This is an optimization exercise on Yosys and OpenROAD, whose aim is small area, not a production implementation. At most, simulation tests tie the RTL to the original design; equivalence was not proved. Not every run is shown, and edits may drop behaviour that the tests do not exercise. The RTL of runs 3 to 6 was laid out without a check of its function.

[design/flow/config.mk]
export PLATFORM = sky130hd
export DESIGN_NAME = main
export DESIGN_NICKNAME = main
export VERILOG_FILES = /design/flow/design.v
export SDC_FILE = /design/flow/constraint.sdc
export NUM_CORES = 4
export LEC_CHECK = 0
export CAP_MARGIN = 20
export CORE_MARGIN = 2
export CORE_UTILIZATION = 40
export SLEW_MARGIN = 20
[design/flow/design.v]
`timescale 1ns / 1ps
module debounce(input clk, input reset_n, input btn_input, output btn_output);
parameter DEBOUNCE_PERIOD = 488;    
reg [$clog2(DEBOUNCE_PERIOD):0] counter;
assign btn_output = (counter == DEBOUNCE_PERIOD);
always@(posedge clk) begin
  if (~reset_n || btn_input == 0)
    counter <= 0;
  else
    counter <= counter + (counter != DEBOUNCE_PERIOD);
end
endmodule
`timescale 1ns / 1ps
module player(
    input  clk,
    input  reset_n,
    input  [3:0] usr_btn,
    input  [1:0] game_state,
    output [11:0] x,
    output [11:0] y
);
reg  [31:0] player_clock;
reg  [31:0] player_vclock;
wire [9:0]  pos;
wire [9:0]  posv;
reg [26:0] speed;
reg [26:0] speed_clk;
wire btn_level, btn_pressed;
reg  prev_btn_level;
localparam VBUF_W = 320;  
localparam VBUF_H = 240;  
localparam PLAYER_W      = 41;  
localparam PLAYER_H      = 42;  
parameter gravity = 27'd1;  
parameter init_speed = 27'd4; 
localparam TS = 12;
wire [31:0] vstep = {speed, 5'd0} << (TS - 5);  
debounce btn_db(
  .clk(clk),
  .reset_n(reset_n),
  .btn_input(usr_btn[1]),
  .btn_output(btn_level)
);
assign x = player_clock[31:20];  
assign y = {2'b00,player_vclock[31:22]};  
reg face;
reg facev;
always @(posedge clk) begin
  if (~reset_n || game_state == 1) begin
    player_clock <= {12'd278, 20'd0};  
    face <= 1;
  end else if(face==1 && ~(player_clock[31:20]+ PLAYER_W > VBUF_W) && usr_btn[0]==1)
    player_clock <= player_clock + (32'd1 << TS);
  else if(face==0 && ~(player_clock[31:20] <= 160) && usr_btn[2]==1)
    player_clock <= player_clock - (32'd1 << TS);
  if (usr_btn[0]==1) begin
     face<=1 ;
  end else if(usr_btn[2]==1) begin
     face<=0;
  end
end
always @(posedge clk) begin
  if (~reset_n || game_state == 1) begin
     player_vclock <= {10'd177, 22'd0};  
  end else if (facev == 1 && player_vclock[31:22] > 0) begin
     player_vclock <= player_vclock - vstep;
  end else if (facev == 0 && player_vclock[31:22] + PLAYER_H < VBUF_H -20) begin
     player_vclock <= player_vclock + vstep;
  end
end
always @(posedge clk) begin
  if (~reset_n)
    prev_btn_level <= 0;
  else
    prev_btn_level <= btn_level;
end
assign btn_pressed = (btn_level == 1 && prev_btn_level == 0)? 1 : 0;
always @(posedge clk) begin
  if (~reset_n) begin
    speed <= 0;
    facev <= 1;
    speed_clk <=0;
  end else if (btn_pressed && player_vclock[31:22] == (VBUF_H - PLAYER_H - 20)) begin
    speed <= 20;
    facev <= 1;
  end else if (facev == 1 && speed_clk > 27'd2048) begin
    if (speed == 0 ) facev <= 0;
    else     speed <= speed - 4;
    speed_clk <= 0;
  end else if (facev == 0 && player_vclock[31:22] + PLAYER_H < VBUF_H -20 && speed_clk > 27'd2048) begin
    speed <= speed + 2;
    speed_clk <= 0;
  end else
    speed_clk = speed_clk +1;
end
endmodule
`timescale 1ns / 1ps
module npc(
    input clk,
    input reset_n,
    input  [11:0] ball_pos_x,
    input  [11:0] ball_pos_y,
    input game_mode,  
    input [1:0] game_state,  
    output [11:0] npc_pos_x,
    output [11:0] npc_pos_y
);
reg [31:0] npc_clock;
reg [31:0] npc_vclock;
reg [20:0] doziness_clock;  
wire [9:0] pos;
wire [9:0] pos_v;
reg [26:0] speed;
reg [26:0] speed_clk;
localparam VBUF_W = 320;
localparam VBUF_H = 240;
localparam NPC_W = 41;
localparam NPC_H = 42;
localparam BALL_DIST = 18;
parameter gravity = 27'd1;
parameter init_speed = 27'd4;
localparam TS = 12;
wire [31:0] vstep = {speed, 5'd0} << (TS - 5);  
assign npc_pos_x = npc_clock[31:20];
assign npc_pos_y = {2'b00, npc_vclock[31:22]};
reg face_v;
always @(posedge clk) begin
    if (~reset_n || game_state == 1) npc_clock <= {12'd1, 20'd0};
    else if (~(npc_clock[31:20] + NPC_W > 160) && ball_pos_x > npc_pos_x + BALL_DIST + npc_clock[TS+1:TS]
            && (game_mode == 0 || doziness_clock < 21'd170))
        npc_clock <= npc_clock + (32'd1 << TS);
    else if (~(npc_clock[31:20] <= 0) && ball_pos_x < npc_pos_x + BALL_DIST + npc_clock[TS+1:TS]
            && (game_mode == 0 || doziness_clock < 21'd170))
        npc_clock <= npc_clock - (32'd1 << TS);
end
always @(posedge clk) begin
    if (~reset_n || game_state == 1 ) npc_vclock <= {10'd177, 22'd0};  
    else if (face_v && npc_vclock[31:22] > 0)
        npc_vclock <= npc_vclock - vstep;
    else if (~face_v && npc_vclock[31:22] + NPC_H < VBUF_H - 20)
        npc_vclock <= npc_vclock + vstep;
end
always @(posedge clk) begin
    if (~reset_n) begin
        speed <= 0;
        face_v <= 1;
        speed_clk <= 0;
    end else if (ball_pos_y <= 80 && npc_vclock[31:22] == (VBUF_H - NPC_H - 20)) begin
        speed <= 20;
        face_v <= 1;
    end else if (face_v && speed_clk > 27'd2048) begin
        if (speed == 0) face_v <= 0;
        else speed <= speed - 4;
        speed_clk <= 0;
    end else if (~face_v && npc_vclock[31:22] + NPC_H < VBUF_H - 20 && speed_clk > 27'd2048) begin
        speed <= speed + 2;
        speed_clk <= 0;
    end else speed_clk <= speed_clk + 1;
end
always @(posedge clk) begin
    if (~reset_n) doziness_clock <= 0;
    else if (game_mode == 1 && doziness_clock < 21'd244) doziness_clock <= doziness_clock + 1;
    else doziness_clock <= 0;
end
endmodule
`timescale 1ns / 1ps
module Ball(
    input clk,
    input reset_n,
    input [11:0] Player_X,
    input [11:0] Player_Y,
    input [11:0] NPC_X,
    input [11:0] NPC_Y,
    input [1:0] game_state,  
    input who_win,  
    input smash,  
    input smash1,
    output [11:0] Ball_X,
    output [11:0] Ball_Y
);
localparam [11:0] Ball_W = 30,
                  Ball_H = 30,
                  Pika_W = 41,
                  Pika_H = 42,
                  VBUF_H = 240,
                  VBUF_W = 320,
                  NET_W = 6,
                  NET_H = 90,
                  NET_POS_X = 160,
                  NET_POS_Y = 150,
                  START_POS_PLAYER_X = 180,
                  START_POS_PLAYER_Y = 30,
                  START_POS_NPC_X = 100,
                  START_POS_NPC_Y = 30,
                  START_V_X = 0,
                  START_V_Y = 2,
                  g = 2, 
                  range = 23,
                  smash_speed = 8,
                  ground_y = 220;
localparam [31:0] smash_cnt_max = 5000;
localparam TS = 12;
localparam [31:0] max_number_0 = 1,
                  max_number_1 = 3,
                  max_number_2 = 5;
reg [31:0] pos_x , pos_y;
reg [31:0] v_x , v_y;
reg check_x_dir , check_y_dir;
reg [2:0] smash_times;
reg [31:0] clk_cnt;
reg [31:0] smash_cnt;
wire check_cnt_max;
wire check_smash_cnt_max;
wire player_collison;
wire player_left_side , player_right_side , player_top;
wire player_left_e , player_right_e , player_top_e , player_center_e;
wire NPC_left_side , NPC_right_side , NPC_top_side;
wire NPC_left_e , NPC_right_e , NPC_top_e , NPC_center_e;
wire NPC_collison;
wire player_on_ground , NPC_on_ground;
wire net_collison;
wire net_collison_top;
wire net_collison_side;
reg start;   
localparam [31:0] clk_cnt_max = max_number_0;
reg x_dir , y_dir;
assign player_left_side = (pos_x[31:20] + Ball_W >= Player_X  );
assign player_right_side = ( pos_x[31:20] <= Player_X + Pika_W - 2);
assign player_top = (pos_y[31:20] + Ball_H >= Player_Y);
assign player_left_e = (pos_x[31:20] + Ball_W >= Player_X) && (pos_x[31:20] + Ball_W <= Player_X + range);
assign player_right_e = (pos_x[31:20] >= Player_X + Pika_W - range) && (pos_x[31:20] <= Player_X + Pika_W );
assign player_center_e = (pos_x[31:20] + Ball_W >= Player_X + range) && (pos_x[31:20] <= Player_X + Pika_W - range);
assign player_top_e = (pos_y[31:20] + Ball_H >= Player_Y) && ( pos_y[31:20] + Ball_H <= Player_Y + 21);
assign player_collison = (player_right_side && player_left_side &&player_top 
                         && ( pos_y[31:20] <= Player_Y + Pika_H));
assign NPC_left_side = (pos_x[31:20] + Ball_W >= NPC_X +5);
assign NPC_right_side = ( pos_x[31:20] <= NPC_X + Pika_W -7);
assign NPC_top_side = (pos_y[31:20] + Ball_H  >= NPC_Y);
assign NPC_left_e = (pos_x[31:20] + Ball_W >= NPC_X ) && (pos_x[31:20] + Ball_W <= NPC_X + range);
assign NPC_right_e = (pos_x[31:20] >= NPC_X + Pika_W - range) && (pos_x[31:20] <= NPC_X + Pika_W );
assign NPC_center_e = (pos_x[31:20] + Ball_W >= NPC_X + range) && (pos_x[31:20] <= NPC_X + Pika_W - range);
assign NPC_top_e = (pos_y[31:20] + Ball_H  >= NPC_Y) && ( pos_y[31:20] + Ball_H <= NPC_Y + 21);
assign NPC_collison = (NPC_left_side && (NPC_right_side) && (NPC_top_side) && 
                      ( pos_y[31:20] <= NPC_Y + Pika_H));
assign net_collison = (pos_y[31:20] + Ball_H >= NET_POS_Y) && (pos_x[31:20] + Ball_W >= NET_POS_X) && ( pos_x[31:20] <= NET_POS_X + NET_W);
assign net_collison_top  =(pos_y[31:20] + Ball_H == NET_POS_Y) && (pos_x[31:20] + Ball_W >= NET_POS_X) && (pos_x[31:20] <= NET_POS_X + NET_W);
assign player_on_ground =  Player_Y + Pika_H < ground_y;
assign NPC_on_ground = NPC_Y + Pika_H < ground_y;
wire [31:0] step_y = {12'd0, v_y[31:24], 12'd0};  
localparam [31:0] g_step = {20'd0, g} << TS;
assign Ball_X = pos_x[31:20];
assign Ball_Y = pos_y[31:20];
assign check_cnt_max = (clk_cnt == clk_cnt_max);
assign check_smash_cnt_max = (smash_cnt == smash_cnt_max);
always @(posedge clk)begin
    if(~reset_n) clk_cnt <= 0;
    else clk_cnt <= (clk_cnt == clk_cnt_max)?0:(clk_cnt + 1);
end 
always @(posedge clk)begin
    if(~reset_n) begin 
        smash_cnt <= 0;
        start <= 0;
    end else if(start)begin
        smash_cnt <= (smash_cnt == smash_cnt_max)?smash_cnt_max:(smash_cnt+1);
        start <= (check_smash_cnt_max)?0:1;
    end else begin
        start <= ( (player_collison && smash) || (NPC_collison && smash1) );
        smash_cnt <= 0;
    end
end
always @(posedge clk)begin
    if(~reset_n || game_state != 2'b10)begin
        pos_x <= {((who_win)?NPC_X:Player_X), 20'd0};
        x_dir <= 1;
        v_x <= START_V_X;
    end else begin
        if(check_cnt_max) pos_x <= (x_dir) ? (pos_x + (v_x << TS)):(pos_x - (v_x << TS));
        if(pos_x[31:20] == 12'b0) x_dir <= 1;
        else if(pos_x[31:20] + Ball_W == VBUF_W) x_dir <= 0;
        else if(net_collison && pos_x[31:20] + Ball_W == NET_POS_X) x_dir <= 0;
        else if(net_collison && pos_x[31:20] == NET_POS_X + NET_W ) x_dir <= 1;
        else if(player_collison && smash)begin
            x_dir <= 0;
            v_x <= smash_speed;
        end else if(NPC_collison && smash1)begin
            x_dir <= 1;
            v_x <= smash_speed;
        end else if(player_collison && player_left_e && ~check_smash_cnt_max)begin 
            x_dir <= 0;
            v_x <= 2; 
        end else if(player_collison && player_right_e && ~check_smash_cnt_max)begin 
            x_dir <= 1;
            v_x <= 2; 
        end else if(NPC_collison && NPC_left_e && ~check_smash_cnt_max)begin 
            x_dir <= 0;
            v_x <= 2;
        end else if(NPC_collison && NPC_right_e && ~check_smash_cnt_max)begin 
            x_dir <= 1;
            v_x <= 2;
        end else if(NPC_collison && NPC_center_e && ~check_smash_cnt_max)begin
            v_x <= 0;
        end else if(player_collison && player_center_e && ~check_smash_cnt_max)begin    
            v_x <= 0;
        end else x_dir <= x_dir;
    end
end
always @(posedge clk)begin
    if(~reset_n || game_state != 2'b10)begin
        if(who_win) pos_y <= {START_POS_NPC_Y, 20'd0};
        else pos_y <= {START_POS_PLAYER_Y, 20'd0};
        y_dir <= 1;
    end else begin
        if(check_cnt_max) pos_y <= (y_dir) ? (pos_y + step_y) : ( (pos_y < step_y)?0:(pos_y - step_y));
        if(pos_y[31:20] == 0 || v_y[31:24] == 0)y_dir <= 1;
        else if(( (player_collison && player_on_ground) || (NPC_collison && NPC_on_ground) ) && smash) y_dir <= 1;
        else if(pos_y[31:20] + Ball_H == VBUF_H - 20) y_dir <= 0;
        else if( (player_collison && player_top_e) || (NPC_collison && NPC_top_e    ) || net_collison_top) y_dir <= 0;
        else y_dir <= y_dir; 
    end
end
always @(posedge clk)begin
    if(~reset_n || game_state != 2'b10)begin
        v_y <= {START_V_Y[8:0], 23'd0};
    end else begin
        v_y <= ( y_dir )? (v_y + g_step) : ( (v_y < g_step)?0: (v_y - g_step) );
    end
end
endmodule
`timescale 1ns / 1ps
module main(
    input  clk,
    input  reset_n,
    input  [3:0] usr_btn,
    input [3:0] usr_sw,
    output [11:0] player_x,
    output [11:0] player_y,
    output [11:0] computer_x,
    output [11:0] computer_y,
    output [11:0] ball_x,
    output [11:0] ball_y,
    output reg [2:0] player_score,
    output reg [2:0] computer_score,
    output reg [1:0] state
    );
localparam [3:0] S_MAIN_INIT = 0 , S_MAIN_IDLE = 1,
                 S_MAIN_START = 2 ,  S_MAIN_WAIT1 =3, S_MAIN_PLAY = 4,
                 S_MAIN_CAL = 5 ,  S_MAIN_WAIT2 =6,
                 S_MAIN_END =7;
localparam VBUF_W = 320;
localparam VBUF_H = 240;
localparam BALL_W = 30;
localparam BALL_H = 30;
wire touched;  
reg  [2:0] P, P_next;
reg [31:0] cnt1;  
reg [31:0] cnt2;  
reg win;  
reg [9:0] sm_clk;  
wire sm;  
assign sm = usr_sw[1]== 1'b1 ? sm_clk[3] : 1'b1;
assign touched = (ball_y + BALL_H >= VBUF_H - 20)? 1:0;
Ball ball(
    .clk(clk),
    .reset_n(reset_n),
    .Player_X(player_x),
    .Player_Y(player_y),
    .NPC_X(computer_x),
    .NPC_Y(computer_y),
    .game_state(state),  
    .who_win(win),  
    .smash(usr_btn[3]),  
    .smash1(sm),
    .Ball_X(ball_x),
    .Ball_Y(ball_y)
);
player players(
    .clk(clk),
    .reset_n(reset_n),
    .usr_btn(usr_btn),
    .game_state(state),
    .x(player_x),
    .y(player_y)
);
npc npcs(
    .clk(clk),
    .reset_n(reset_n),
    .ball_pos_x(ball_x),
    .ball_pos_y(ball_y),
    .game_mode(usr_sw[1]),
    .game_state(state),
    .npc_pos_x(computer_x),
    .npc_pos_y(computer_y)
);
always @(posedge clk) begin
  if (~reset_n || P==S_MAIN_INIT) begin
    state <= 0;
  end else  if(P == S_MAIN_START)begin
    state <= 0;
  end else  if(P == S_MAIN_WAIT1)begin
    state <= 1;
  end else  if(P == S_MAIN_PLAY)begin
    state <= 2;
  end else  if(P == S_MAIN_END)begin
    state <= 3;
  end
end
always @(posedge clk) begin
  if (~reset_n) begin
    P <= S_MAIN_INIT;
  end else begin
    P <= P_next;
  end
end
always @(posedge clk) begin
  if (~reset_n || P==S_MAIN_INIT) begin
    sm_clk <= 0;
  end else if(sm_clk > 1000) begin
    sm_clk <= 0;
  end else begin
    sm_clk <= sm_clk+1;
  end
end
always @(posedge clk) begin
  if (~reset_n || P==S_MAIN_INIT) begin
    cnt1 <= 0;
    cnt2 <= 0;
  end else if(P == S_MAIN_START) begin
    cnt1 <= cnt1 + 1;
  end else if(P == S_MAIN_WAIT1) begin
    cnt2 <= cnt2 + 1;
  end else begin
    cnt1 <= 0;
    cnt2 <= 0;
  end
end
always @(*) begin  
  case (P)
    S_MAIN_INIT: 
      P_next = S_MAIN_IDLE;
    S_MAIN_IDLE:  
      if (usr_sw[0] == 0) P_next = S_MAIN_START;
      else P_next = S_MAIN_IDLE;
    S_MAIN_START:  
        if(cnt1>24414) P_next = S_MAIN_WAIT1;
        else P_next = S_MAIN_START;
    S_MAIN_WAIT1:
        if(cnt2>12207) P_next = S_MAIN_PLAY;
        else P_next = S_MAIN_WAIT1;
    S_MAIN_PLAY:  
      if (touched) P_next = S_MAIN_WAIT2;
      else P_next = S_MAIN_PLAY;
    S_MAIN_WAIT2:
        P_next = S_MAIN_CAL ;
    S_MAIN_CAL:  
      if(player_score >= 7) P_next = S_MAIN_END;
      else if (computer_score >= 7) P_next = S_MAIN_END;
      else P_next = S_MAIN_WAIT1;
    S_MAIN_END:  
        if (usr_sw[0] == 1) P_next = S_MAIN_INIT;
        else P_next = S_MAIN_END;
    default:
      P_next = S_MAIN_INIT;
  endcase
end
always @(posedge clk) begin
    if(~reset_n || P==S_MAIN_INIT) begin
        player_score <= 0;
        computer_score <= 0;
        win <= 0;
    end else if(P_next == S_MAIN_WAIT2) begin
        if(ball_x >=160)begin
            computer_score <= computer_score + 1;
            win <= 1;
        end else if(ball_x <160) begin
            player_score <= player_score + 1;
            win <= 0;
        end
    end  
end
endmodule
[design/flow/run.sh]
#!/bin/bash
# synth_recipe.tcl (not shown) runs the flow's synth.tcl, then flattens the netlist and writes it again
# the make line also repeats each setting of config.mk as NAME=value (left out here)
make -C /OpenROAD-flow-scripts/flow DESIGN_CONFIG=/design/flow/config.mk WORK_HOME=/design/flow/orfs CLKGATE_MAP_FILE= SYNTH_SCRIPT=/design/flow/synth_recipe.tcl finish
[design/flow/constraint.sdc]
create_clock -name core_clock -period 10.0 [get_ports {clk}]
set_input_delay 2.0000 -clock core_clock [delete_from_list [all_inputs] [get_ports {clk}]]
set_output_delay 2.0000 -clock core_clock [all_outputs]
set_load 0.01 [all_outputs]
**Run 1: selected gate families**

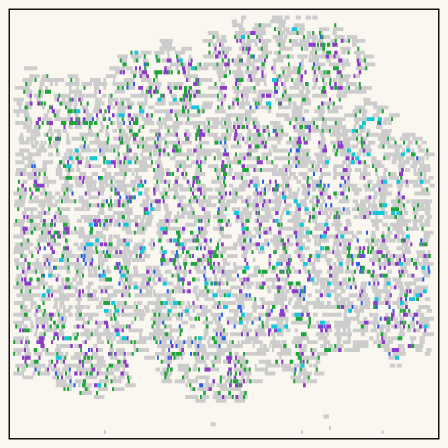
legend:
  blue:
    family: inv cells
    cells: 165
    most_used: inv_1
  cyan:
    family: non-inverting ao/oa cells
    cells: 130
    most_used: a21o_1
  green:
    family: nor cells
    cells: 822
    most_used: nor2_1
    where: spread over the die
  purple:
    family: nand cells
    cells: 645
    most_used: nand2_1
    where: spread over the die
multi-input combinational area share: 0.635
commonest non-fill, non-tap cell in the layout: nor2_1
final non-filler cell total: 5539

**Run 1: wires at chosen ports, followed through buffers**

Scale bar: 100 microns.
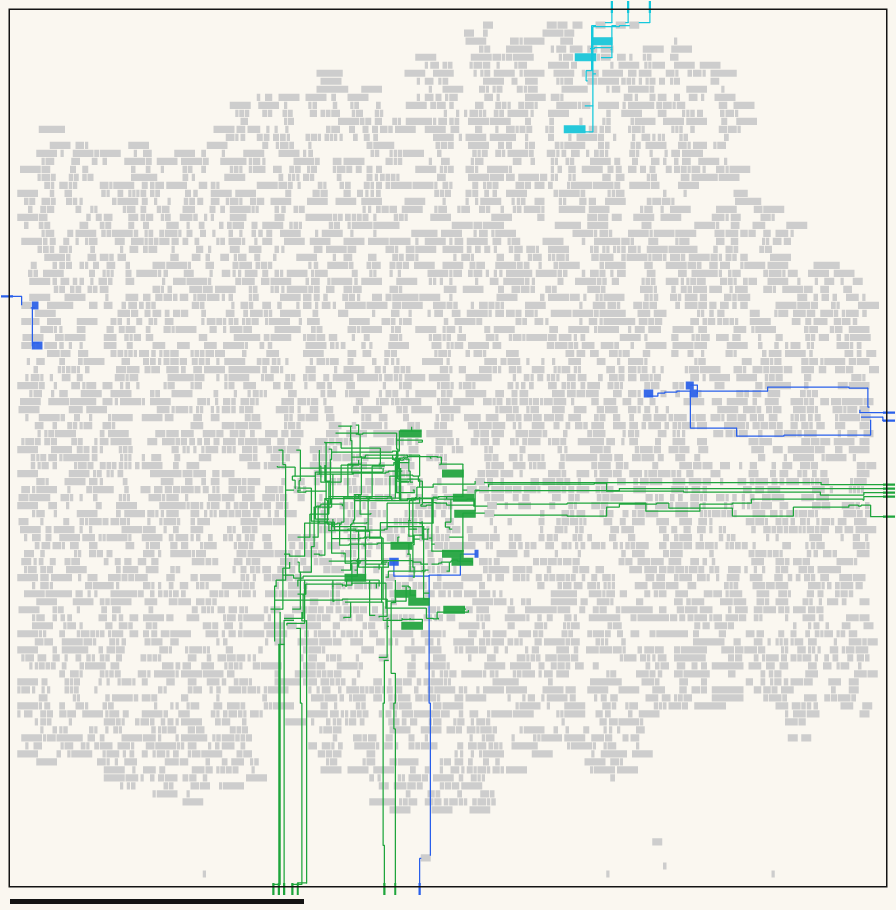
legend:
  cyan:
    port: player_score
    bits: 3
    direction: output
    edge: top
    end_cells: 3
    buffers: 3
    wire: 122 microns
  blue:
    port: usr_btn
    bits: 4
    direction: input
    edge: 2 right, 1 left, 1 bottom
    end_cells: 8
    buffers: 4
    wire: 359 microns
  green:
    port: ball_y
    bits: 12
    direction: output
    edge: 7 bottom, 5 right
    end_cells: 12
    buffers: 14
    wire: 3460 microns
I/O pins: 90
port bufs: 83

==> impl_metrics.env, run 1 <==
export IMPL_path_clk_slew_ns=0.06
export IMPL_drive_gt1_frac=0.0437
export IMPL_drt_wirelength_per_cell_microns=16.8
export IMPL_viasPerCell=5.51
export IMPL_fin_crit_ns=7.23
export IMPL_ys_warn_count=5
export IMPL_cp_start_kind="flop"
export IMPL_drv_cap=0
export IMPL_worst_slack_ns=2.77
export IMPL_grt_pass1_wl_microns=151000
export IMPL_drt_iter0_drc=1956
export IMPL_grt_max_degree=65
export IMPL_start_util=0.404
export IMPL_cts_sinks=432
export IMPL_post_route_util=0.442
export IMPL_fin_worst_skew_ns=0.0260
export IMPL_synthMuxAreaShare=0.0175
export IMPL_max_slew_margin=0.290
export IMPL_synth_edf_count=12
export IMPL_fillerInstances=8631
export IMPL_rows=107
export IMPL_die_area_sq_um=88500
export IMPL_async_flop_share=0
export IMPL_netlist_area_leader_share=0.244
export IMPL_htreeDepth=2
export IMPL_overflow=0
export IMPL_num_vias=30520
export IMPL_yosysUniqueCellTypes=95
export IMPL_cts_setup_buffers=0
export IMPL_cpPeakStageDelay_ns=0.80
export IMPL_final_antenna_net_count=0
export IMPL_synth_area_per_cell_sq_um=7.83
export IMPL_synthTopCellsByArea="dfxtp_1, ha_1, xnor2_1, nor2_1, xor2_1"
export IMPL_ctsHoldBuffers=0
export IMPL_hold_ws_ns=0.465
export IMPL_cts_resized=0
export IMPL_stdcell_area_sq_um=37700
export IMPL_clk_path_buf_depth=3
export IMPL_end_kind="flop"
export IMPL_setup_violations=0
export IMPL_grt_pass1_vias=28470
export IMPL_synth_compound_area_share=0.163
export IMPL_finalHoldViolations=0
export IMPL_cp_required_ns=10.56
export IMPL_hpwl_microns=68300
export IMPL_status="timing/DRC/antenna clean"
export IMPL_slowest_stage="dfxtp_1"
export IMPL_final_cell_mix="nor2_1, dfxtp_1, ha_1"
export IMPL_numCtsBuffers=52
export IMPL_placed_cell_area_sq_um=35900
export IMPL_crit_arrival_ns=7.79
export IMPL_place_inst=5442
export IMPL_synthAdderAreaFrac=0.138
export IMPL_synth_seq_area_share=0.254
export IMPL_setup_worst_path_class="reg2reg"
export IMPL_pre_cts_slack_ns=2.77
export IMPL_synth_top_family_by_area="simple AND/OR/NAND/NOR gates"
export IMPL_synth_cells=4400
export IMPL_period_share=0.723
export IMPL_fmax_mhz=138
export IMPL_regArea_sq_um=8770
export IMPL_critPathMaxFanout=24
export IMPL_ys_seq_elements=432
**Run 1: drive-strength map**

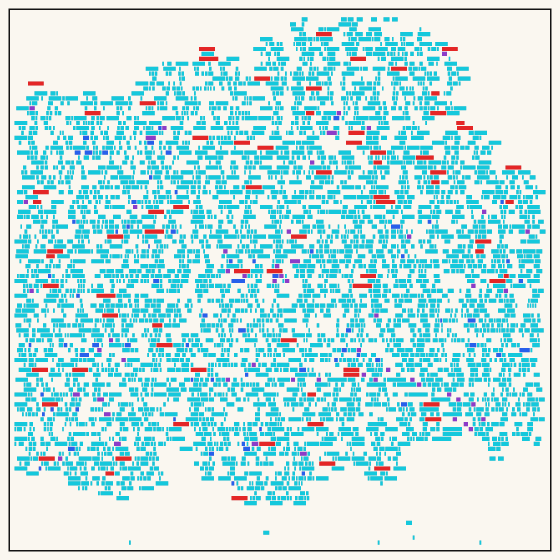
legend:
  blue:
    size: x2
    cells: 66
    share: 1.5%
    most_used: or2_2
  purple:
    size: x3 and x4
    cells: 53
    share: 1.2%
    most_used: buf_4
  red:
    size: x6 and larger
    cells: 73
    share: 1.7%
    most_used: clkbuf_16
  cyan:
    size: x1 and smaller
    cells: 4203
    share: 96%
    most_used: nor2_1
P&R area growth vs syn: 9.47%
Non-CTS buffers: 125

-- run 1: Yosys cell counts (78+ instances only) --
cell type / number
nand2_1: 326
xor2_1: 203
dfxtp_1: 420
clkbuf_1: 139
ha_1: 371
o21ai_0: 187
nor3_1: 123
buf_4: 78
nand3_1: 166
a21oi_1: 313
nand4_1: 99
xnor2_1: 289
inv_1: 152
nor2_1: 557
-- run 1: path summary, 6_finish.rpt --
path | to | startpoint | slack [ns] | cells after the start
min reg2reg | sm_clk[0] | sm_clk[0] | 0.46 | 1
min | sm_clk[0] | sm_clk[0] | 0.46 | 1
max reg2reg | npcs.npc_clock[30] | npcs.npc_clock[21] | 2.77 | 26
max | npcs.npc_clock[30] | npcs.npc_clock[21] | 2.77 | 26
-- run 1: routing by layer --
layer	wire length (microns)	vias up	track usage
li1	-	15559	-
met1	44200	14206	0.276
met2	40900	611	0.328
met3	5270	142	0.0368
met4	2730	2	0.0635
met5	13	-	0
-- run 1: final cells by class --
type                            instances  area share
Inverter                              165      0.0164
Multi-Input combinational cell       3577       0.635
Tap cell                             1144      0.0379
Timing Repair Buffer                  125      0.0309
Clock inverter                         19     0.00650
Sequential cell                       432       0.232
Clock buffer                           77      0.0410
==> run 2: a larger rewrite; changed files in full <==
==> design/flow/design.v <==
`timescale 1ns / 1ps
module debounce(input clk, input reset_n, input btn_input, output btn_output);
reg [8:0] counter;
assign btn_output = counter[8] & counter[7] & counter[6] & counter[5] & counter[3];
always @(posedge clk) begin
  if (~reset_n || btn_input == 0)
    counter <= 0;
  else if (!btn_output)
    counter <= counter + 1'b1;
end
endmodule
`timescale 1ns / 1ps
module player(
    input  clk,
    input  reset_n,
    input  [3:0] usr_btn,
    input  [1:0] game_state,
    output [11:0] x,
    output [11:0] y
);
localparam VBUF_W = 320;
localparam VBUF_H = 240;
localparam PLAYER_W = 41;
localparam PLAYER_H = 42;
reg  [16:0] hpos;
reg  [19:0] vpos;
reg  [19:1] speed;
reg  [26:0] speed_clk;
reg  face, facev;
reg  prev_btn_level;
wire btn_level, btn_pressed;
debounce btn_db(
  .clk(clk),
  .reset_n(reset_n),
  .btn_input(usr_btn[1]),
  .btn_output(btn_level)
);
wire [11:0] xi = {3'b000, hpos[16:8]};
wire [9:0]  yi = vpos[19:10];
assign x = xi;
assign y = {2'b00, yi};
always @(posedge clk) begin
  if (~reset_n || game_state == 1) begin
    hpos <= {9'd278, 8'd0};
    face <= 1;
  end else if (face == 1 && ~(xi + PLAYER_W > VBUF_W) && usr_btn[0] == 1)
    hpos <= hpos + 1'b1;
  else if (face == 0 && ~(xi <= 160) && usr_btn[2] == 1)
    hpos <= hpos - 1'b1;
  if (usr_btn[0] == 1)
    face <= 1;
  else if (usr_btn[2] == 1)
    face <= 0;
end
wire on_floor_above = (yi + PLAYER_H < VBUF_H - 20);
always @(posedge clk) begin
  if (~reset_n || game_state == 1)
    vpos <= {10'd177, 10'd0};
  else if (facev == 1 && yi > 0)
    vpos <= vpos - {speed, 1'b0};
  else if (facev == 0 && on_floor_above)
    vpos <= vpos + {speed, 1'b0};
end
always @(posedge clk) begin
  if (~reset_n)
    prev_btn_level <= 0;
  else
    prev_btn_level <= btn_level;
end
assign btn_pressed = btn_level & ~prev_btn_level;
wire clk_due = |speed_clk[26:12] | (speed_clk[11] & |speed_clk[10:0]);  
always @(posedge clk) begin
  if (~reset_n) begin
    speed <= 0;
    facev <= 1;
    speed_clk <= 0;
  end else if (btn_pressed && yi == (VBUF_H - PLAYER_H - 20)) begin
    speed <= 10;
    facev <= 1;
  end else if (facev == 1 && clk_due) begin
    if (speed[4:2] == 0) facev <= 0;
    else speed <= speed - 2'd2;
    speed_clk <= 0;
  end else if (facev == 0 && on_floor_above && clk_due) begin
    speed <= speed + 1'b1;
    speed_clk <= 0;
  end else
    speed_clk <= speed_clk + 1'b1;
end
endmodule
`timescale 1ns / 1ps
module npc(
    input clk,
    input reset_n,
    input  [11:0] ball_pos_x,
    input  [11:0] ball_pos_y,
    input game_mode,  
    input [1:0] game_state,  
    output [11:0] npc_pos_x,
    output [11:0] npc_pos_y
);
localparam VBUF_W = 320;
localparam VBUF_H = 240;
localparam NPC_W = 41;
localparam NPC_H = 42;
localparam BALL_DIST = 18;
reg  [14:0] hpos;
reg  [19:0] vpos;
reg  [19:1] speed;
reg  [26:0] speed_clk;
reg  [7:0]  doziness_clock;  
reg  face_v;
wire [11:0] xi = {5'd0, hpos[14:8]};
wire [9:0]  yi = vpos[19:10];
assign npc_pos_x = xi;
assign npc_pos_y = {2'b00, yi};
wire awake = (game_mode == 0 || doziness_clock < 8'd170);
always @(posedge clk) begin
    if (~reset_n || game_state == 1) hpos <= {7'd1, 8'd0};
    else if (~(xi + NPC_W > 160) && ball_pos_x > xi + BALL_DIST + hpos[1:0] && awake)
        hpos <= hpos + 1'b1;
    else if (~(xi <= 0) && ball_pos_x < xi + BALL_DIST + hpos[1:0] && awake)
        hpos <= hpos - 1'b1;
end
wire above_floor = (yi + NPC_H < VBUF_H - 20);
always @(posedge clk) begin
    if (~reset_n || game_state == 1) vpos <= {10'd177, 10'd0};
    else if (face_v && yi > 0)
        vpos <= vpos - {speed, 1'b0};
    else if (~face_v && above_floor)
        vpos <= vpos + {speed, 1'b0};
end
wire clk_due = |speed_clk[26:12] | (speed_clk[11] & |speed_clk[10:0]);  
always @(posedge clk) begin
    if (~reset_n) begin
        speed <= 0;
        face_v <= 1;
        speed_clk <= 0;
    end else if (ball_pos_y <= 80 && yi == (VBUF_H - NPC_H - 20)) begin
        speed <= 10;
        face_v <= 1;
    end else if (face_v && clk_due) begin
        if (speed[4:2] == 0) face_v <= 0;
        else speed <= speed - 2'd2;
        speed_clk <= 0;
    end else if (~face_v && above_floor && clk_due) begin
        speed <= speed + 1'b1;
        speed_clk <= 0;
    end else speed_clk <= speed_clk + 1'b1;
end
always @(posedge clk) begin
    if (~reset_n) doziness_clock <= 0;
    else if (game_mode == 1 && doziness_clock < 8'd244) doziness_clock <= doziness_clock + 1'b1;
    else doziness_clock <= 0;
end
endmodule
`timescale 1ns / 1ps
module Ball(
    input clk,
    input reset_n,
    input [11:0] Player_X,
    input [11:0] Player_Y,
    input [11:0] NPC_X,
    input [11:0] NPC_Y,
    input [1:0] game_state,  
    input who_win,  
    input smash,  
    input smash1,
    output [11:0] Ball_X,
    output [11:0] Ball_Y
);
localparam [11:0] Ball_W = 30,
                  Ball_H = 30,
                  Pika_W = 41,
                  Pika_H = 42,
                  VBUF_H = 240,
                  VBUF_W = 320,
                  NET_W = 6,
                  NET_H = 90,
                  NET_POS_X = 160,
                  NET_POS_Y = 150,
                  START_POS_Y = 30,
                  range = 23,
                  ground_y = 220;
reg [18:0] px;
reg [19:0] py;
reg [18:0] vy;
reg vx1, vx4;           
reg x_dir, y_dir;
reg clk_cnt;            
reg [12:0] smash_cnt;   
reg start;              
wire [11:0] X = px[18:7];
wire [11:0] Y = py[19:8];
assign Ball_X = X;
assign Ball_Y = Y;
wire check_cnt_max = clk_cnt;
wire check_smash_cnt_max = smash_cnt[12] & smash_cnt[9] & smash_cnt[8] & smash_cnt[7] & smash_cnt[3];
wire player_left_side  = (X + Ball_W >= Player_X);
wire player_right_side = (X <= Player_X + Pika_W - 2);
wire player_top        = (Y + Ball_H >= Player_Y);
wire player_left_e   = (X + Ball_W >= Player_X) && (X + Ball_W <= Player_X + range);
wire player_right_e  = (X >= Player_X + Pika_W - range) && (X <= Player_X + Pika_W);
wire player_center_e = (X + Ball_W >= Player_X + range) && (X <= Player_X + Pika_W - range);
wire player_top_e    = (Y + Ball_H >= Player_Y) && (Y + Ball_H <= Player_Y + 21);
wire player_collison = (player_right_side && player_left_side && player_top
                        && (Y <= Player_Y + Pika_H));
wire NPC_left_side  = (X + Ball_W >= NPC_X + 5);
wire NPC_right_side = (X <= NPC_X + Pika_W - 7);
wire NPC_top_side   = (Y + Ball_H >= NPC_Y);
wire NPC_left_e   = (X + Ball_W >= NPC_X) && (X + Ball_W <= NPC_X + range);
wire NPC_right_e  = (X >= NPC_X + Pika_W - range) && (X <= NPC_X + Pika_W);
wire NPC_center_e = (X + Ball_W >= NPC_X + range) && (X <= NPC_X + Pika_W - range);
wire NPC_top_e    = (Y + Ball_H >= NPC_Y) && (Y + Ball_H <= NPC_Y + 21);
wire NPC_collison = (NPC_left_side && NPC_right_side && NPC_top_side &&
                     (Y <= NPC_Y + Pika_H));
wire net_collison     = (Y + Ball_H >= NET_POS_Y) && (X + Ball_W >= NET_POS_X) && (X <= NET_POS_X + NET_W);
wire net_collison_top = (Y + Ball_H == NET_POS_Y) && (X + Ball_W >= NET_POS_X) && (X <= NET_POS_X + NET_W);
wire player_on_ground = Player_Y + Pika_H < ground_y;
wire NPC_on_ground    = NPC_Y + Pika_H < ground_y;
wire [7:0] step_y = vy[18:11];
wire play = reset_n && game_state == 2'b10;
always @(posedge clk) begin
    if (~reset_n) clk_cnt <= 0;
    else clk_cnt <= ~clk_cnt;
end
always @(posedge clk) begin
    if (~reset_n) begin
        smash_cnt <= 0;
        start <= 0;
    end else if (start) begin
        if (!check_smash_cnt_max) smash_cnt <= smash_cnt + 1'b1;
        start <= ~check_smash_cnt_max;
    end else begin
        start <= ((player_collison && smash) || (NPC_collison && smash1));
        smash_cnt <= 0;
    end
end
always @(posedge clk) begin
    if (!play) begin
        px <= {(who_win ? NPC_X : Player_X), 7'd0};
        x_dir <= 1;
        vx1 <= 0;
        vx4 <= 0;
    end else begin
        if (check_cnt_max) px <= x_dir ? (px + {vx4, 1'b0, vx1}) : (px - {vx4, 1'b0, vx1});
        if (X == 12'b0) x_dir <= 1;
        else if (X + Ball_W == VBUF_W) x_dir <= 0;
        else if (net_collison && X + Ball_W == NET_POS_X) x_dir <= 0;
        else if (net_collison && X == NET_POS_X + NET_W) x_dir <= 1;
        else if (player_collison && smash) begin
            x_dir <= 0; vx1 <= 0; vx4 <= 1;
        end else if (NPC_collison && smash1) begin
            x_dir <= 1; vx1 <= 0; vx4 <= 1;
        end else if (player_collison && player_left_e && ~check_smash_cnt_max) begin
            x_dir <= 0; vx1 <= 1; vx4 <= 0;
        end else if (player_collison && player_right_e && ~check_smash_cnt_max) begin
            x_dir <= 1; vx1 <= 1; vx4 <= 0;
        end else if (NPC_collison && NPC_left_e && ~check_smash_cnt_max) begin
            x_dir <= 0; vx1 <= 1; vx4 <= 0;
        end else if (NPC_collison && NPC_right_e && ~check_smash_cnt_max) begin
            x_dir <= 1; vx1 <= 1; vx4 <= 0;
        end else if (NPC_collison && NPC_center_e && ~check_smash_cnt_max) begin
            vx1 <= 0; vx4 <= 0;
        end else if (player_collison && player_center_e && ~check_smash_cnt_max) begin
            vx1 <= 0; vx4 <= 0;
        end
    end
end
always @(posedge clk) begin
    if (!play) begin
        py <= {START_POS_Y, 8'd0};
        y_dir <= 1;
    end else begin
        if (check_cnt_max) py <= y_dir ? (py + step_y) : ((py < step_y) ? 20'd0 : (py - step_y));
        if (Y == 0 || step_y == 0) y_dir <= 1;
        else if (((player_collison && player_on_ground) || (NPC_collison && NPC_on_ground)) && smash) y_dir <= 1;
        else if (Y + Ball_H == VBUF_H - 20) y_dir <= 0;
        else if ((player_collison && player_top_e) || (NPC_collison && NPC_top_e) || net_collison_top) y_dir <= 0;
    end
end
always @(posedge clk) begin
    if (!play)
        vy <= 19'd1 << 11;
    else if (y_dir)
        vy <= vy + 1'b1;
    else if (vy != 0)
        vy <= vy - 1'b1;
end
endmodule
`timescale 1ns / 1ps
module main(
    input  clk,
    input  reset_n,
    input  [3:0] usr_btn,
    input [3:0] usr_sw,
    output [11:0] player_x,
    output [11:0] player_y,
    output [11:0] computer_x,
    output [11:0] computer_y,
    output [11:0] ball_x,
    output [11:0] ball_y,
    output reg [2:0] player_score,
    output reg [2:0] computer_score,
    output reg [1:0] state
    );
localparam [2:0] S_MAIN_INIT = 0 , S_MAIN_IDLE = 1,
                 S_MAIN_START = 2 ,  S_MAIN_WAIT1 =3, S_MAIN_PLAY = 4,
                 S_MAIN_CAL = 5 ,  S_MAIN_WAIT2 =6,
                 S_MAIN_END =7;
reg  [2:0] P, P_next;
reg [14:0] cnt;
reg win;  
reg [9:0] sm_clk;  
wire sm = usr_sw[1] == 1'b1 ? sm_clk[3] : 1'b1;
wire touched = (ball_y >= 190);
wire start_done = cnt[14] & cnt[12] & cnt[11] & cnt[10] & cnt[9] & cnt[8] & cnt[6] & cnt[4] & cnt[3] & cnt[2] & cnt[1] & cnt[0];
wire wait_done  = cnt[13] & cnt[11] & cnt[10] & cnt[9] & cnt[8] & cnt[7] & cnt[5] & cnt[4];
wire sm_wrap = sm_clk[9] & sm_clk[8] & sm_clk[7] & sm_clk[6] & sm_clk[5] & sm_clk[3] & sm_clk[0];
Ball ball(
    .clk(clk),
    .reset_n(reset_n),
    .Player_X(player_x),
    .Player_Y(player_y),
    .NPC_X(computer_x),
    .NPC_Y(computer_y),
    .game_state(state),
    .who_win(win),
    .smash(usr_btn[3]),
    .smash1(sm),
    .Ball_X(ball_x),
    .Ball_Y(ball_y)
);
player players(
    .clk(clk),
    .reset_n(reset_n),
    .usr_btn(usr_btn),
    .game_state(state),
    .x(player_x),
    .y(player_y)
);
npc npcs(
    .clk(clk),
    .reset_n(reset_n),
    .ball_pos_x(ball_x),
    .ball_pos_y(ball_y),
    .game_mode(usr_sw[1]),
    .game_state(state),
    .npc_pos_x(computer_x),
    .npc_pos_y(computer_y)
);
always @(posedge clk) begin
  if (~reset_n || P == S_MAIN_INIT || P == S_MAIN_START)
    state <= 0;
  else if (P == S_MAIN_WAIT1)
    state <= 1;
  else if (P == S_MAIN_PLAY)
    state <= 2;
  else if (P == S_MAIN_END)
    state <= 3;
end
always @(posedge clk) begin
  if (~reset_n) P <= S_MAIN_INIT;
  else P <= P_next;
end
always @(posedge clk) begin
  if (~reset_n || P == S_MAIN_INIT || sm_wrap) sm_clk <= 0;
  else sm_clk <= sm_clk + 1'b1;
end
always @(posedge clk) begin
  if (~reset_n || !(P == S_MAIN_START || P == S_MAIN_WAIT1) || (P == S_MAIN_START && start_done))
    cnt <= 0;
  else
    cnt <= cnt + 1'b1;
end
always @(*) begin
  case (P)
    S_MAIN_INIT:  P_next = S_MAIN_IDLE;
    S_MAIN_IDLE:  P_next = (usr_sw[0] == 0) ? S_MAIN_START : S_MAIN_IDLE;
    S_MAIN_START: P_next = start_done ? S_MAIN_WAIT1 : S_MAIN_START;
    S_MAIN_WAIT1: P_next = wait_done ? S_MAIN_PLAY : S_MAIN_WAIT1;
    S_MAIN_PLAY:  P_next = touched ? S_MAIN_WAIT2 : S_MAIN_PLAY;
    S_MAIN_WAIT2: P_next = S_MAIN_CAL;
    S_MAIN_CAL:   P_next = (player_score == 7 || computer_score == 7) ? S_MAIN_END : S_MAIN_WAIT1;
    default:      P_next = usr_sw[0] ? S_MAIN_INIT : S_MAIN_END;  
  endcase
end
always @(posedge clk) begin
  if (~reset_n || P == S_MAIN_INIT) begin
    player_score <= 0;
    computer_score <= 0;
    win <= 0;
  end else if (P == S_MAIN_PLAY && touched) begin
    if (ball_x >= 160) begin
      computer_score <= computer_score + 1;
      win <= 1;
    end else begin
      player_score <= player_score + 1;
      win <= 0;
    end
  end
end
endmodule
==> run 2 against run 1 <==
Net effect:
- hold slack worse by 0.018 ns
- sequential cell count down 135
- final cell count down 23%
- global-route usage down 0.28 points
- non-clock buffer count down 16
- fmax up 2.6%
- clock-buffer cell count down 21
- setup slack better by 0.19 ns
==> impl_metrics.env, run 2 <==
export IMPL_status="timing/DRC/antenna clean"
export IMPL_met2_length_microns=32800
export IMPL_hpwl_microns=53400
export IMPL_cts_resized=0
export IMPL_grt_pass1_wl_microns=116000
export IMPL_clkCellAreaFrac=0.0452
export IMPL_multiInputCombCellCount=2776
export IMPL_num_vias=23636
export IMPL_fin_crit_ns=7.04
export IMPL_start_util=0.405
export IMPL_nNonClkInverters=170
export IMPL_drv_cap=0
export IMPL_antenna_found_initial=1
export IMPL_async_flop_share=0
export IMPL_max_slew_margin=0.186
export IMPL_drt_total_wl_microns=71200
export IMPL_netlist_area_leader_share=0.214
export IMPL_gp_congestion=0.911
export IMPL_slew_viol_final=0
export IMPL_n_antenna_cell=1
export IMPL_die_height_microns=262
export IMPL_multi_input_area_sq_um=19000
export IMPL_setup_violations=0
export IMPL_synthMuxAreaShare=0.0204
export IMPL_rows=94
export IMPL_cp_top_family="compound AO/OA/AOI/OAI gates"
export IMPL_rsz0062_at_grt="no"
export IMPL_period_share=0.704
export IMPL_synth_xor_area_frac=0.107
export IMPL_ys_warn_count=5
export IMPL_cp_start_kind="flop"
export IMPL_crit_arrival_ns=7.53
export IMPL_hold_ws_ns=0.447
export IMPL_drtPass1Iterations=5
export IMPL_drt_iter0_drc=1581
export IMPL_finalNetCount=3759
export IMPL_clk_path_buf_depth=3
export IMPL_end_kind="flop"
export IMPL_ctsHoldBuffers=0
export IMPL_multi_input_area_share=0.653
export IMPL_hold_class="reg2reg"
export IMPL_finalNonFillerCells=4287
export IMPL_cpPeakStageDelay_ns=0.67
export IMPL_use_met3=0.0312
export IMPL_synthTopCellsByArea="dfxtp_1, ha_1, xnor2_1, nor2_1, a21oi_1"
export IMPL_fin_worst_skew_ns=0.0387
export IMPL_synth_edf_count=12
export IMPL_clock_latency_ns=0.58
export IMPL_yosysUniqueCellTypes=93
export IMPL_final_common_cell="nor2_1"
export IMPL_yosys_cell_count_top_type="nor2_1"
export IMPL_highest_layer="met4"
export IMPL_synthAdderAreaFrac=0.170
export IMPL_yosys_area_share_simple=0.225
export IMPL_fillerInstances=6751
export IMPL_drc=0
export IMPL_setup_worst_path_class="reg2reg"
export IMPL_use_met1=0.265
export IMPL_grt_pass1_vias=22155
export IMPL_place_inst=4216
export IMPL_viasPerCell=5.51
export IMPL_synthFlopType="dfxtp_1"
export IMPL_ios=90
export IMPL_cp_num_buf_inv=3
export IMPL_synth_seq_area_share=0.227
export IMPL_reg_largest_list="npcs.speed_clk (27), players.speed_clk (27), ball.py (20)"
export IMPL_busiest_layer="met2"
export IMPL_grtUsageMet2=0.338
export IMPL_ys_seq_elements=297
export IMPL_synth_cells=3425
export IMPL_coreArea_sq_um=65900
export IMPL_grt_usage=0.201
export IMPL_grt_max_degree=61
export IMPL_placed_cell_area_sq_um=27800
export IMPL_drt_wirelength_per_cell_microns=16.6
export IMPL_area_dominant_class="multi-input gates"
export IMPL_cts_setup_buffers=0
export IMPL_yosysTopAreaCell="dfxtp_1"
export IMPL_synth_top_family_by_area="simple AND/OR/NAND/NOR gates"
export IMPL_tightest_slew_ns=1.19
export IMPL_n_clock_buffer=56
export IMPL_synth_area_per_cell_sq_um=7.79
export IMPL_mappedNetlistArea_sq_um=26700
export IMPL_path_clk_slew_ns=0.06
export IMPL_routedLengthMet1_microns=33700
export IMPL_seq_cells=297
export IMPL_critPathMaxFanout=17
export IMPL_buffer_area_frac=0.0345
export IMPL_fin_setup_tns_ns=0
export IMPL_fmax_mhz=142
export IMPL_seq_area_frac=0.208
export IMPL_wl_met3_microns=2950
export IMPL_cts_tree="yes"
export IMPL_die_x_microns=262
export IMPL_final_antenna_net_count=0
export IMPL_die_area_sq_um=68800
export IMPL_finalHoldViolations=0
export IMPL_drive_gt1_frac=0.0453
export IMPL_overflow=0
export IMPL_synth_compound_area_share=0.188
export IMPL_cp_cell_sequence="inv_1 > ha_1 > inv_1 > ha_1 > inv_1 > fa_1 > nor2_1 > and3_1 > o21ai_0 > ha_1 > nand4_1 > nor3_1 > a2111oi_0 > nand2_1 > fa_1 > a21oi_1 > o21bai_1 > a2111oi_0 > nor3_1 > o31ai_1 > o21bai_1 > a21oi_1 > mux2i_1 > mux2i_1"
export IMPL_slowest_stage="a2111oi_0"
export IMPL_final_cell_mix="nor2_1, ha_1, dfxtp_1"
export IMPL_pre_cts_slack_ns=2.98
export IMPL_cp_required_ns=10.49
export IMPL_synth_commonest_cells="nor2_1, ha_1, dfxtp_1"
export IMPL_tapCellCount=864
==> run 2: worst register-to-register path: stages, from the launching register on <==
cell       delay [ns]
dfxtp_1          0.64
inv_1            0.25
ha_1             0.34
inv_1            0.06
ha_1             0.15
inv_1            0.05
fa_1             0.39
nor2_1           0.14
and3_1           0.17
o21ai_0          0.08
ha_1             0.32
nand4_1          0.12
nor3_1           0.06
a2111oi_0        0.67
nand2_1          0.62
fa_1             0.61
a21oi_1          0.17
o21bai_1         0.13
a2111oi_0        0.62
nor3_1           0.17
o31ai_1          0.42
o21bai_1         0.10
a21oi_1          0.20
mux2i_1          0.26
mux2i_1          0.21
==> run 2: worst paths after layout <==
path                                        startpoint                      to  slack (ns)  cells past startpoint
worst min-delay path            npcs.doziness_clock[0]  npcs.doziness_clock[0]        0.45                      1
worst min register to register  npcs.doziness_clock[0]  npcs.doziness_clock[0]        0.45                      1
worst max register to register            npcs.hpos[9]           npcs.hpos[14]        2.96                     24
worst max-delay path                      npcs.hpos[9]           npcs.hpos[14]        2.96                     24
**Run 2: sequential cells grouped by signal name**

Other sequential cells in the stronger gray, the rest of the logic in the fainter gray.
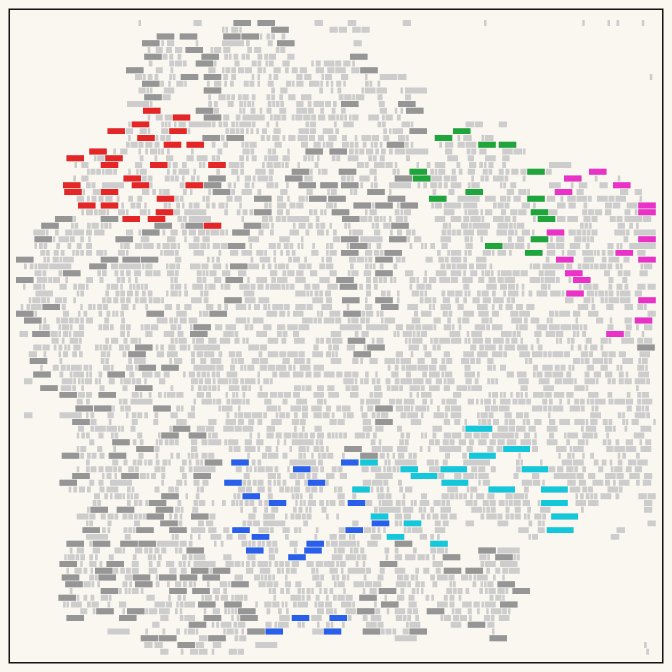
legend:
  blue:
    netlist_name: ball.py
    flops: 20
    where: bottom center
  red:
    netlist_name: players.speed_clk
    flops: 27
    where: upper left
  cyan:
    netlist_name: ball.px
    flops: 19
  magenta:
    netlist_name: players.hpos
    flops: 17
  green:
    netlist_name: npcs.hpos
    flops: 15
    where: upper right
not colored: 199
utilization after layout: 0.443
storage element area: 6070 sq um

**Run 2: drive-strength map**

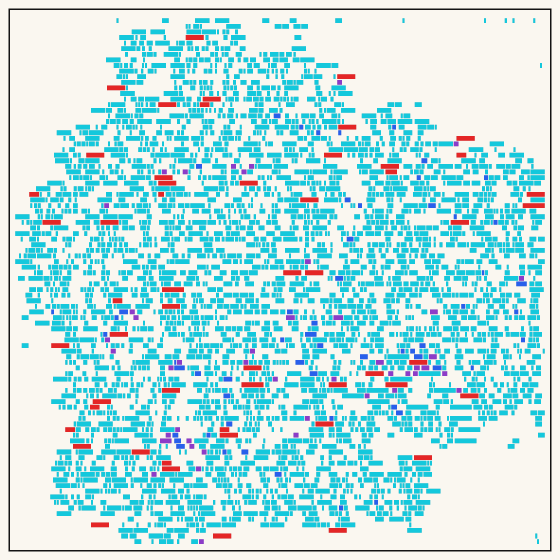
legend:
  blue:
    size: x2
    cells: 57
    share: 1.7%
    most_used: or2_2
  cyan:
    size: x1 and smaller
    cells: 3267
    share: 95%
    most_used: nor2_1
  red:
    size: x6 and larger
    cells: 53
    share: 1.5%
    most_used: clkbuf_16
  purple:
    size: x3 and x4
    cells: 45
    share: 1.3%
    most_used: buf_4
P&R area growth vs syn: 9.31%
fin area: 29200 sq um
Setup WS post-layout: 2.96 ns
Non-CTS buffers: 109

**Run 2: CTS result over the die**

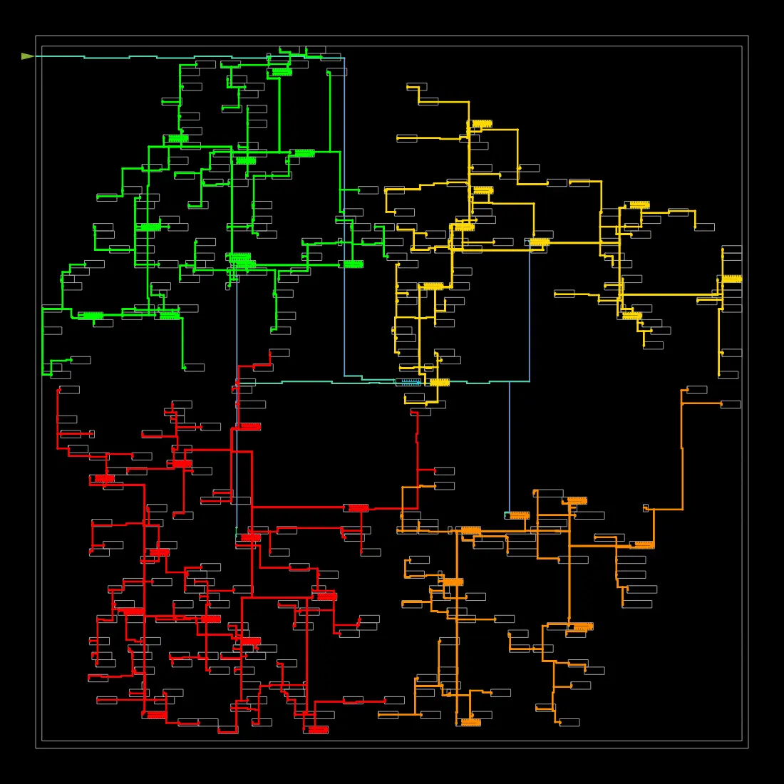
root buffer cell: clkbuf_16
cts bufs inserted: 39
Sinks on Clock Net: 297
H-tree levels: 2

**Run 2: wires at chosen ports, followed through buffers**

Scale bar: 100 microns.
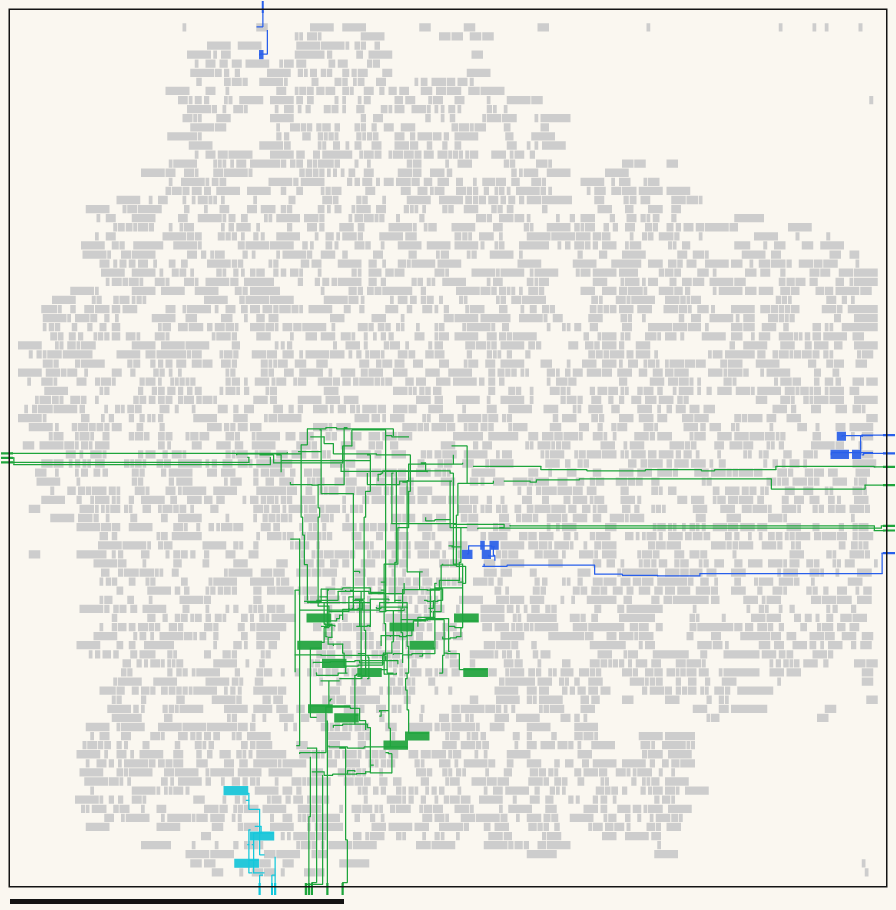
legend:
  cyan:
    port: player_score
    bits: 3
    direction: output
    edge: bottom
    end_cells: 3
    buffers: 3
    wire: 83.2 microns
  green:
    port: ball_y
    bits: 12
    direction: output
    edge: 5 bottom, 4 right, 3 left
    end_cells: 12
    buffers: 12
    wire: 2970 microns
  blue:
    port: usr_btn
    bits: 4
    direction: input
    edge: 3 right, 1 top
    end_cells: 8
    buffers: 4
    wire: 208 microns
port bufs: 75

## Run 3: files that changed since run 2, shown whole
==> design/flow/design.v <==
`timescale 1ns / 1ps
module debounce(input clk, input reset_n, input btn_input, output btn_output);
reg [8:0] counter;
assign btn_output = counter[8] & counter[7] & counter[6] & counter[5] & counter[3];
wire [9:0] carry;
wire [8:0] inc;
assign carry[0] = 1'b1;
genvar i;
generate for (i = 0; i < 9; i = i + 1) begin : g_inc
  assign inc[i] = counter[i] ^ carry[i];
  assign carry[i + 1] = counter[i] & carry[i];
end endgenerate
always @(posedge clk) begin
  if (~reset_n || btn_input == 0)
    counter <= 0;
  else if (!btn_output)
    counter <= inc;
end
endmodule
`timescale 1ns / 1ps
module player(
    input  clk,
    input  reset_n,
    input  [3:0] usr_btn,
    input  [1:0] game_state,
    output [11:0] x,
    output [11:0] y
);
function [32:0] add;  
    input [31:0] a, b;
    input cin;
    reg c;
    integer i;
    begin
        c = cin;
        for (i = 0; i < 32; i = i + 1) begin
            add[i] = a[i] ^ b[i] ^ c;
            c = (a[i] & b[i]) | (c & (a[i] ^ b[i]));
        end
        add[32] = c;
    end
endfunction
function ult;  
    input [31:0] a, b;
    integer i;
    begin
        ult = 1'b0;
        for (i = 0; i < 32; i = i + 1)
            ult = (~a[i] & b[i]) | (~(a[i] ^ b[i]) & ult);
    end
endfunction
reg  [16:0] hpos;
reg  [19:0] vpos;
reg  [19:1] speed;
reg  [26:0] speed_clk;
reg  face, facev;
reg  prev_btn_level;
wire btn_level, btn_pressed;
debounce btn_db(
  .clk(clk),
  .reset_n(reset_n),
  .btn_input(usr_btn[1]),
  .btn_output(btn_level)
);
wire [8:0] xi = hpos[16:8];
wire [9:0] yi = vpos[19:10];
assign x = {3'b000, xi};
assign y = {2'b00, yi};
wire move_r = face == 1 && ult(xi, 280) && usr_btn[0] == 1;    
wire move_l = face == 0 && ~ult(xi, 161) && usr_btn[2] == 1;   
wire [32:0] hsum = add({15'd0, hpos}, {32{move_l}}, move_r);
always @(posedge clk) begin
  if (~reset_n || game_state == 1) begin
    hpos <= {9'd278, 8'd0};
    face <= 1;
  end else
    hpos <= hsum[16:0];
  if (usr_btn[0] == 1)
    face <= 1;
  else if (usr_btn[2] == 1)
    face <= 0;
end
wire above_floor = ult(yi, 178);      
wire at_floor    = (yi == 10'd178);
wire v_move = facev ? (yi != 0) : above_floor;
wire [19:0] vstep = {speed[19:5] | {15{facev}}, {speed[4:1], 1'b0} ^ {5{facev}}};
wire [32:0] vsum = add({12'd0, vpos}, {12'd0, vstep}, facev);
always @(posedge clk) begin
  if (~reset_n || game_state == 1)
    vpos <= {10'd177, 10'd0};
  else if (v_move)
    vpos <= vsum[19:0];
end
always @(posedge clk) begin
  if (~reset_n)
    prev_btn_level <= 0;
  else
    prev_btn_level <= btn_level;
end
assign btn_pressed = btn_level & ~prev_btn_level;
wire clk_due = |speed_clk[26:12] | (speed_clk[11] & |speed_clk[10:0]);  
wire [32:0] clk_inc = add({5'd0, speed_clk}, 32'd0, 1'b1);
wire [32:0] speed_inc = add({13'd0, speed}, 32'd0, 1'b1);
wire [32:0] speed_dec = add({29'd0, speed[4:2]}, 32'hffffffff, 1'b0);
always @(posedge clk) begin
  if (~reset_n) begin
    speed <= 0;
    facev <= 1;
    speed_clk <= 0;
  end else if (btn_pressed && at_floor) begin
    speed <= 10;  
    facev <= 1;
  end else if (facev == 1 && clk_due) begin
    if (speed[4:2] == 0) facev <= 0;
    else speed[4:2] <= speed_dec[2:0];
    speed_clk <= 0;
  end else if (facev == 0 && above_floor && clk_due) begin
    speed <= speed_inc[18:0];
    speed_clk <= 0;
  end else
    speed_clk <= clk_inc[26:0];
end
endmodule
`timescale 1ns / 1ps
module npc(
    input clk,
    input reset_n,
    input  [11:0] ball_pos_x,
    input  [11:0] ball_pos_y,
    input game_mode,  
    input [1:0] game_state,  
    output [11:0] npc_pos_x,
    output [11:0] npc_pos_y
);
function [32:0] add;  
    input [31:0] a, b;
    input cin;
    reg c;
    integer i;
    begin
        c = cin;
        for (i = 0; i < 32; i = i + 1) begin
            add[i] = a[i] ^ b[i] ^ c;
            c = (a[i] & b[i]) | (c & (a[i] ^ b[i]));
        end
        add[32] = c;
    end
endfunction
function ult;  
    input [31:0] a, b;
    integer i;
    begin
        ult = 1'b0;
        for (i = 0; i < 32; i = i + 1)
            ult = (~a[i] & b[i]) | (~(a[i] ^ b[i]) & ult);
    end
endfunction
reg  [14:0] hpos;
reg  [19:0] vpos;
reg  [19:1] speed;
reg  [26:0] speed_clk;
reg  [7:0]  doziness_clock;  
reg  face_v;
wire [6:0] xi = hpos[14:8];
wire [9:0] yi = vpos[19:10];
assign npc_pos_x = {5'd0, xi};
assign npc_pos_y = {2'b00, yi};
wire awake = (game_mode == 0 || ult(doziness_clock, 170));
wire [32:0] t1 = add({25'd0, xi}, {30'd0, hpos[1:0]}, 1'b0);
wire [32:0] target = add(t1[31:0], 32'd18, 1'b0);
wire move_r = ult(xi, 120) && ult(target[31:0], {20'd0, ball_pos_x}) && awake;   
wire move_l = (xi != 0) && ult({20'd0, ball_pos_x}, target[31:0]) && awake;
wire [32:0] hsum = add({17'd0, hpos}, {32{move_l}}, move_r);
always @(posedge clk) begin
    if (~reset_n || game_state == 1) hpos <= {7'd1, 8'd0};
    else hpos <= hsum[14:0];
end
wire above_floor = ult(yi, 178);
wire at_floor    = (yi == 10'd178);
wire v_move = face_v ? (yi != 0) : above_floor;
wire [19:0] vstep = {speed[19:5] | {15{face_v}}, {speed[4:1], 1'b0} ^ {5{face_v}}};
wire [32:0] vsum = add({12'd0, vpos}, {12'd0, vstep}, face_v);
always @(posedge clk) begin
    if (~reset_n || game_state == 1) vpos <= {10'd177, 10'd0};
    else if (v_move) vpos <= vsum[19:0];
end
wire clk_due = |speed_clk[26:12] | (speed_clk[11] & |speed_clk[10:0]);  
wire [32:0] clk_inc = add({5'd0, speed_clk}, 32'd0, 1'b1);
wire [32:0] speed_inc = add({13'd0, speed}, 32'd0, 1'b1);
wire [32:0] speed_dec = add({29'd0, speed[4:2]}, 32'hffffffff, 1'b0);
always @(posedge clk) begin
    if (~reset_n) begin
        speed <= 0;
        face_v <= 1;
        speed_clk <= 0;
    end else if (ult(ball_pos_y, 81) && at_floor) begin
        speed <= 10;  
        face_v <= 1;
    end else if (face_v && clk_due) begin
        if (speed[4:2] == 0) face_v <= 0;
        else speed[4:2] <= speed_dec[2:0];
        speed_clk <= 0;
    end else if (~face_v && above_floor && clk_due) begin
        speed <= speed_inc[18:0];
        speed_clk <= 0;
    end else speed_clk <= clk_inc[26:0];
end
wire [32:0] doz_inc = add({24'd0, doziness_clock}, 32'd0, 1'b1);
always @(posedge clk) begin
    if (~reset_n) doziness_clock <= 0;
    else if (game_mode == 1 && ult(doziness_clock, 244)) doziness_clock <= doz_inc[7:0];
    else doziness_clock <= 0;
end
endmodule
`timescale 1ns / 1ps
module Ball(
    input clk,
    input reset_n,
    input [11:0] Player_X,
    input [11:0] Player_Y,
    input [11:0] NPC_X,
    input [11:0] NPC_Y,
    input [1:0] game_state,  
    input who_win,  
    input smash,  
    input smash1,
    output [11:0] Ball_X,
    output [11:0] Ball_Y
);
function [32:0] add;  
    input [31:0] a, b;
    input cin;
    reg c;
    integer i;
    begin
        c = cin;
        for (i = 0; i < 32; i = i + 1) begin
            add[i] = a[i] ^ b[i] ^ c;
            c = (a[i] & b[i]) | (c & (a[i] ^ b[i]));
        end
        add[32] = c;
    end
endfunction
function ult;  
    input [31:0] a, b;
    integer i;
    begin
        ult = 1'b0;
        for (i = 0; i < 32; i = i + 1)
            ult = (~a[i] & b[i]) | (~(a[i] ^ b[i]) & ult);
    end
endfunction
reg [18:0] px;
reg [19:0] py;
reg [18:0] vy;
reg vx1, vx4;           
reg x_dir, y_dir;
reg clk_cnt;            
reg [12:0] smash_cnt;   
reg start;              
wire [11:0] X = px[18:7];
wire [11:0] Y = py[19:8];
assign Ball_X = X;
assign Ball_Y = Y;
wire check_cnt_max = clk_cnt;
wire check_smash_cnt_max = smash_cnt[12] & smash_cnt[9] & smash_cnt[8] & smash_cnt[7] & smash_cnt[3];
wire [32:0] spx = add({22'd0, X[8:0]}, ~{23'd0, Player_X[8:0]}, 1'b1);
wire [32:0] snx = add({24'd0, X[7:0]}, ~{25'd0, NPC_X[6:0]}, 1'b1);
wire [32:0] spy = add({21'd0, Y[10:0]}, ~{22'd0, Player_Y[9:0]}, 1'b1);
wire [32:0] sny = add({21'd0, Y[10:0]}, ~{22'd0, NPC_Y[9:0]}, 1'b1);
wire [9:0]  opx = {~spx[9], spx[8:0]};    
wire [8:0]  onx = {~snx[8], snx[7:0]};    
wire [11:0] opy = {~spy[11], spy[10:0]};  
wire [11:0] ony = {~sny[11], sny[10:0]};
wire px_ok = (X[11:9] == 0);
wire nx_ok = (X[11:8] == 0);
wire y_ok  = ~Y[11];
wire player_collison = px_ok && y_ok &&
                       ~ult(opx, 512 - 30) && ult(opx, 512 + 40) &&
                       ~ult(opy, 2048 - 30) && ult(opy, 2048 + 43);
wire player_left_e   = ult(opx, 512 - 6);
wire player_center_e = ~ult(opx, 512 - 7) && ult(opx, 512 + 19);
wire player_right_e  = ~ult(opx, 512 + 18);
wire player_top_e    = ult(opy, 2048 - 8);
wire NPC_collison = nx_ok && y_ok &&
                    ~ult(onx, 256 - 25) && ult(onx, 256 + 35) &&
                    ~ult(ony, 2048 - 30) && ult(ony, 2048 + 43);
wire NPC_left_e   = ult(onx, 256 - 6);
wire NPC_center_e = ~ult(onx, 256 - 7) && ult(onx, 256 + 19);
wire NPC_right_e  = ~ult(onx, 256 + 18);
wire NPC_top_e    = ult(ony, 2048 - 8);
wire net_x            = ~ult(X, 130) && ult(X, 167);
wire net_collison     = net_x && ~ult(Y, 120) && ult(Y, 4066);
wire net_collison_top = net_x && (Y == 12'd120);
wire player_on_ground = ult(Player_Y, 178);
wire NPC_on_ground    = ult(NPC_Y, 178);
wire [7:0] step_y = vy[18:11];
wire play = reset_n && game_state == 2'b10;
wire [32:0] ysum = add({12'd0, py}, y_dir ? {24'd0, step_y} : ~{24'd0, step_y}, ~y_dir);
wire [32:0] xsum = add({13'd0, px}, {{29{~x_dir}}, vx4 ^ ~x_dir, ~x_dir, vx1 ^ ~x_dir}, ~x_dir);
wire vy_nz = |vy;
wire [32:0] vsum = add({13'd0, vy}, {32{~y_dir & vy_nz}}, y_dir);
always @(posedge clk) begin
    if (~reset_n) clk_cnt <= 0;
    else clk_cnt <= ~clk_cnt;
end
wire [32:0] smash_inc = add({19'd0, smash_cnt}, 32'd0, 1'b1);
always @(posedge clk) begin
    if (~reset_n) begin
        smash_cnt <= 0;
        start <= 0;
    end else if (start) begin
        if (!check_smash_cnt_max) smash_cnt <= smash_inc[12:0];
        start <= ~check_smash_cnt_max;
    end else begin
        start <= ((player_collison && smash) || (NPC_collison && smash1));
        smash_cnt <= 0;
    end
end
always @(posedge clk) begin
    if (!play) begin
        px <= {(who_win ? NPC_X : Player_X), 7'd0};
        x_dir <= 1;
        vx1 <= 0;
        vx4 <= 0;
    end else begin
        if (check_cnt_max) px <= xsum[18:0];
        if (X == 12'b0) x_dir <= 1;
        else if (X == 12'd290) x_dir <= 0;
        else if (net_collison && X == 12'd130) x_dir <= 0;
        else if (net_collison && X == 12'd166) x_dir <= 1;
        else if (player_collison && smash) begin
            x_dir <= 0; vx1 <= 0; vx4 <= 1;
        end else if (NPC_collison && smash1) begin
            x_dir <= 1; vx1 <= 0; vx4 <= 1;
        end else if (player_collison && player_left_e && ~check_smash_cnt_max) begin
            x_dir <= 0; vx1 <= 1; vx4 <= 0;
        end else if (player_collison && player_right_e && ~check_smash_cnt_max) begin
            x_dir <= 1; vx1 <= 1; vx4 <= 0;
        end else if (NPC_collison && NPC_left_e && ~check_smash_cnt_max) begin
            x_dir <= 0; vx1 <= 1; vx4 <= 0;
        end else if (NPC_collison && NPC_right_e && ~check_smash_cnt_max) begin
            x_dir <= 1; vx1 <= 1; vx4 <= 0;
        end else if (NPC_collison && NPC_center_e && ~check_smash_cnt_max) begin
            vx1 <= 0; vx4 <= 0;
        end else if (player_collison && player_center_e && ~check_smash_cnt_max) begin
            vx1 <= 0; vx4 <= 0;
        end
    end
end
always @(posedge clk) begin
    if (!play) begin
        py <= {12'd30, 8'd0};
        y_dir <= 1;
    end else begin
        if (check_cnt_max) py <= (!y_dir && !ysum[32]) ? 20'd0 : ysum[19:0];
        if (Y == 0 || step_y == 0) y_dir <= 1;
        else if (((player_collison && player_on_ground) || (NPC_collison && NPC_on_ground)) && smash) y_dir <= 1;
        else if (Y == 12'd190) y_dir <= 0;
        else if ((player_collison && player_top_e) || (NPC_collison && NPC_top_e) || net_collison_top) y_dir <= 0;
    end
end
always @(posedge clk) begin
    if (!play)
        vy <= 19'd1 << 11;
    else
        vy <= vsum[18:0];
end
endmodule
`timescale 1ns / 1ps
module main(
    input  clk,
    input  reset_n,
    input  [3:0] usr_btn,
    input [3:0] usr_sw,
    output [11:0] player_x,
    output [11:0] player_y,
    output [11:0] computer_x,
    output [11:0] computer_y,
    output [11:0] ball_x,
    output [11:0] ball_y,
    output reg [2:0] player_score,
    output reg [2:0] computer_score,
    output reg [1:0] state
    );
localparam [2:0] S_MAIN_INIT = 0 , S_MAIN_IDLE = 1,
                 S_MAIN_START = 2 ,  S_MAIN_WAIT1 =3, S_MAIN_PLAY = 4,
                 S_MAIN_CAL = 5 ,  S_MAIN_WAIT2 =6,
                 S_MAIN_END =7;
function [32:0] add;  
    input [31:0] a, b;
    input cin;
    reg c;
    integer i;
    begin
        c = cin;
        for (i = 0; i < 32; i = i + 1) begin
            add[i] = a[i] ^ b[i] ^ c;
            c = (a[i] & b[i]) | (c & (a[i] ^ b[i]));
        end
        add[32] = c;
    end
endfunction
function ult;  
    input [31:0] a, b;
    integer i;
    begin
        ult = 1'b0;
        for (i = 0; i < 32; i = i + 1)
            ult = (~a[i] & b[i]) | (~(a[i] ^ b[i]) & ult);
    end
endfunction
reg  [2:0] P, P_next;
reg [14:0] cnt;
reg win;  
reg [9:0] sm_clk;  
wire sm = usr_sw[1] == 1'b1 ? sm_clk[3] : 1'b1;
wire touched = ~ult(ball_y, 190);
wire start_done = cnt[14] & cnt[12] & cnt[11] & cnt[10] & cnt[9] & cnt[8] & cnt[6] & cnt[4] & cnt[3] & cnt[2] & cnt[1] & cnt[0];
wire wait_done  = cnt[13] & cnt[11] & cnt[10] & cnt[9] & cnt[8] & cnt[7] & cnt[5] & cnt[4];
wire sm_wrap = sm_clk[9] & sm_clk[8] & sm_clk[7] & sm_clk[6] & sm_clk[5] & sm_clk[3] & sm_clk[0];
Ball ball(
    .clk(clk),
    .reset_n(reset_n),
    .Player_X(player_x),
    .Player_Y(player_y),
    .NPC_X(computer_x),
    .NPC_Y(computer_y),
    .game_state(state),
    .who_win(win),
    .smash(usr_btn[3]),
    .smash1(sm),
    .Ball_X(ball_x),
    .Ball_Y(ball_y)
);
player players(
    .clk(clk),
    .reset_n(reset_n),
    .usr_btn(usr_btn),
    .game_state(state),
    .x(player_x),
    .y(player_y)
);
npc npcs(
    .clk(clk),
    .reset_n(reset_n),
    .ball_pos_x(ball_x),
    .ball_pos_y(ball_y),
    .game_mode(usr_sw[1]),
    .game_state(state),
    .npc_pos_x(computer_x),
    .npc_pos_y(computer_y)
);
always @(posedge clk) begin
  if (~reset_n || P == S_MAIN_INIT || P == S_MAIN_START)
    state <= 0;
  else if (P == S_MAIN_WAIT1)
    state <= 1;
  else if (P == S_MAIN_PLAY)
    state <= 2;
  else if (P == S_MAIN_END)
    state <= 3;
end
always @(posedge clk) begin
  if (~reset_n) P <= S_MAIN_INIT;
  else P <= P_next;
end
wire [32:0] sm_inc = add({22'd0, sm_clk}, 32'd0, 1'b1);
wire [32:0] cnt_inc = add({17'd0, cnt}, 32'd0, 1'b1);
wire [32:0] ps_inc = add({29'd0, player_score}, 32'd0, 1'b1);
wire [32:0] cs_inc = add({29'd0, computer_score}, 32'd0, 1'b1);
always @(posedge clk) begin
  if (~reset_n || P == S_MAIN_INIT || sm_wrap) sm_clk <= 0;
  else sm_clk <= sm_inc[9:0];
end
always @(posedge clk) begin
  if (~reset_n || !(P == S_MAIN_START || P == S_MAIN_WAIT1) || (P == S_MAIN_START && start_done))
    cnt <= 0;
  else
    cnt <= cnt_inc[14:0];
end
always @(*) begin
  case (P)
    S_MAIN_INIT:  P_next = S_MAIN_IDLE;
    S_MAIN_IDLE:  P_next = (usr_sw[0] == 0) ? S_MAIN_START : S_MAIN_IDLE;
    S_MAIN_START: P_next = start_done ? S_MAIN_WAIT1 : S_MAIN_START;
    S_MAIN_WAIT1: P_next = wait_done ? S_MAIN_PLAY : S_MAIN_WAIT1;
    S_MAIN_PLAY:  P_next = touched ? S_MAIN_WAIT2 : S_MAIN_PLAY;
    S_MAIN_WAIT2: P_next = S_MAIN_CAL;
    S_MAIN_CAL:   P_next = (player_score == 7 || computer_score == 7) ? S_MAIN_END : S_MAIN_WAIT1;
    default:      P_next = usr_sw[0] ? S_MAIN_INIT : S_MAIN_END;  
  endcase
end
always @(posedge clk) begin
  if (~reset_n || P == S_MAIN_INIT) begin
    player_score <= 0;
    computer_score <= 0;
    win <= 0;
  end else if (P == S_MAIN_PLAY && touched) begin
    if (~ult(ball_x, 160)) begin
      computer_score <= cs_inc[2:0];
      win <= 1;
    end else begin
      player_score <= ps_inc[2:0];
      win <= 0;
    end
  end
end
endmodule
==> design/flow/config.mk <==
export PLATFORM = sky130hd
export DESIGN_NAME = main
export DESIGN_NICKNAME = main
export VERILOG_FILES = /design/flow/design.v
export SDC_FILE = /design/flow/constraint.sdc
export NUM_CORES = 4
export LEC_CHECK = 0
export CAP_MARGIN = 20
export CORE_MARGIN = 2
export CORE_UTILIZATION = 40
export CTS_BUF_LIST = sky130_fd_sc_hd__clkbuf_4
export SLEW_MARGIN = 20
==> run 3 against run 2 <==
Net effect:
- sequential share of layout area up 9.4 points
- largest cell class unchanged
- die area down 32%
- final cell count down 40%
- via count down 46%
- clock skew up 0.031 ns
- global-route usage down 3.3 points
- area after synthesis down 32%
- critical endpoint is now npcs.hpos[14]
==> impl_metrics.env, run 3 <==
export IMPL_max_slew_margin=0.393
export IMPL_placed_cell_area_sq_um=19100
export IMPL_seq_cells=299
export IMPL_drt_wirelength_per_cell_microns=15.0
export IMPL_cp_required_ns=10.68
export IMPL_fillerInstances=4298
export IMPL_critPathMaxFanout=3
export IMPL_n_antenna_cell=1
export IMPL_grt_max_degree=53
export IMPL_die_x_microns=217
export IMPL_fin_crit_ns=9.57
export IMPL_synth_commonest_cells="dfxtp_1, nor2_1, ha_1"
export IMPL_clkCellAreaFrac=0.0548
export IMPL_yosys_cell_count_top_type="dfxtp_1"
export IMPL_stdcell_area_sq_um=20200
export IMPL_synthTopCellsByArea="dfxtp_1, fa_1, ha_1, nor2_1, nand2_1"
export IMPL_overflow=0
export IMPL_finalNetCount=2244
export IMPL_final_cell_mix="dfxtp_1, nor2_1, ha_1"
export IMPL_synthFlopType="dfxtp_1"
export IMPL_viasPerCell=5.02
export IMPL_r2r_start="npcs.hpos[8]"
export IMPL_num_vias=12797
export IMPL_signal_buffers=100
export IMPL_clk_path_buf_depth=3
export IMPL_start_util=0.407
export IMPL_cpMostUsedCell="fa_1"
export IMPL_synth_cells=1845
export IMPL_fin_worst_skew_ns=0.0692
export IMPL_hpwl_microns=28000
export IMPL_synth_edf_count=12
export IMPL_clock_latency_ns=0.81
export IMPL_multiInputCombCellCount=1296
export IMPL_place_inst=2407
export IMPL_coreArea_sq_um=44400
export IMPL_antenna_found_initial=2
export IMPL_finalHoldViolations=0
export IMPL_yosysTopAreaCell="dfxtp_1"
export IMPL_routedLengthMet1_microns=17400
export IMPL_synth_area_per_cell_sq_um=9.81
export IMPL_netlist_area_leader_share=0.317
export IMPL_port_buffers=75
export IMPL_setup_violations=0
export IMPL_tapCellCount=592
export IMPL_synth_seq_area_share=0.337
export IMPL_fin_setup_tns_ns=0
export IMPL_path_clk_slew_ns=0.06
export IMPL_slowest_stage="fa_1"
export IMPL_min_to="npcs.doziness_clock[0]"
export IMPL_grt_pass1_vias=13038
export IMPL_met2_length_microns=17500
export IMPL_grtUsageMet2=0.267
export IMPL_tightest_slew_ns=0.909
export IMPL_cp_num_buf_inv=2
export IMPL_cpPeakStageDelay_ns=0.55
export IMPL_hold_class="reg2reg"
export IMPL_mappedNetlistArea_sq_um=18100
export IMPL_ys_warn_count=5
export IMPL_drv_cap=0
export IMPL_fmax_mhz=105
export IMPL_setup_worst_path_class="reg2reg"
export IMPL_drtPass1Iterations=7
export IMPL_syn_to_final_growth_pct=11.6
export IMPL_gp_congestion=0.826
export IMPL_worst_slack_ns=0.432
export IMPL_r2r_cells=32
export IMPL_use_met1=0.216
export IMPL_use_met3=0.0413
export IMPL_yosysUniqueCellTypes=76
export IMPL_end_kind="flop"
export IMPL_hold_start="npcs.doziness_clock[0]"
export IMPL_busiest_layer="met2"
export IMPL_multi_input_area_sq_um=10800
export IMPL_cts_setup_buffers=0
export IMPL_wl_met3_microns=2100
export IMPL_ios=90
export IMPL_status="timing/DRC/antenna clean"
export IMPL_cp_top_family="adder cells"
export IMPL_reg_largest_list="npcs.speed_clk (27), players.speed_clk (27)"
export IMPL_grt_pass1_wl_microns=64000
export IMPL_crit_arrival_ns=10.25
export IMPL_nNonClkInverters=120
export IMPL_async_flop_share=0
export IMPL_ys_seq_elements=299
export IMPL_cp_start_kind="flop"
export IMPL_area_dominant_class="multi-input gates"
export IMPL_drt_iter0_drc=695
export IMPL_ff2ff_setup_slack_ns=0.43
export IMPL_holdPathStages=1
export IMPL_period_share=0.957
export IMPL_grt_usage=0.168
export IMPL_hold_ws_ns=0.432
export IMPL_slew_viol_final=0
export IMPL_drc=0
export IMPL_drive_gt1_frac=0.0940
export IMPL_numCtsBuffers=85
export IMPL_r2r_end="npcs.hpos[14]"
export IMPL_cts_tree="yes"
export IMPL_final_antenna_net_count=0
export IMPL_highest_layer="met4"
export IMPL_buffer_area_frac=0.0462
export IMPL_n_clock_buffer=126
export IMPL_die_area_sq_um=47000
export IMPL_pre_cts_slack_ns=0.0709
export IMPL_rsz0062_at_grt="no"
[run 3: changes by cell type after synthesis, moves of 56 or more]
cell / change
o21ai_0: -134
nand2_1: -105
fa_1: +144
nand3_1: -83
nand4_1: -56
a21oi_1: -178
ha_1: -168
nor3_1: -67
xor2_1: -121
nor2_1: -214
xnor2_1: -159
[run 3: worst max path at each step]
stage | start | endpoint | depth (start not counted)
final | npcs.hpos[8] | npcs.hpos[14] | 32
after global routing | npcs.hpos[0] | npcs.hpos[14] | 32
after CTS | npcs.hpos[8] | npcs.hpos[14] | 32
after detailed placement | npcs.hpos[8] | npcs.hpos[14] | 32
after global placement | npcs.hpos[0] | npcs.hpos[14] | 32
after floorplan | ball.vy[12] | ball.vy[18] | 25
[run 3: kinds of logic (layout without fill, tap and decap cells)]
kind of cell,Yosys count,in the layout,share of synthesized area
flops,299,299,0.337
compound gates,280,280,0.101
buf+inv,261,363,0.0695
xor+xnor,46,46,0.0223
other cells,1,13,0.000207
simple gates,598,598,0.161
fa+ha+maj,332,332,0.293
mux,28,28,0.0155
[run 3: repair_timing]
item / in CTS / in global routing
hold buffers: 0 / 0
endpoints found under the hold margin: 0 / 0
setup endpoints to repair: 0 / 2
resized for setup: 0 / 7
**Run 3: full-chip view from the flow's report step**

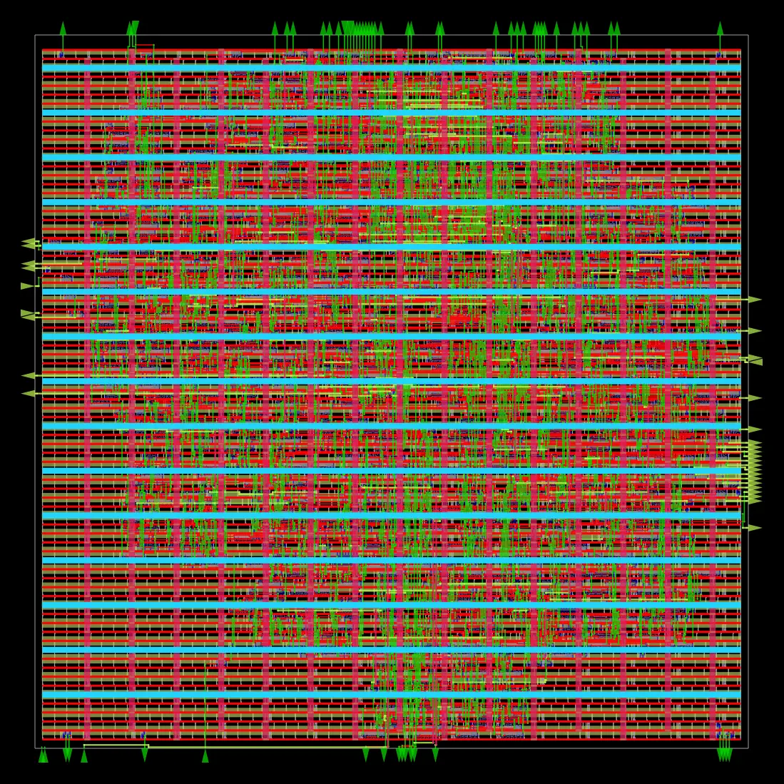
std cell rows: 77
routed wire length: 38100 microns
utilization after layout: 0.455
Die H: 217 microns
final non-filler cell total: 2551

**Run 3: selected gate families**

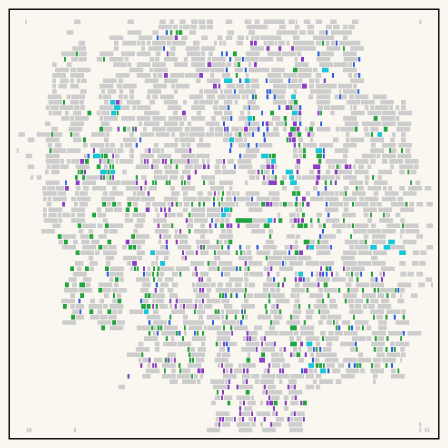
legend:
  green:
    family: nor cells
    cells: 283
    most_used: nor2_1
  purple:
    family: nand cells
    cells: 204
    most_used: nand2_1
  cyan:
    family: non-inverting ao/oa cells
    cells: 35
    most_used: o21a_1
  blue:
    family: inv cells
    cells: 120
    most_used: inv_1
commonest non-fill, non-tap cell in the layout: dfxtp_1
multi-input combinational area share: 0.537

**Run 3: sequential cells grouped by signal name**

Other sequential cells in the stronger gray, the rest of the logic in the fainter gray.
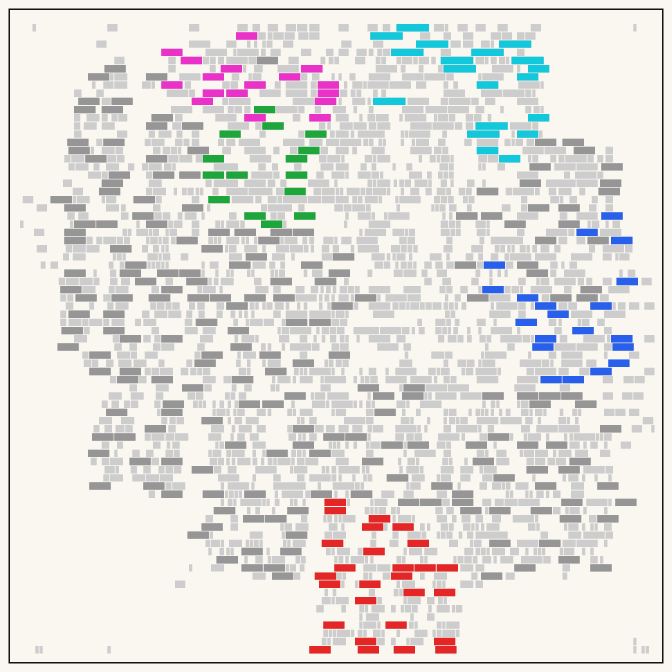
storage element area: 6110 sq um
Seq area share: 0.302

**Run 3: CTS result over the die**

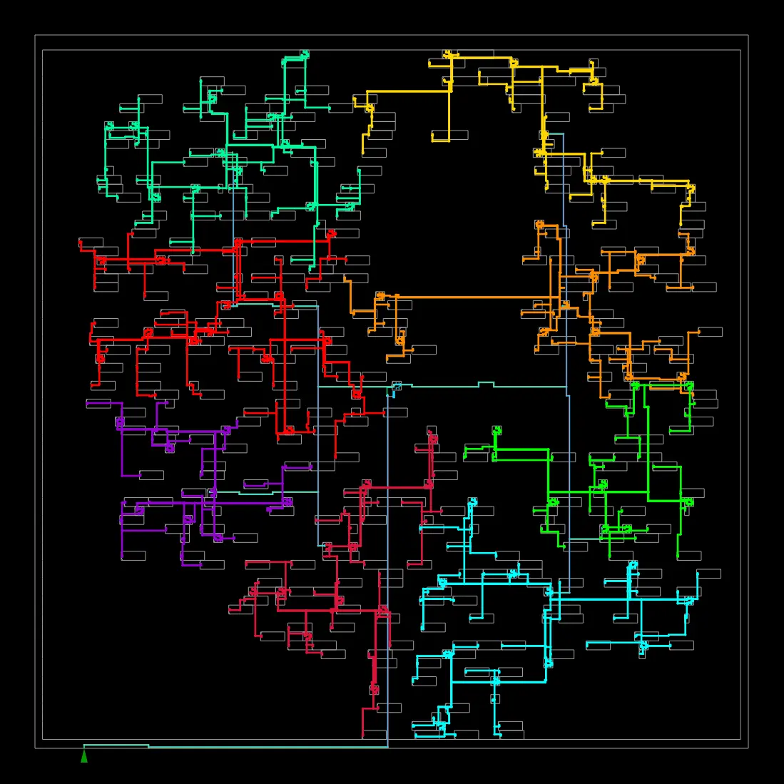
H-tree levels: 3
root buffer cell: clkbuf_4
Sinks on Clock Net: 299

==> inputs of run 4 (changes only) <==
--- a/design/flow/config.mk
+++ b/design/flow/config.mk
@@ -8,5 +8,4 @@
 export CAP_MARGIN = 20
 export CORE_MARGIN = 2
 export CORE_UTILIZATION = 40
-export CTS_BUF_LIST = sky130_fd_sc_hd__clkbuf_4
 export SLEW_MARGIN = 20
==> run 4 against run 3 <==
Net effect:
- synthesized cell count unchanged
- fmax about the same
- non-clock buffer count unchanged
- area after synthesis unchanged
==> impl_metrics.env, run 4 <==
export IMPL_use_met1=0.220
export IMPL_clk_path_buf_depth=3
export IMPL_rows=77
export IMPL_fin_worst_skew_ns=0.0194
export IMPL_synth_xor_area_frac=0.0223
export IMPL_synth_edf_count=12
export IMPL_cts_resized=0
export IMPL_yosysUniqueCellTypes=76
export IMPL_hpwl_microns=28000
export IMPL_cpPeakStageDelay_ns=0.55
export IMPL_hold_class="reg2reg"
export IMPL_die_height_microns=217
export IMPL_antenna_found_initial=1
export IMPL_grt_pass1_wl_microns=63400
export IMPL_ctsHoldBuffers=0
export IMPL_synth_top_family_by_area="adder cells"
export IMPL_grt_usage=0.165
export IMPL_cts_setup_buffers=0
export IMPL_synth_commonest_cells="dfxtp_1, nor2_1, ha_1"
export IMPL_drt_wirelength_per_cell_microns=15.3
export IMPL_end_kind="flop"
export IMPL_hold_ws_ns=0.425
export IMPL_synth_seq_area_share=0.337
export IMPL_synthFlopType="dfxtp_1"
export IMPL_finalNetCount=2195
export IMPL_wl_met3_microns=2060
export IMPL_min_to="npcs.doziness_clock[0]"
export IMPL_cp_start_kind="flop"
export IMPL_fin_setup_tns_ns=0
export IMPL_ys_seq_elements=299
export IMPL_syn_to_final_growth_pct=11.5
export IMPL_start_util=0.407
export IMPL_netlist_area_leader_share=0.317
export IMPL_synth_area_per_cell_sq_um=9.81
export IMPL_gp_congestion=0.826
export IMPL_cts_sinks=299
export IMPL_slowest_stage="fa_1"
export IMPL_cts_tree="yes"
export IMPL_max_slew_margin=0.396
export IMPL_async_flop_share=0
export IMPL_ios=90
export IMPL_fmax_mhz=105
export IMPL_htreeDepth=2
export IMPL_final_common_cell="dfxtp_1"
export IMPL_mappedNetlistArea_sq_um=18100
export IMPL_cpMostUsedCell="fa_1"
export IMPL_drv_cap=0
export IMPL_grt_max_degree=53
export IMPL_pre_cts_slack_ns=0.0709
export IMPL_r2r_cells=32
export IMPL_cp_num_buf_inv=2
export IMPL_r2r_end="npcs.hpos[14]"
export IMPL_synthTopCellsByArea="dfxtp_1, fa_1, ha_1, nor2_1, nand2_1"
export IMPL_highest_layer="met4"
export IMPL_critPathMaxFanout=3
export IMPL_busiest_layer="met2"
export IMPL_drt_total_wl_microns=37700
export IMPL_drc=0
export IMPL_path_clk_slew_ns=0.05
export IMPL_synth_cells=1845
export IMPL_status="timing/DRC/antenna clean"
export IMPL_ff2ff_setup_slack_ns=0.43
export IMPL_placed_cell_area_sq_um=19100
export IMPL_cp_top_family="adder cells"
export IMPL_viasPerCell=5.07
export IMPL_ys_warn_count=5
export IMPL_reg_largest_list="npcs.speed_clk (27), players.speed_clk (27)"
export IMPL_met2_length_microns=17400
export IMPL_port_buffers=75
export IMPL_final_cell_mix="dfxtp_1, nor2_1, ha_1"
export IMPL_synth_compound_area_share=0.101
export IMPL_n_antenna_cell=0
export IMPL_r2r_start="npcs.hpos[8]"
export IMPL_drt_iter0_drc=676
export IMPL_grtUsageMet2=0.268
export IMPL_drtPass1Iterations=5
export IMPL_setup_violations=0
export IMPL_cp_required_ns=10.45
export IMPL_coreArea_sq_um=44400
export IMPL_overflow=0
export IMPL_synthAdderAreaFrac=0.293
export IMPL_synthMuxAreaShare=0.0155
export IMPL_finalHoldViolations=0
export IMPL_slew_viol_final=0
export IMPL_period_share=0.957
export IMPL_routedLengthMet1_microns=17300
export IMPL_num_vias=12505
export IMPL_clock_latency_ns=0.56
export IMPL_hold_start="npcs.doziness_clock[0]"
export IMPL_rsz0062_at_grt="no"
export IMPL_setup_worst_path_class="reg2reg"
export IMPL_final_antenna_net_count=0
export IMPL_crit_arrival_ns=10.02
export IMPL_tightest_slew_ns=0.903
-- run 4: how the worst max path moves through the flow --
stage / startpoint / endpoint / slack, ns / cells past startpoint
2_1_floorplan: ball.vy[12] / ball.vy[18] / -0.01 / 25
3_3_place_gp: npcs.hpos[0] / npcs.hpos[14] / 0.20 / 32
3_5_place_dp: npcs.hpos[8] / npcs.hpos[14] / 0.07 / 32
4_1_cts: npcs.hpos[8] / npcs.hpos[14] / 0.05 / 32
5_1_grt: npcs.hpos[0] / npcs.hpos[14] / 0.03 / 32
6_report: npcs.hpos[8] / npcs.hpos[14] / 0.43 / 32
-- run 4: stage by stage --
stage | utilization | std cells
4_1_cts | 0.454 | 2465
2_1_floorplan | - | 1856
5_1_grt | 0.454 | 2465
3_5_place_dp | 0.429 | 2407
3_3_place_gp | 0.429 | 2407
6_report | 0.454 | 2465
-- run 4: area by class of cell --
class / count / area, sq um / share of cell area
Clock buffer: 51 / 1010 / 0.0499
Sequential cell: 299 / 6110 / 0.303
Timing Repair Buffer: 100 / 933 / 0.0462
Tap cell: 592 / 741 / 0.0367
Inverter: 120 / 450 / 0.0223
Multi-Input combinational cell: 1296 / 10800 / 0.538
Clock inverter: 7 / 97.6 / 0.00484
**Run 4: CTS result over the die**

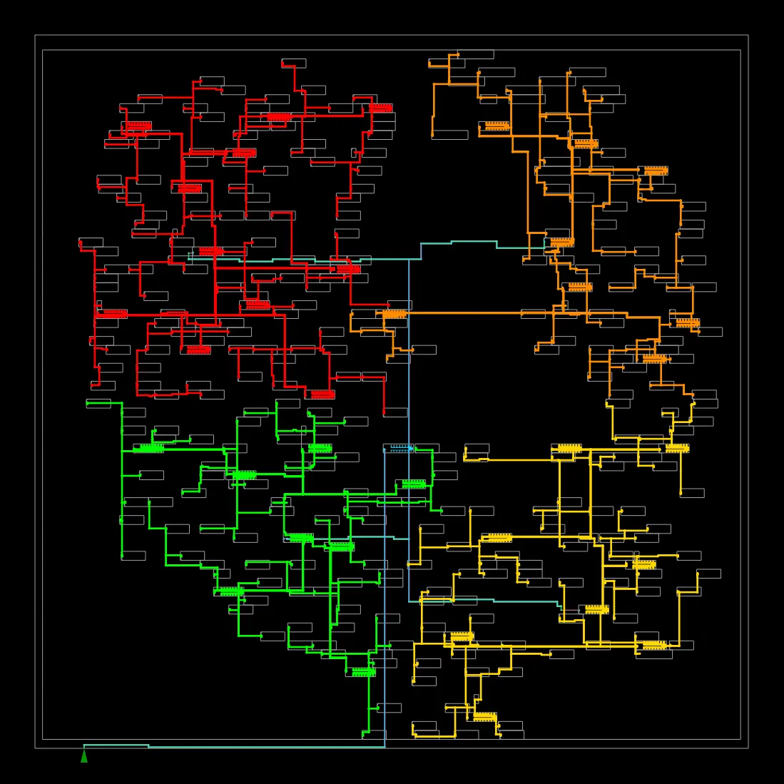
root buffer cell: clkbuf_16
num sequential: 299

**Run 4: wires at chosen ports, followed through buffers**

Scale bar: 50 microns.
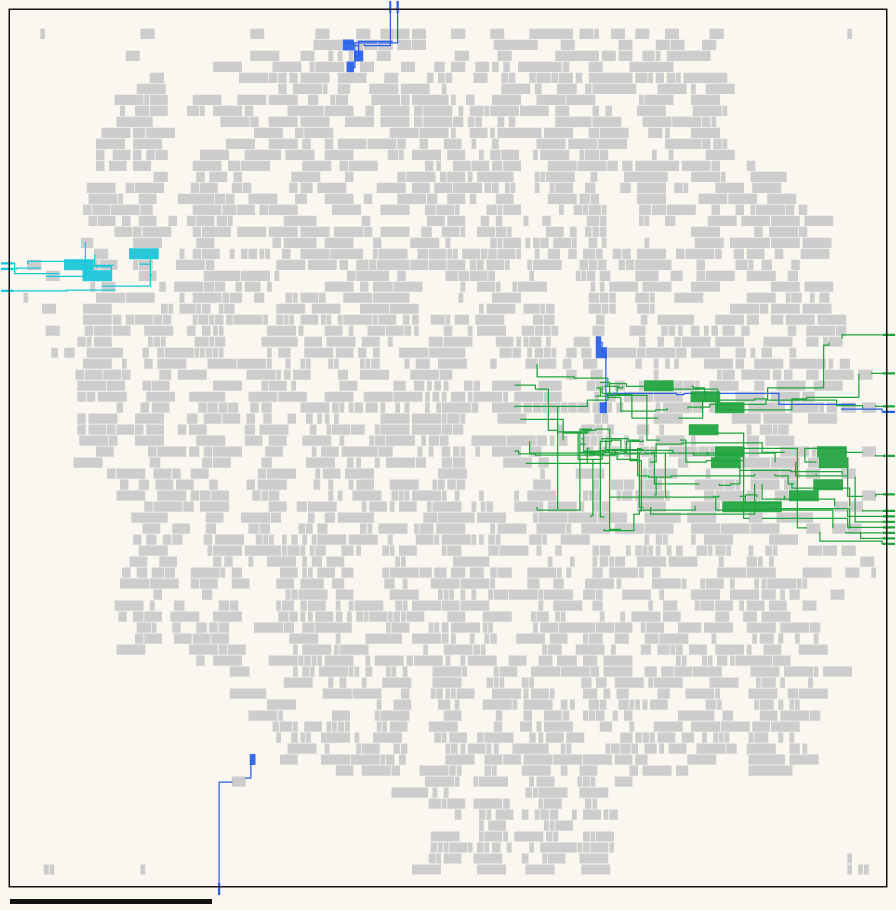
legend:
  blue:
    port: usr_btn
    bits: 4
    direction: input
    edge: 2 top, 1 bottom, 1 right
    end_cells: 7
    buffers: 4
    wire: 187 microns
  green:
    port: ball_y
    bits: 12
    direction: output
    edge: right
    end_cells: 12
    buffers: 12
    wire: 1400 microns
  cyan:
    port: player_score
    bits: 3
    direction: output
    edge: left
    end_cells: 3
    buffers: 3
    wire: 123 microns

**Run 4: selected gate families**

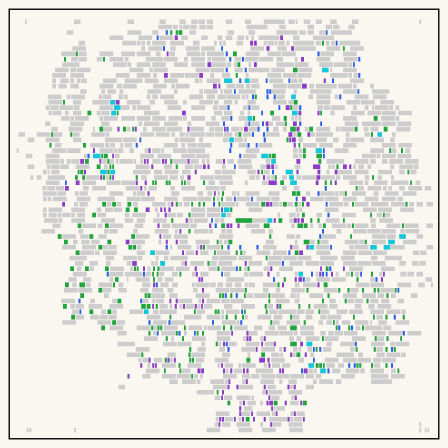
legend:
  purple:
    family: nand cells
    cells: 204
    most_used: nand2_1
  green:
    family: nor cells
    cells: 283
    most_used: nor2_1
  cyan:
    family: non-inverting ao/oa cells
    cells: 35
    most_used: o21a_1
  blue:
    family: inv cells
    cells: 120
    most_used: inv_1
final non-filler cell total: 2465
multi-input combinational area share: 0.538

**Run 4: drive-strength map**

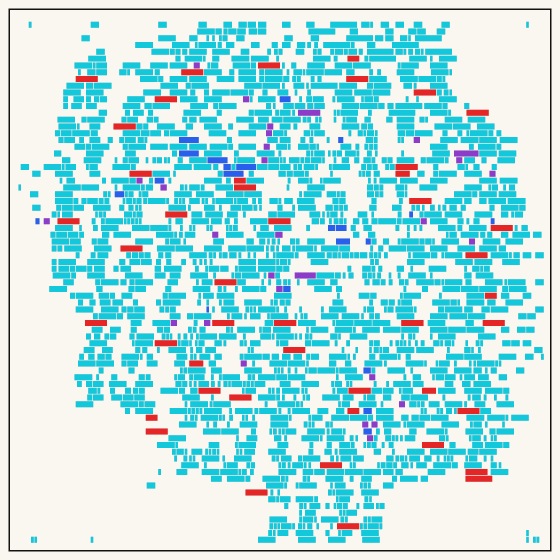
legend:
  red:
    size: x6 and larger
    cells: 45
    share: 2.4%
    most_used: clkbuf_16
  cyan:
    size: x1 and smaller
    cells: 1777
    share: 95%
    most_used: dfxtp_1
  blue:
    size: x2
    cells: 22
    share: 1.2%
    most_used: fa_2
  purple:
    size: x3 and x4
    cells: 29
    share: 1.5%
    most_used: buf_4
Non-CTS buffers: 100
fin area: 20200 sq um
Setup WS post-layout: 0.433 ns

==> inputs of run 5 (changes only) <==
--- a/design/flow/config.mk
+++ b/design/flow/config.mk
@@ -8,4 +8,7 @@
 export CAP_MARGIN = 20
 export CORE_MARGIN = 2
 export CORE_UTILIZATION = 40
+export CTS_BUF_LIST = sky130_fd_sc_hd__clkbuf_16
+export CTS_CLUSTER_DIAMETER = 80
+export CTS_CLUSTER_SIZE = 40
 export SLEW_MARGIN = 20
==> run 5 against run 4 <==
Net effect:
- utilization is 0.11 points lower
- clock-buffer cell count is 26 lower
- area after synthesis stayed put
- synthesized cell count stayed put
- sequential share of layout area is 0.073 points higher
- clock skew is 0.034 ns higher
- first-iteration DRC count is 16% higher
- hold slack better by 0.0064 ns
- highest routed layer unchanged
- design area is 0.24% lower
- setup slack worse by 0.015 ns
- still clean on timing, DRC and antenna
==> impl_metrics.env, run 5 <==
export IMPL_routedLengthMet1_microns=17600
export IMPL_tightest_slew_ns=0.892
export IMPL_met2_length_microns=17300
export IMPL_setup_worst_path_class="reg2reg"
export IMPL_cts_setup_buffers=0
export IMPL_hpwl_microns=28000
export IMPL_status="timing/DRC/antenna clean"
export IMPL_max_slew_margin=0.404
export IMPL_synth_compound_area_share=0.101
export IMPL_highest_layer="met4"
export IMPL_grtUsageMet2=0.270
export IMPL_synth_cells=1845
export IMPL_grt_max_degree=53
export IMPL_htreeDepth=1
export IMPL_finalHoldViolations=0
export IMPL_syn_to_final_growth_pct=11.3
export IMPL_reg_largest_list="npcs.speed_clk (27), players.speed_clk (27)"
export IMPL_cp_num_buf_inv=2
export IMPL_viasPerCell=5.08
export IMPL_rows=77
export IMPL_synth_commonest_cells="dfxtp_1, nor2_1, ha_1"
export IMPL_path_clk_slew_ns=0.12
export IMPL_rsz0062_at_grt="no"
export IMPL_netlist_area_leader_share=0.317
export IMPL_n_antenna_cell=0
export IMPL_antenna_found_initial=1
export IMPL_coreArea_sq_um=44400
export IMPL_finalNetCount=2184
export IMPL_ys_seq_elements=299
export IMPL_hold_ws_ns=0.432
export IMPL_cts_resized=0
export IMPL_fmax_mhz=104
export IMPL_synthTopCellsByArea="dfxtp_1, fa_1, ha_1, nor2_1, nand2_1"
export IMPL_cp_start_kind="flop"
export IMPL_synth_area_per_cell_sq_um=9.81
export IMPL_drtPass1Iterations=5
export IMPL_place_inst=2407
export IMPL_cp_top_family="adder cells"
export IMPL_ys_warn_count=5
export IMPL_drt_iter0_drc=787
export IMPL_cts_root_buffer="clkbuf_16"
export IMPL_fin_crit_ns=9.58
export IMPL_critPathMaxFanout=3
export IMPL_end_kind="flop"
export IMPL_synthAdderAreaFrac=0.293
export IMPL_synthFlopType="dfxtp_1"
export IMPL_drc=0
export IMPL_final_antenna_net_count=0
export IMPL_yosysTopAreaCell="dfxtp_1"
export IMPL_synthMuxAreaShare=0.0155
export IMPL_clock_latency_ns=0.59
export IMPL_yosysUniqueCellTypes=76
export IMPL_final_common_cell="dfxtp_1"
export IMPL_wl_met3_microns=1910
export IMPL_regArea_sq_um=6110
export IMPL_clk_path_buf_depth=3
export IMPL_cts_sinks=299
export IMPL_final_cell_mix="dfxtp_1, nor2_1, ha_1"
export IMPL_multi_input_area_sq_um=10800
export IMPL_port_buffers=75
export IMPL_drv_cap=0
export IMPL_ios=90
export IMPL_drive_gt1_frac=0.0500
export IMPL_setup_violations=0
export IMPL_use_met3=0.0275
export IMPL_cp_required_ns=10.50
export IMPL_start_util=0.407
export IMPL_overflow=0
export IMPL_yosys_area_share_simple=0.161
export IMPL_placed_cell_area_sq_um=19100
export IMPL_fillerInstances=4194
export IMPL_cpMostUsedCell="fa_1"
export IMPL_synth_seq_area_share=0.337
export IMPL_synth_top_family_by_area="adder cells"
export IMPL_async_flop_share=0
export IMPL_busiest_layer="met2"
export IMPL_pre_cts_slack_ns=0.0709
export IMPL_numCtsBuffers=25
export IMPL_cpPeakStageDelay_ns=0.55
export IMPL_fin_worst_skew_ns=0.0536
export IMPL_drt_wirelength_per_cell_microns=15.4
export IMPL_mappedNetlistArea_sq_um=18100
export IMPL_slowest_stage="fa_1"
export IMPL_period_share=0.958
export IMPL_synth_xor_area_frac=0.0223
export IMPL_fin_setup_tns_ns=0
export IMPL_hold_class="reg2reg"
export IMPL_grt_pass1_wl_microns=63500
export IMPL_gp_congestion=0.826
export IMPL_num_vias=12460
export IMPL_yosys_cell_count_top_type="dfxtp_1"
export IMPL_cts_tree="yes"
export IMPL_use_met1=0.222
export IMPL_ctsHoldBuffers=0
export IMPL_grt_usage=0.164
export IMPL_synth_edf_count=12
export IMPL_grt_pass1_vias=12544
export IMPL_crit_arrival_ns=10.08
export IMPL_slew_viol_final=0
-- run 5: cell families after synthesis --
kind of cell,after synthesis
AO/OA/AOI/OAI,280
XOR/XNOR,46
adder cells (fa/ha/maj),332
buffers and inverters,261
flip-flops,299
multiplexers,28
other,1
AND/OR/NAND/NOR,598
-- run 5: final cells by class --
cell class	instances	share of cell area
clock buffers	25	0.0311
clock inverters	20	0.0214
inverters	120	0.0224
multi-input cells	1296	0.539
flip-flops and latches	299	0.303
well taps	592	0.0368
repair buffers	100	0.0464
-- run 5: worst paths after layout --
path                                        startpoint                     end  slack (ns)  cells after the start
worst max-delay path                      npcs.hpos[0]           npcs.hpos[14]        0.42                     32
worst min-delay path            npcs.doziness_clock[0]  npcs.doziness_clock[0]        0.43                      1
worst max register to register            npcs.hpos[0]           npcs.hpos[14]        0.42                     32
worst min register to register  npcs.doziness_clock[0]  npcs.doziness_clock[0]        0.43                      1
**Run 5: sequential cells grouped by signal name**

Other sequential cells in the stronger gray, the rest of the logic in the fainter gray.
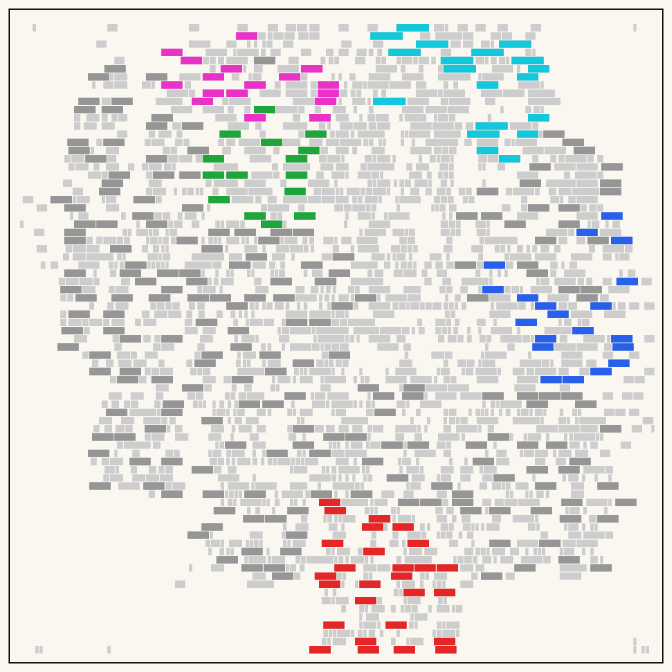
utilization after layout: 0.453
Seq area share: 0.303

**Run 5: drive-strength map**

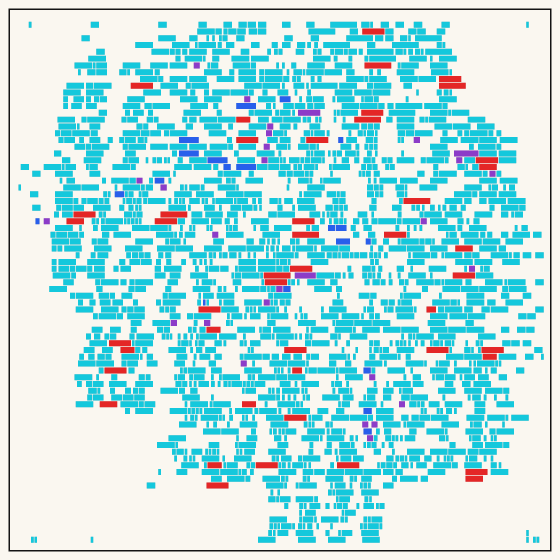
fin area: 20100 sq um
Setup WS post-layout: 0.418 ns

**Run 5: selected gate families**

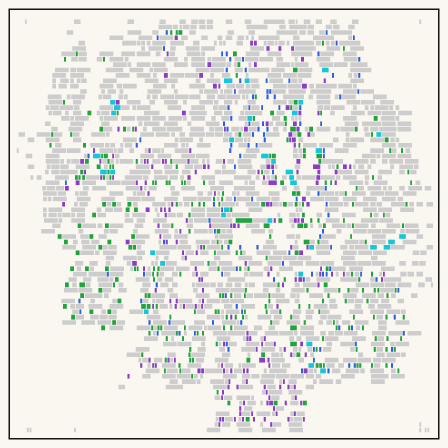
multi-input combinational area share: 0.539
final non-filler cell total: 2452

**Run 5: full-chip view from the flow's report step**

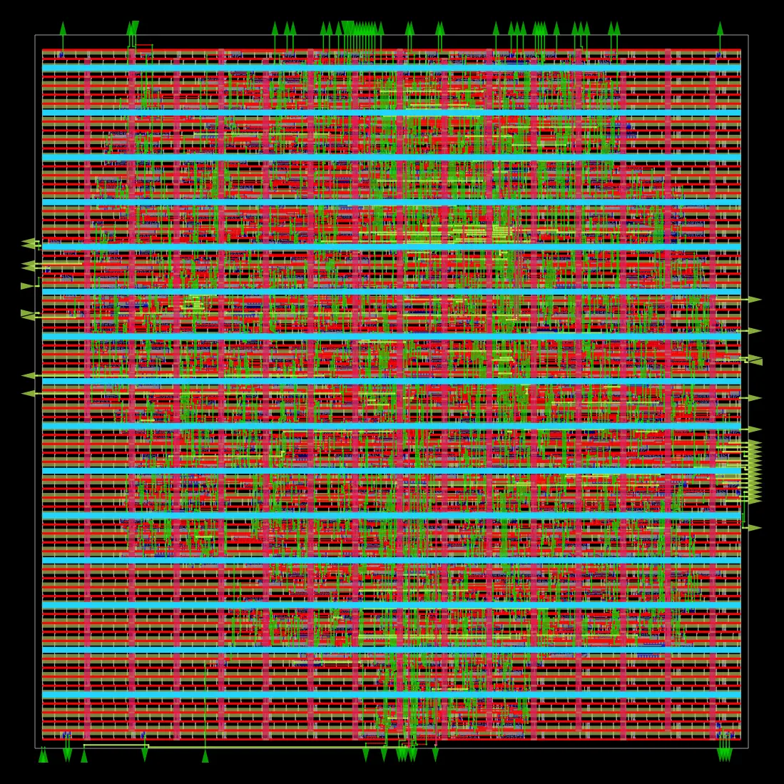
die area: 47000 sq um
routed wire length: 37700 microns
Die Width: 217 microns

==> inputs of run 6 (changes only) <==
--- a/design/flow/config.mk
+++ b/design/flow/config.mk
@@ -8,7 +8,7 @@
 export CAP_MARGIN = 20
 export CORE_MARGIN = 2
 export CORE_UTILIZATION = 40
-export CTS_BUF_LIST = sky130_fd_sc_hd__clkbuf_16
-export CTS_CLUSTER_DIAMETER = 80
-export CTS_CLUSTER_SIZE = 40
+export CTS_BUF_LIST = sky130_fd_sc_hd__clkbuf_8
+export CTS_CLUSTER_DIAMETER = 60
+export CTS_CLUSTER_SIZE = 30
 export SLEW_MARGIN = 20
==> run 6 against run 5 <==
Net effect:
- critical path type unchanged
- fmax increased by 0.36%
- global-route usage decreased by 0.25 points
- still clean
- design area decreased by 2.1%
- clock-buffer cell count increased by 7
- setup slack improved by 0.035 ns
==> impl_metrics.env, run 6 <==
export IMPL_status="timing/DRC/antenna clean"
export IMPL_synthFlopType="dfxtp_1"
export IMPL_reg_largest_list="npcs.speed_clk (27), players.speed_clk (27)"
export IMPL_drtPass1Iterations=5
export IMPL_hpwl_microns=28000
export IMPL_regArea_sq_um=6110
export IMPL_grt_usage=0.162
export IMPL_drive_gt1_frac=0.0520
export IMPL_async_flop_share=0
export IMPL_n_antenna_cell=0
export IMPL_hold_start="npcs.doziness_clock[0]"
export IMPL_use_met1=0.222
export IMPL_cp_required_ns=10.53
export IMPL_tightest_slew_ns=0.889
export IMPL_die_area_sq_um=47000
export IMPL_cp_num_buf_inv=2
export IMPL_drc=0
export IMPL_ios=90
export IMPL_coreArea_sq_um=44400
export IMPL_cts_setup_buffers=0
export IMPL_grt_pass1_vias=12465
export IMPL_grt_pass1_wl_microns=62700
export IMPL_r2r_cells=32
export IMPL_synth_area_per_cell_sq_um=9.81
export IMPL_finalHoldViolations=0
export IMPL_wl_met3_microns=1810
export IMPL_setup_violations=0
export IMPL_drt_iter0_drc=723
export IMPL_fmax_mhz=105
export IMPL_start_util=0.407
export IMPL_num_vias=12440
export IMPL_period_share=0.955
export IMPL_antenna_found_initial=1
export IMPL_multi_input_area_sq_um=10900
export IMPL_holdPathStages=1
export IMPL_cpMostUsedCell="fa_1"
export IMPL_cts_sinks=299
export IMPL_rsz0062_at_grt="no"
export IMPL_finalNetCount=2188
export IMPL_routedLengthMet1_microns=17400
export IMPL_drv_cap=0
export IMPL_path_clk_slew_ns=0.11
export IMPL_place_inst=2407
export IMPL_ys_seq_elements=299
export IMPL_crit_arrival_ns=10.08
export IMPL_overflow=0
export IMPL_end_kind="flop"
export IMPL_synth_edf_count=12
export IMPL_met2_length_microns=17200
export IMPL_rows=77
export IMPL_cp_start_kind="flop"
export IMPL_hold_class="reg2reg"
export IMPL_gp_congestion=0.826
export IMPL_use_met3=0.0247
export IMPL_grt_max_degree=53
export IMPL_cts_tree="yes"
export IMPL_drt_wirelength_per_cell_microns=15.2
export IMPL_synthTopCellsByArea="dfxtp_1, fa_1, ha_1, nor2_1, nand2_1"
export IMPL_crit_path_end="npcs.hpos[14]"
export IMPL_highest_layer="met4"
export IMPL_grtUsageMet2=0.263
export IMPL_critPathMaxFanout=3
export IMPL_final_cell_mix="dfxtp_1, nor2_1, ha_1"
export IMPL_synth_commonest_cells="dfxtp_1, nor2_1, ha_1"
export IMPL_critPathLaunch="npcs.hpos[8]"
export IMPL_fin_crit_ns=9.55
export IMPL_hold_ws_ns=0.430
export IMPL_mappedNetlistArea_sq_um=18100
export IMPL_netlist_area_leader_share=0.317
export IMPL_yosysUniqueCellTypes=76
export IMPL_synth_cells=1845
export IMPL_ff2ff_setup_slack_ns=0.45
export IMPL_setup_worst_path_class="reg2reg"
export IMPL_cts_resized=0
export IMPL_slowest_stage="fa_1"
export IMPL_max_slew_margin=0.406
export IMPL_clk_path_buf_depth=3
export IMPL_pre_cts_slack_ns=0.0709
export IMPL_viasPerCell=5.06
export IMPL_placed_cell_area_sq_um=19100
export IMPL_ys_warn_count=5
export IMPL_final_common_cell="dfxtp_1"
export IMPL_port_buffers=75
export IMPL_r2r_end="npcs.hpos[14]"
export IMPL_cpPeakStageDelay_ns=0.55
export IMPL_yosys_cell_count_top_type="dfxtp_1"
export IMPL_cp_top_family="adder cells"
export IMPL_die_height_microns=217
export IMPL_yosysTopAreaCell="dfxtp_1"
export IMPL_slew_viol_final=0
export IMPL_fillerInstances=4294
export IMPL_ctsHoldBuffers=0
export IMPL_die_x_microns=217
export IMPL_synth_seq_area_share=0.337
export IMPL_fin_worst_skew_ns=0.0297
export IMPL_busiest_layer="met2"
export IMPL_final_antenna_net_count=0
export IMPL_min_to="npcs.doziness_clock[0]"
export IMPL_clock_latency_ns=0.64
export IMPL_r2r_start="npcs.hpos[8]"
export IMPL_path_depth=32
run 6: cell types whose count changed in the layout (fill, tap and decap cells not counted), sizes merged:
cell      delta
inv          +1
clkinv       -4
clkbuf       +7
clkinvlp     +3
run 6: layout make-up:
cell class	count	share of cell area
clock inverters	20	0.00977
multi-input cells	1296	0.550
flip-flops and latches	299	0.310
inverters	120	0.0228
well taps	592	0.0376
repair buffers	100	0.0473
clock buffers	32	0.0223
run 6: logic make-up after synthesis:
| family | Yosys count | share of synthesized area |
|---|---|---|
| AND/OR/NAND/NOR | 598 | 0.161 |
| adder cells (fa/ha/maj) | 332 | 0.293 |
| flip-flops | 299 | 0.337 |
| AO/OA/AOI/OAI | 280 | 0.101 |
| buffers and inverters | 261 | 0.0695 |
| XOR/XNOR | 46 | 0.0223 |
| multiplexers | 28 | 0.0155 |
| other | 1 | 0.000207 |
run 6: through the flow:
| stage | TNS, ns | util |
|---|---|---|
| floorplan | -0.0114 | - |
| global placement | 0 | 0.429 |
| detailed placement | 0 | 0.429 |
| CTS | 0 | 0.443 |
| global route | 0 | 0.444 |
| finish | 0 | 0.444 |
**Run 6: full-chip view from the flow's report step**

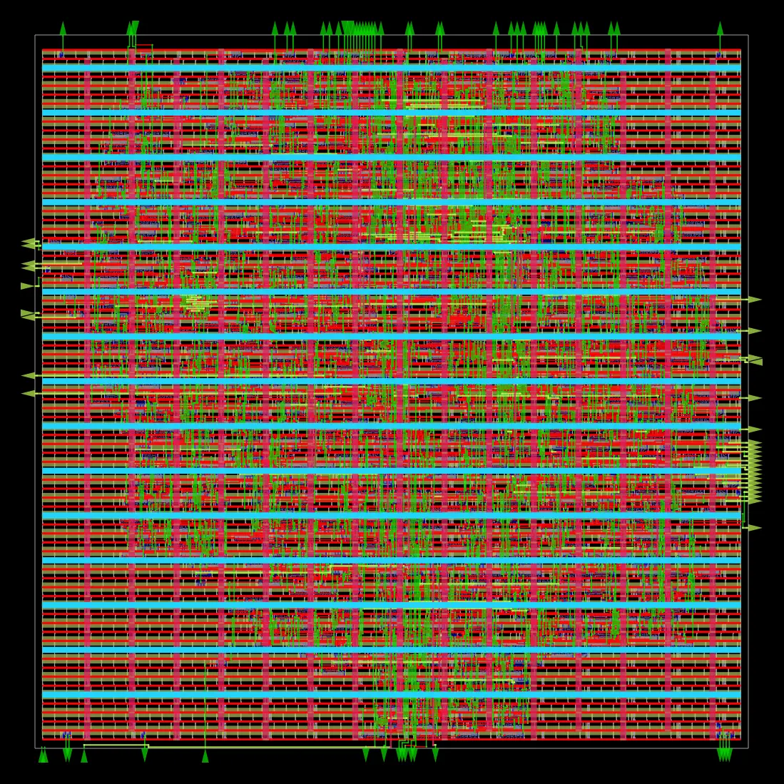
routed wire length: 37300 microns
utilization after layout: 0.444
fin area: 19700 sq um
final non-filler cell total: 2459

**Run 6: CTS result over the die**

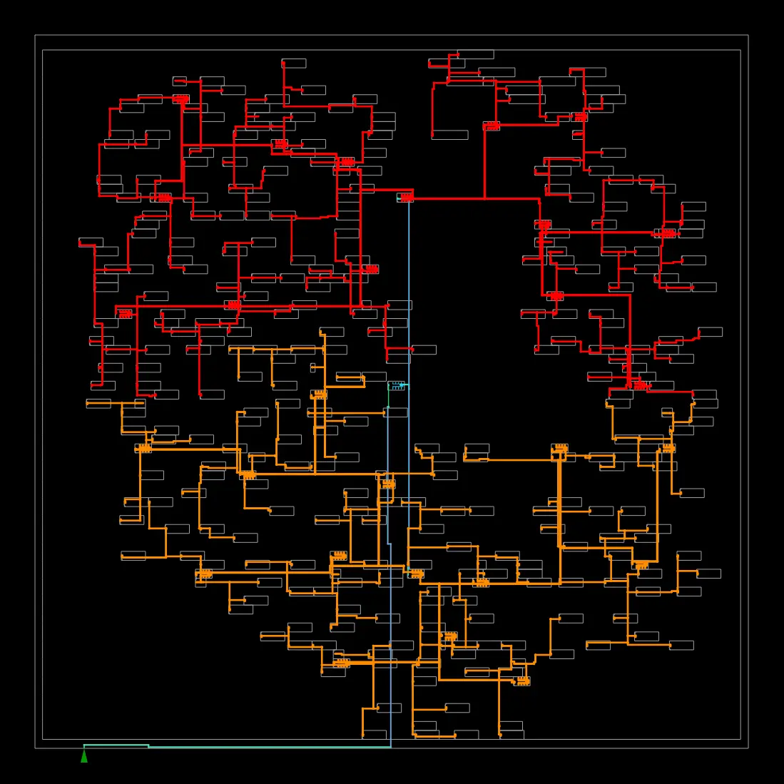
root buffer cell: clkbuf_8
H-tree levels: 1
cts bufs inserted: 29

**Run 6: wires at chosen ports, followed through buffers**

Scale bar: 50 microns.
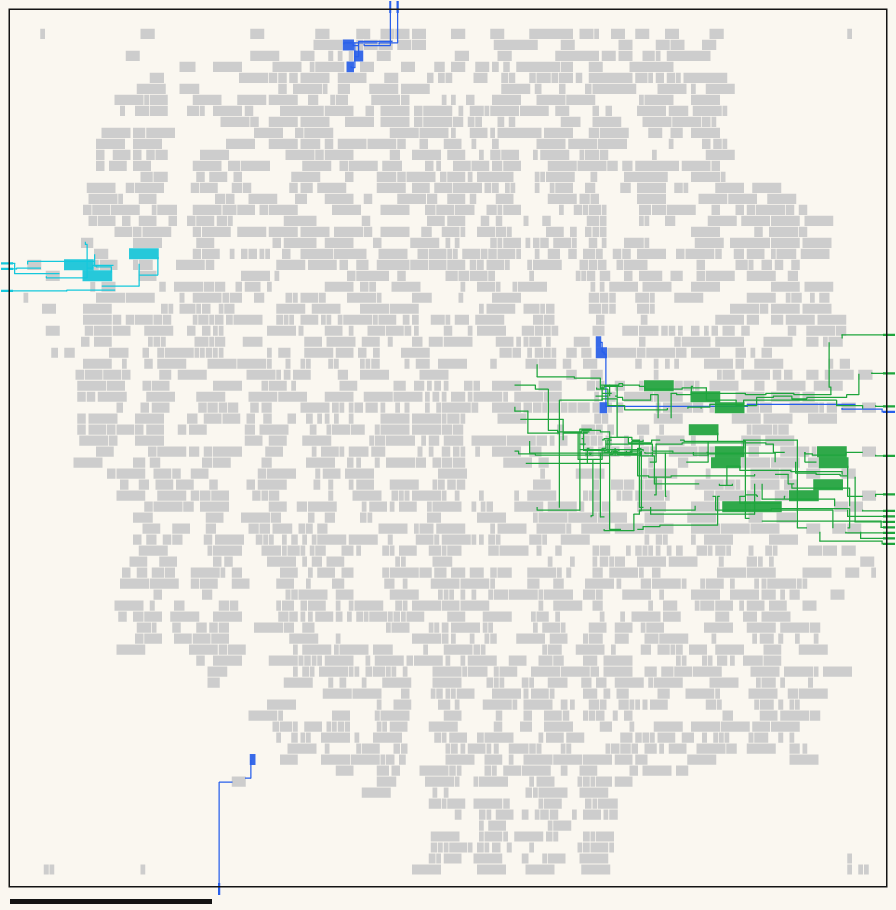
legend:
  blue:
    port: usr_btn
    bits: 4
    direction: input
    edge: 2 top, 1 bottom, 1 right
    end_cells: 7
    buffers: 4
    wire: 184 microns
  cyan:
    port: player_score
    bits: 3
    direction: output
    edge: left
    end_cells: 3
    buffers: 3
    wire: 124 microns
  green:
    port: ball_y
    bits: 12
    direction: output
    edge: right
    end_cells: 12
    buffers: 12
    wire: 1420 microns

**Run 6: drive-strength map**

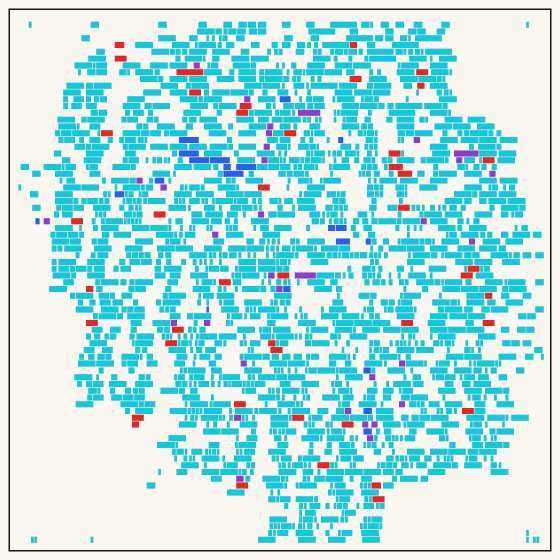
legend:
  red:
    size: x6 and larger
    cells: 43
    share: 2.3%
    most_used: clkbuf_8
  purple:
    size: x3 and x4
    cells: 33
    share: 1.8%
    most_used: buf_4
  cyan:
    size: x1 and smaller
    cells: 1770
    share: 95%
    most_used: dfxtp_1
  blue:
    size: x2
    cells: 21
    share: 1.1%
    most_used: fa_2
Setup WS post-layout: 0.453 ns
P&R area growth vs syn: 8.93%


==> layout pictures side by side <==
Full-chip view from the flow's report step.
Plate I
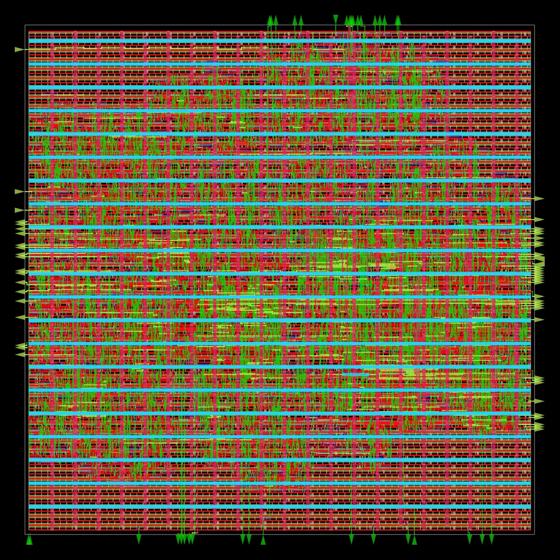
Plate II
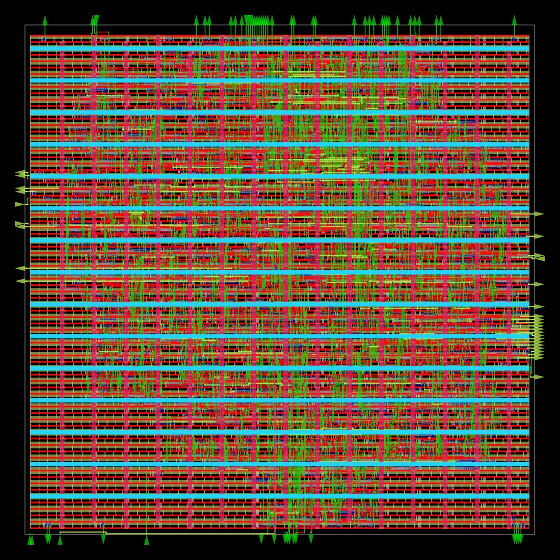
Plate III
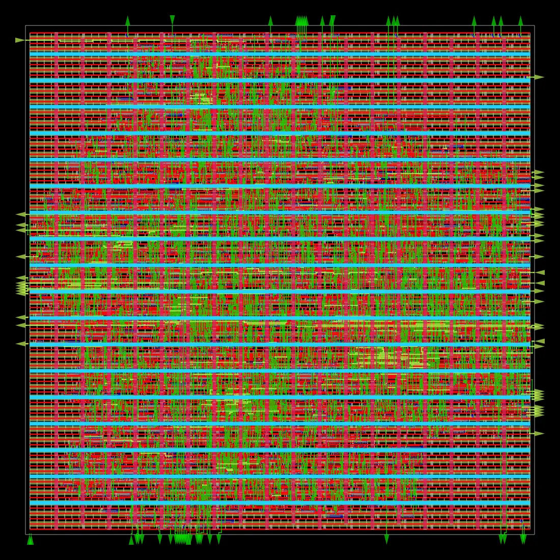
run 1 -> Plate I
run 2 -> Plate III
run 4 -> Plate II
Of these, smallest die: Plate II
Of these, least wire: Plate II


==> screenshots <==
Sequential cells grouped by signal name.
Other sequential cells in the stronger gray, the rest of the logic in the fainter gray.
shot_01.png
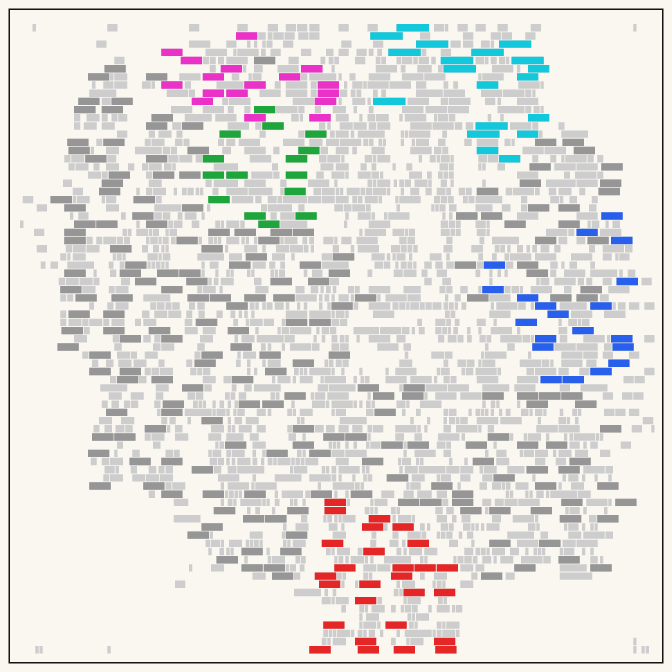
shot_02.png
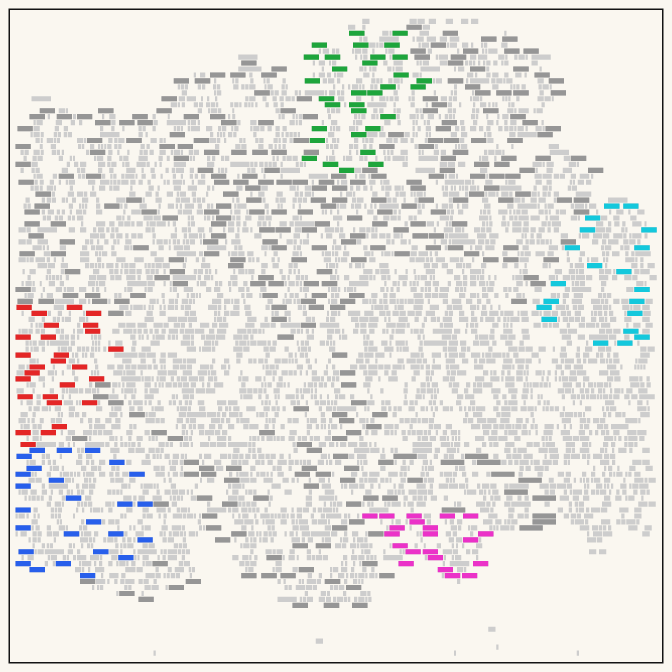
The one with the most sequential cells is shot_02.png.
The one with the most cells is shot_02.png.
| picture | from |
|---|---|
| shot_01.png | run 4 |
| shot_02.png | run 1 |

Key to shot_01.png:
legend:
  magenta:
    netlist_name: players.hpos
    flops: 17
  cyan:
    netlist_name: ball.px
    flops: 19
    where: upper right
  green:
    netlist_name: npcs.hpos
    flops: 15
    where: top center
  blue:
    netlist_name: ball.py
    flops: 20
    where: middle right
  red:
    netlist_name: players.speed_clk
    flops: 27
    where: bottom center
not colored: 201

==> static timing again, ports no longer ideal <==
No port has a modelled driver above. Below, the same layouts with a new extraction and two added sets of constraints. Step 1 assumes that a clkbuf_16 drives the clock port and a buf_2 every other input. Step 2 also shifts input and output timing later by t, the mid clock arrival at the registers, as if the neighbouring blocks saw the same clock. a / b / c = ideal / step 1 / step 2; a / b = the first two.
| run | shift t [ns] | slack for setup (ns) | hold WS [ns] | slew at the worst register clock pin (ns) | worst data-port slew with drivers (ns) |
|---|---|---|---|---|---|
| run 1 | 0.672 | 2.771 / 2.771 / 2.771 | 0.465 / 0.465 / 0.465 | 0.07 / 0.07 | 0.03 |
| run 2 | 0.627 | 2.957 / 2.957 / 2.957 | 0.447 / 0.447 / 0.447 | 0.06 / 0.06 | 0.12 |
| run 3 | 0.825 | 0.432 / 0.432 / 0.256 | 0.432 / 0.432 / 0.432 | 0.07 / 0.07 | 0.05 |
| run 4 | 0.595 | 0.433 / 0.433 / 0.273 | 0.425 / 0.425 / 0.425 | 0.06 / 0.06 | 0.05 |
| run 5 | 0.617 | 0.418 / 0.418 / 0.309 | 0.432 / 0.432 / 0.432 | 0.12 / 0.12 | 0.05 |
| run 6 | 0.669 | 0.453 / 0.453 / 0.282 | 0.430 / 0.430 / 0.430 | 0.11 / 0.11 | 0.05 |
After both steps setup and hold are still met in every run listed. For run 3, which loses most, drivers alone change the setup slack by 0.000 ns; drivers and shift together by -0.176 ns.
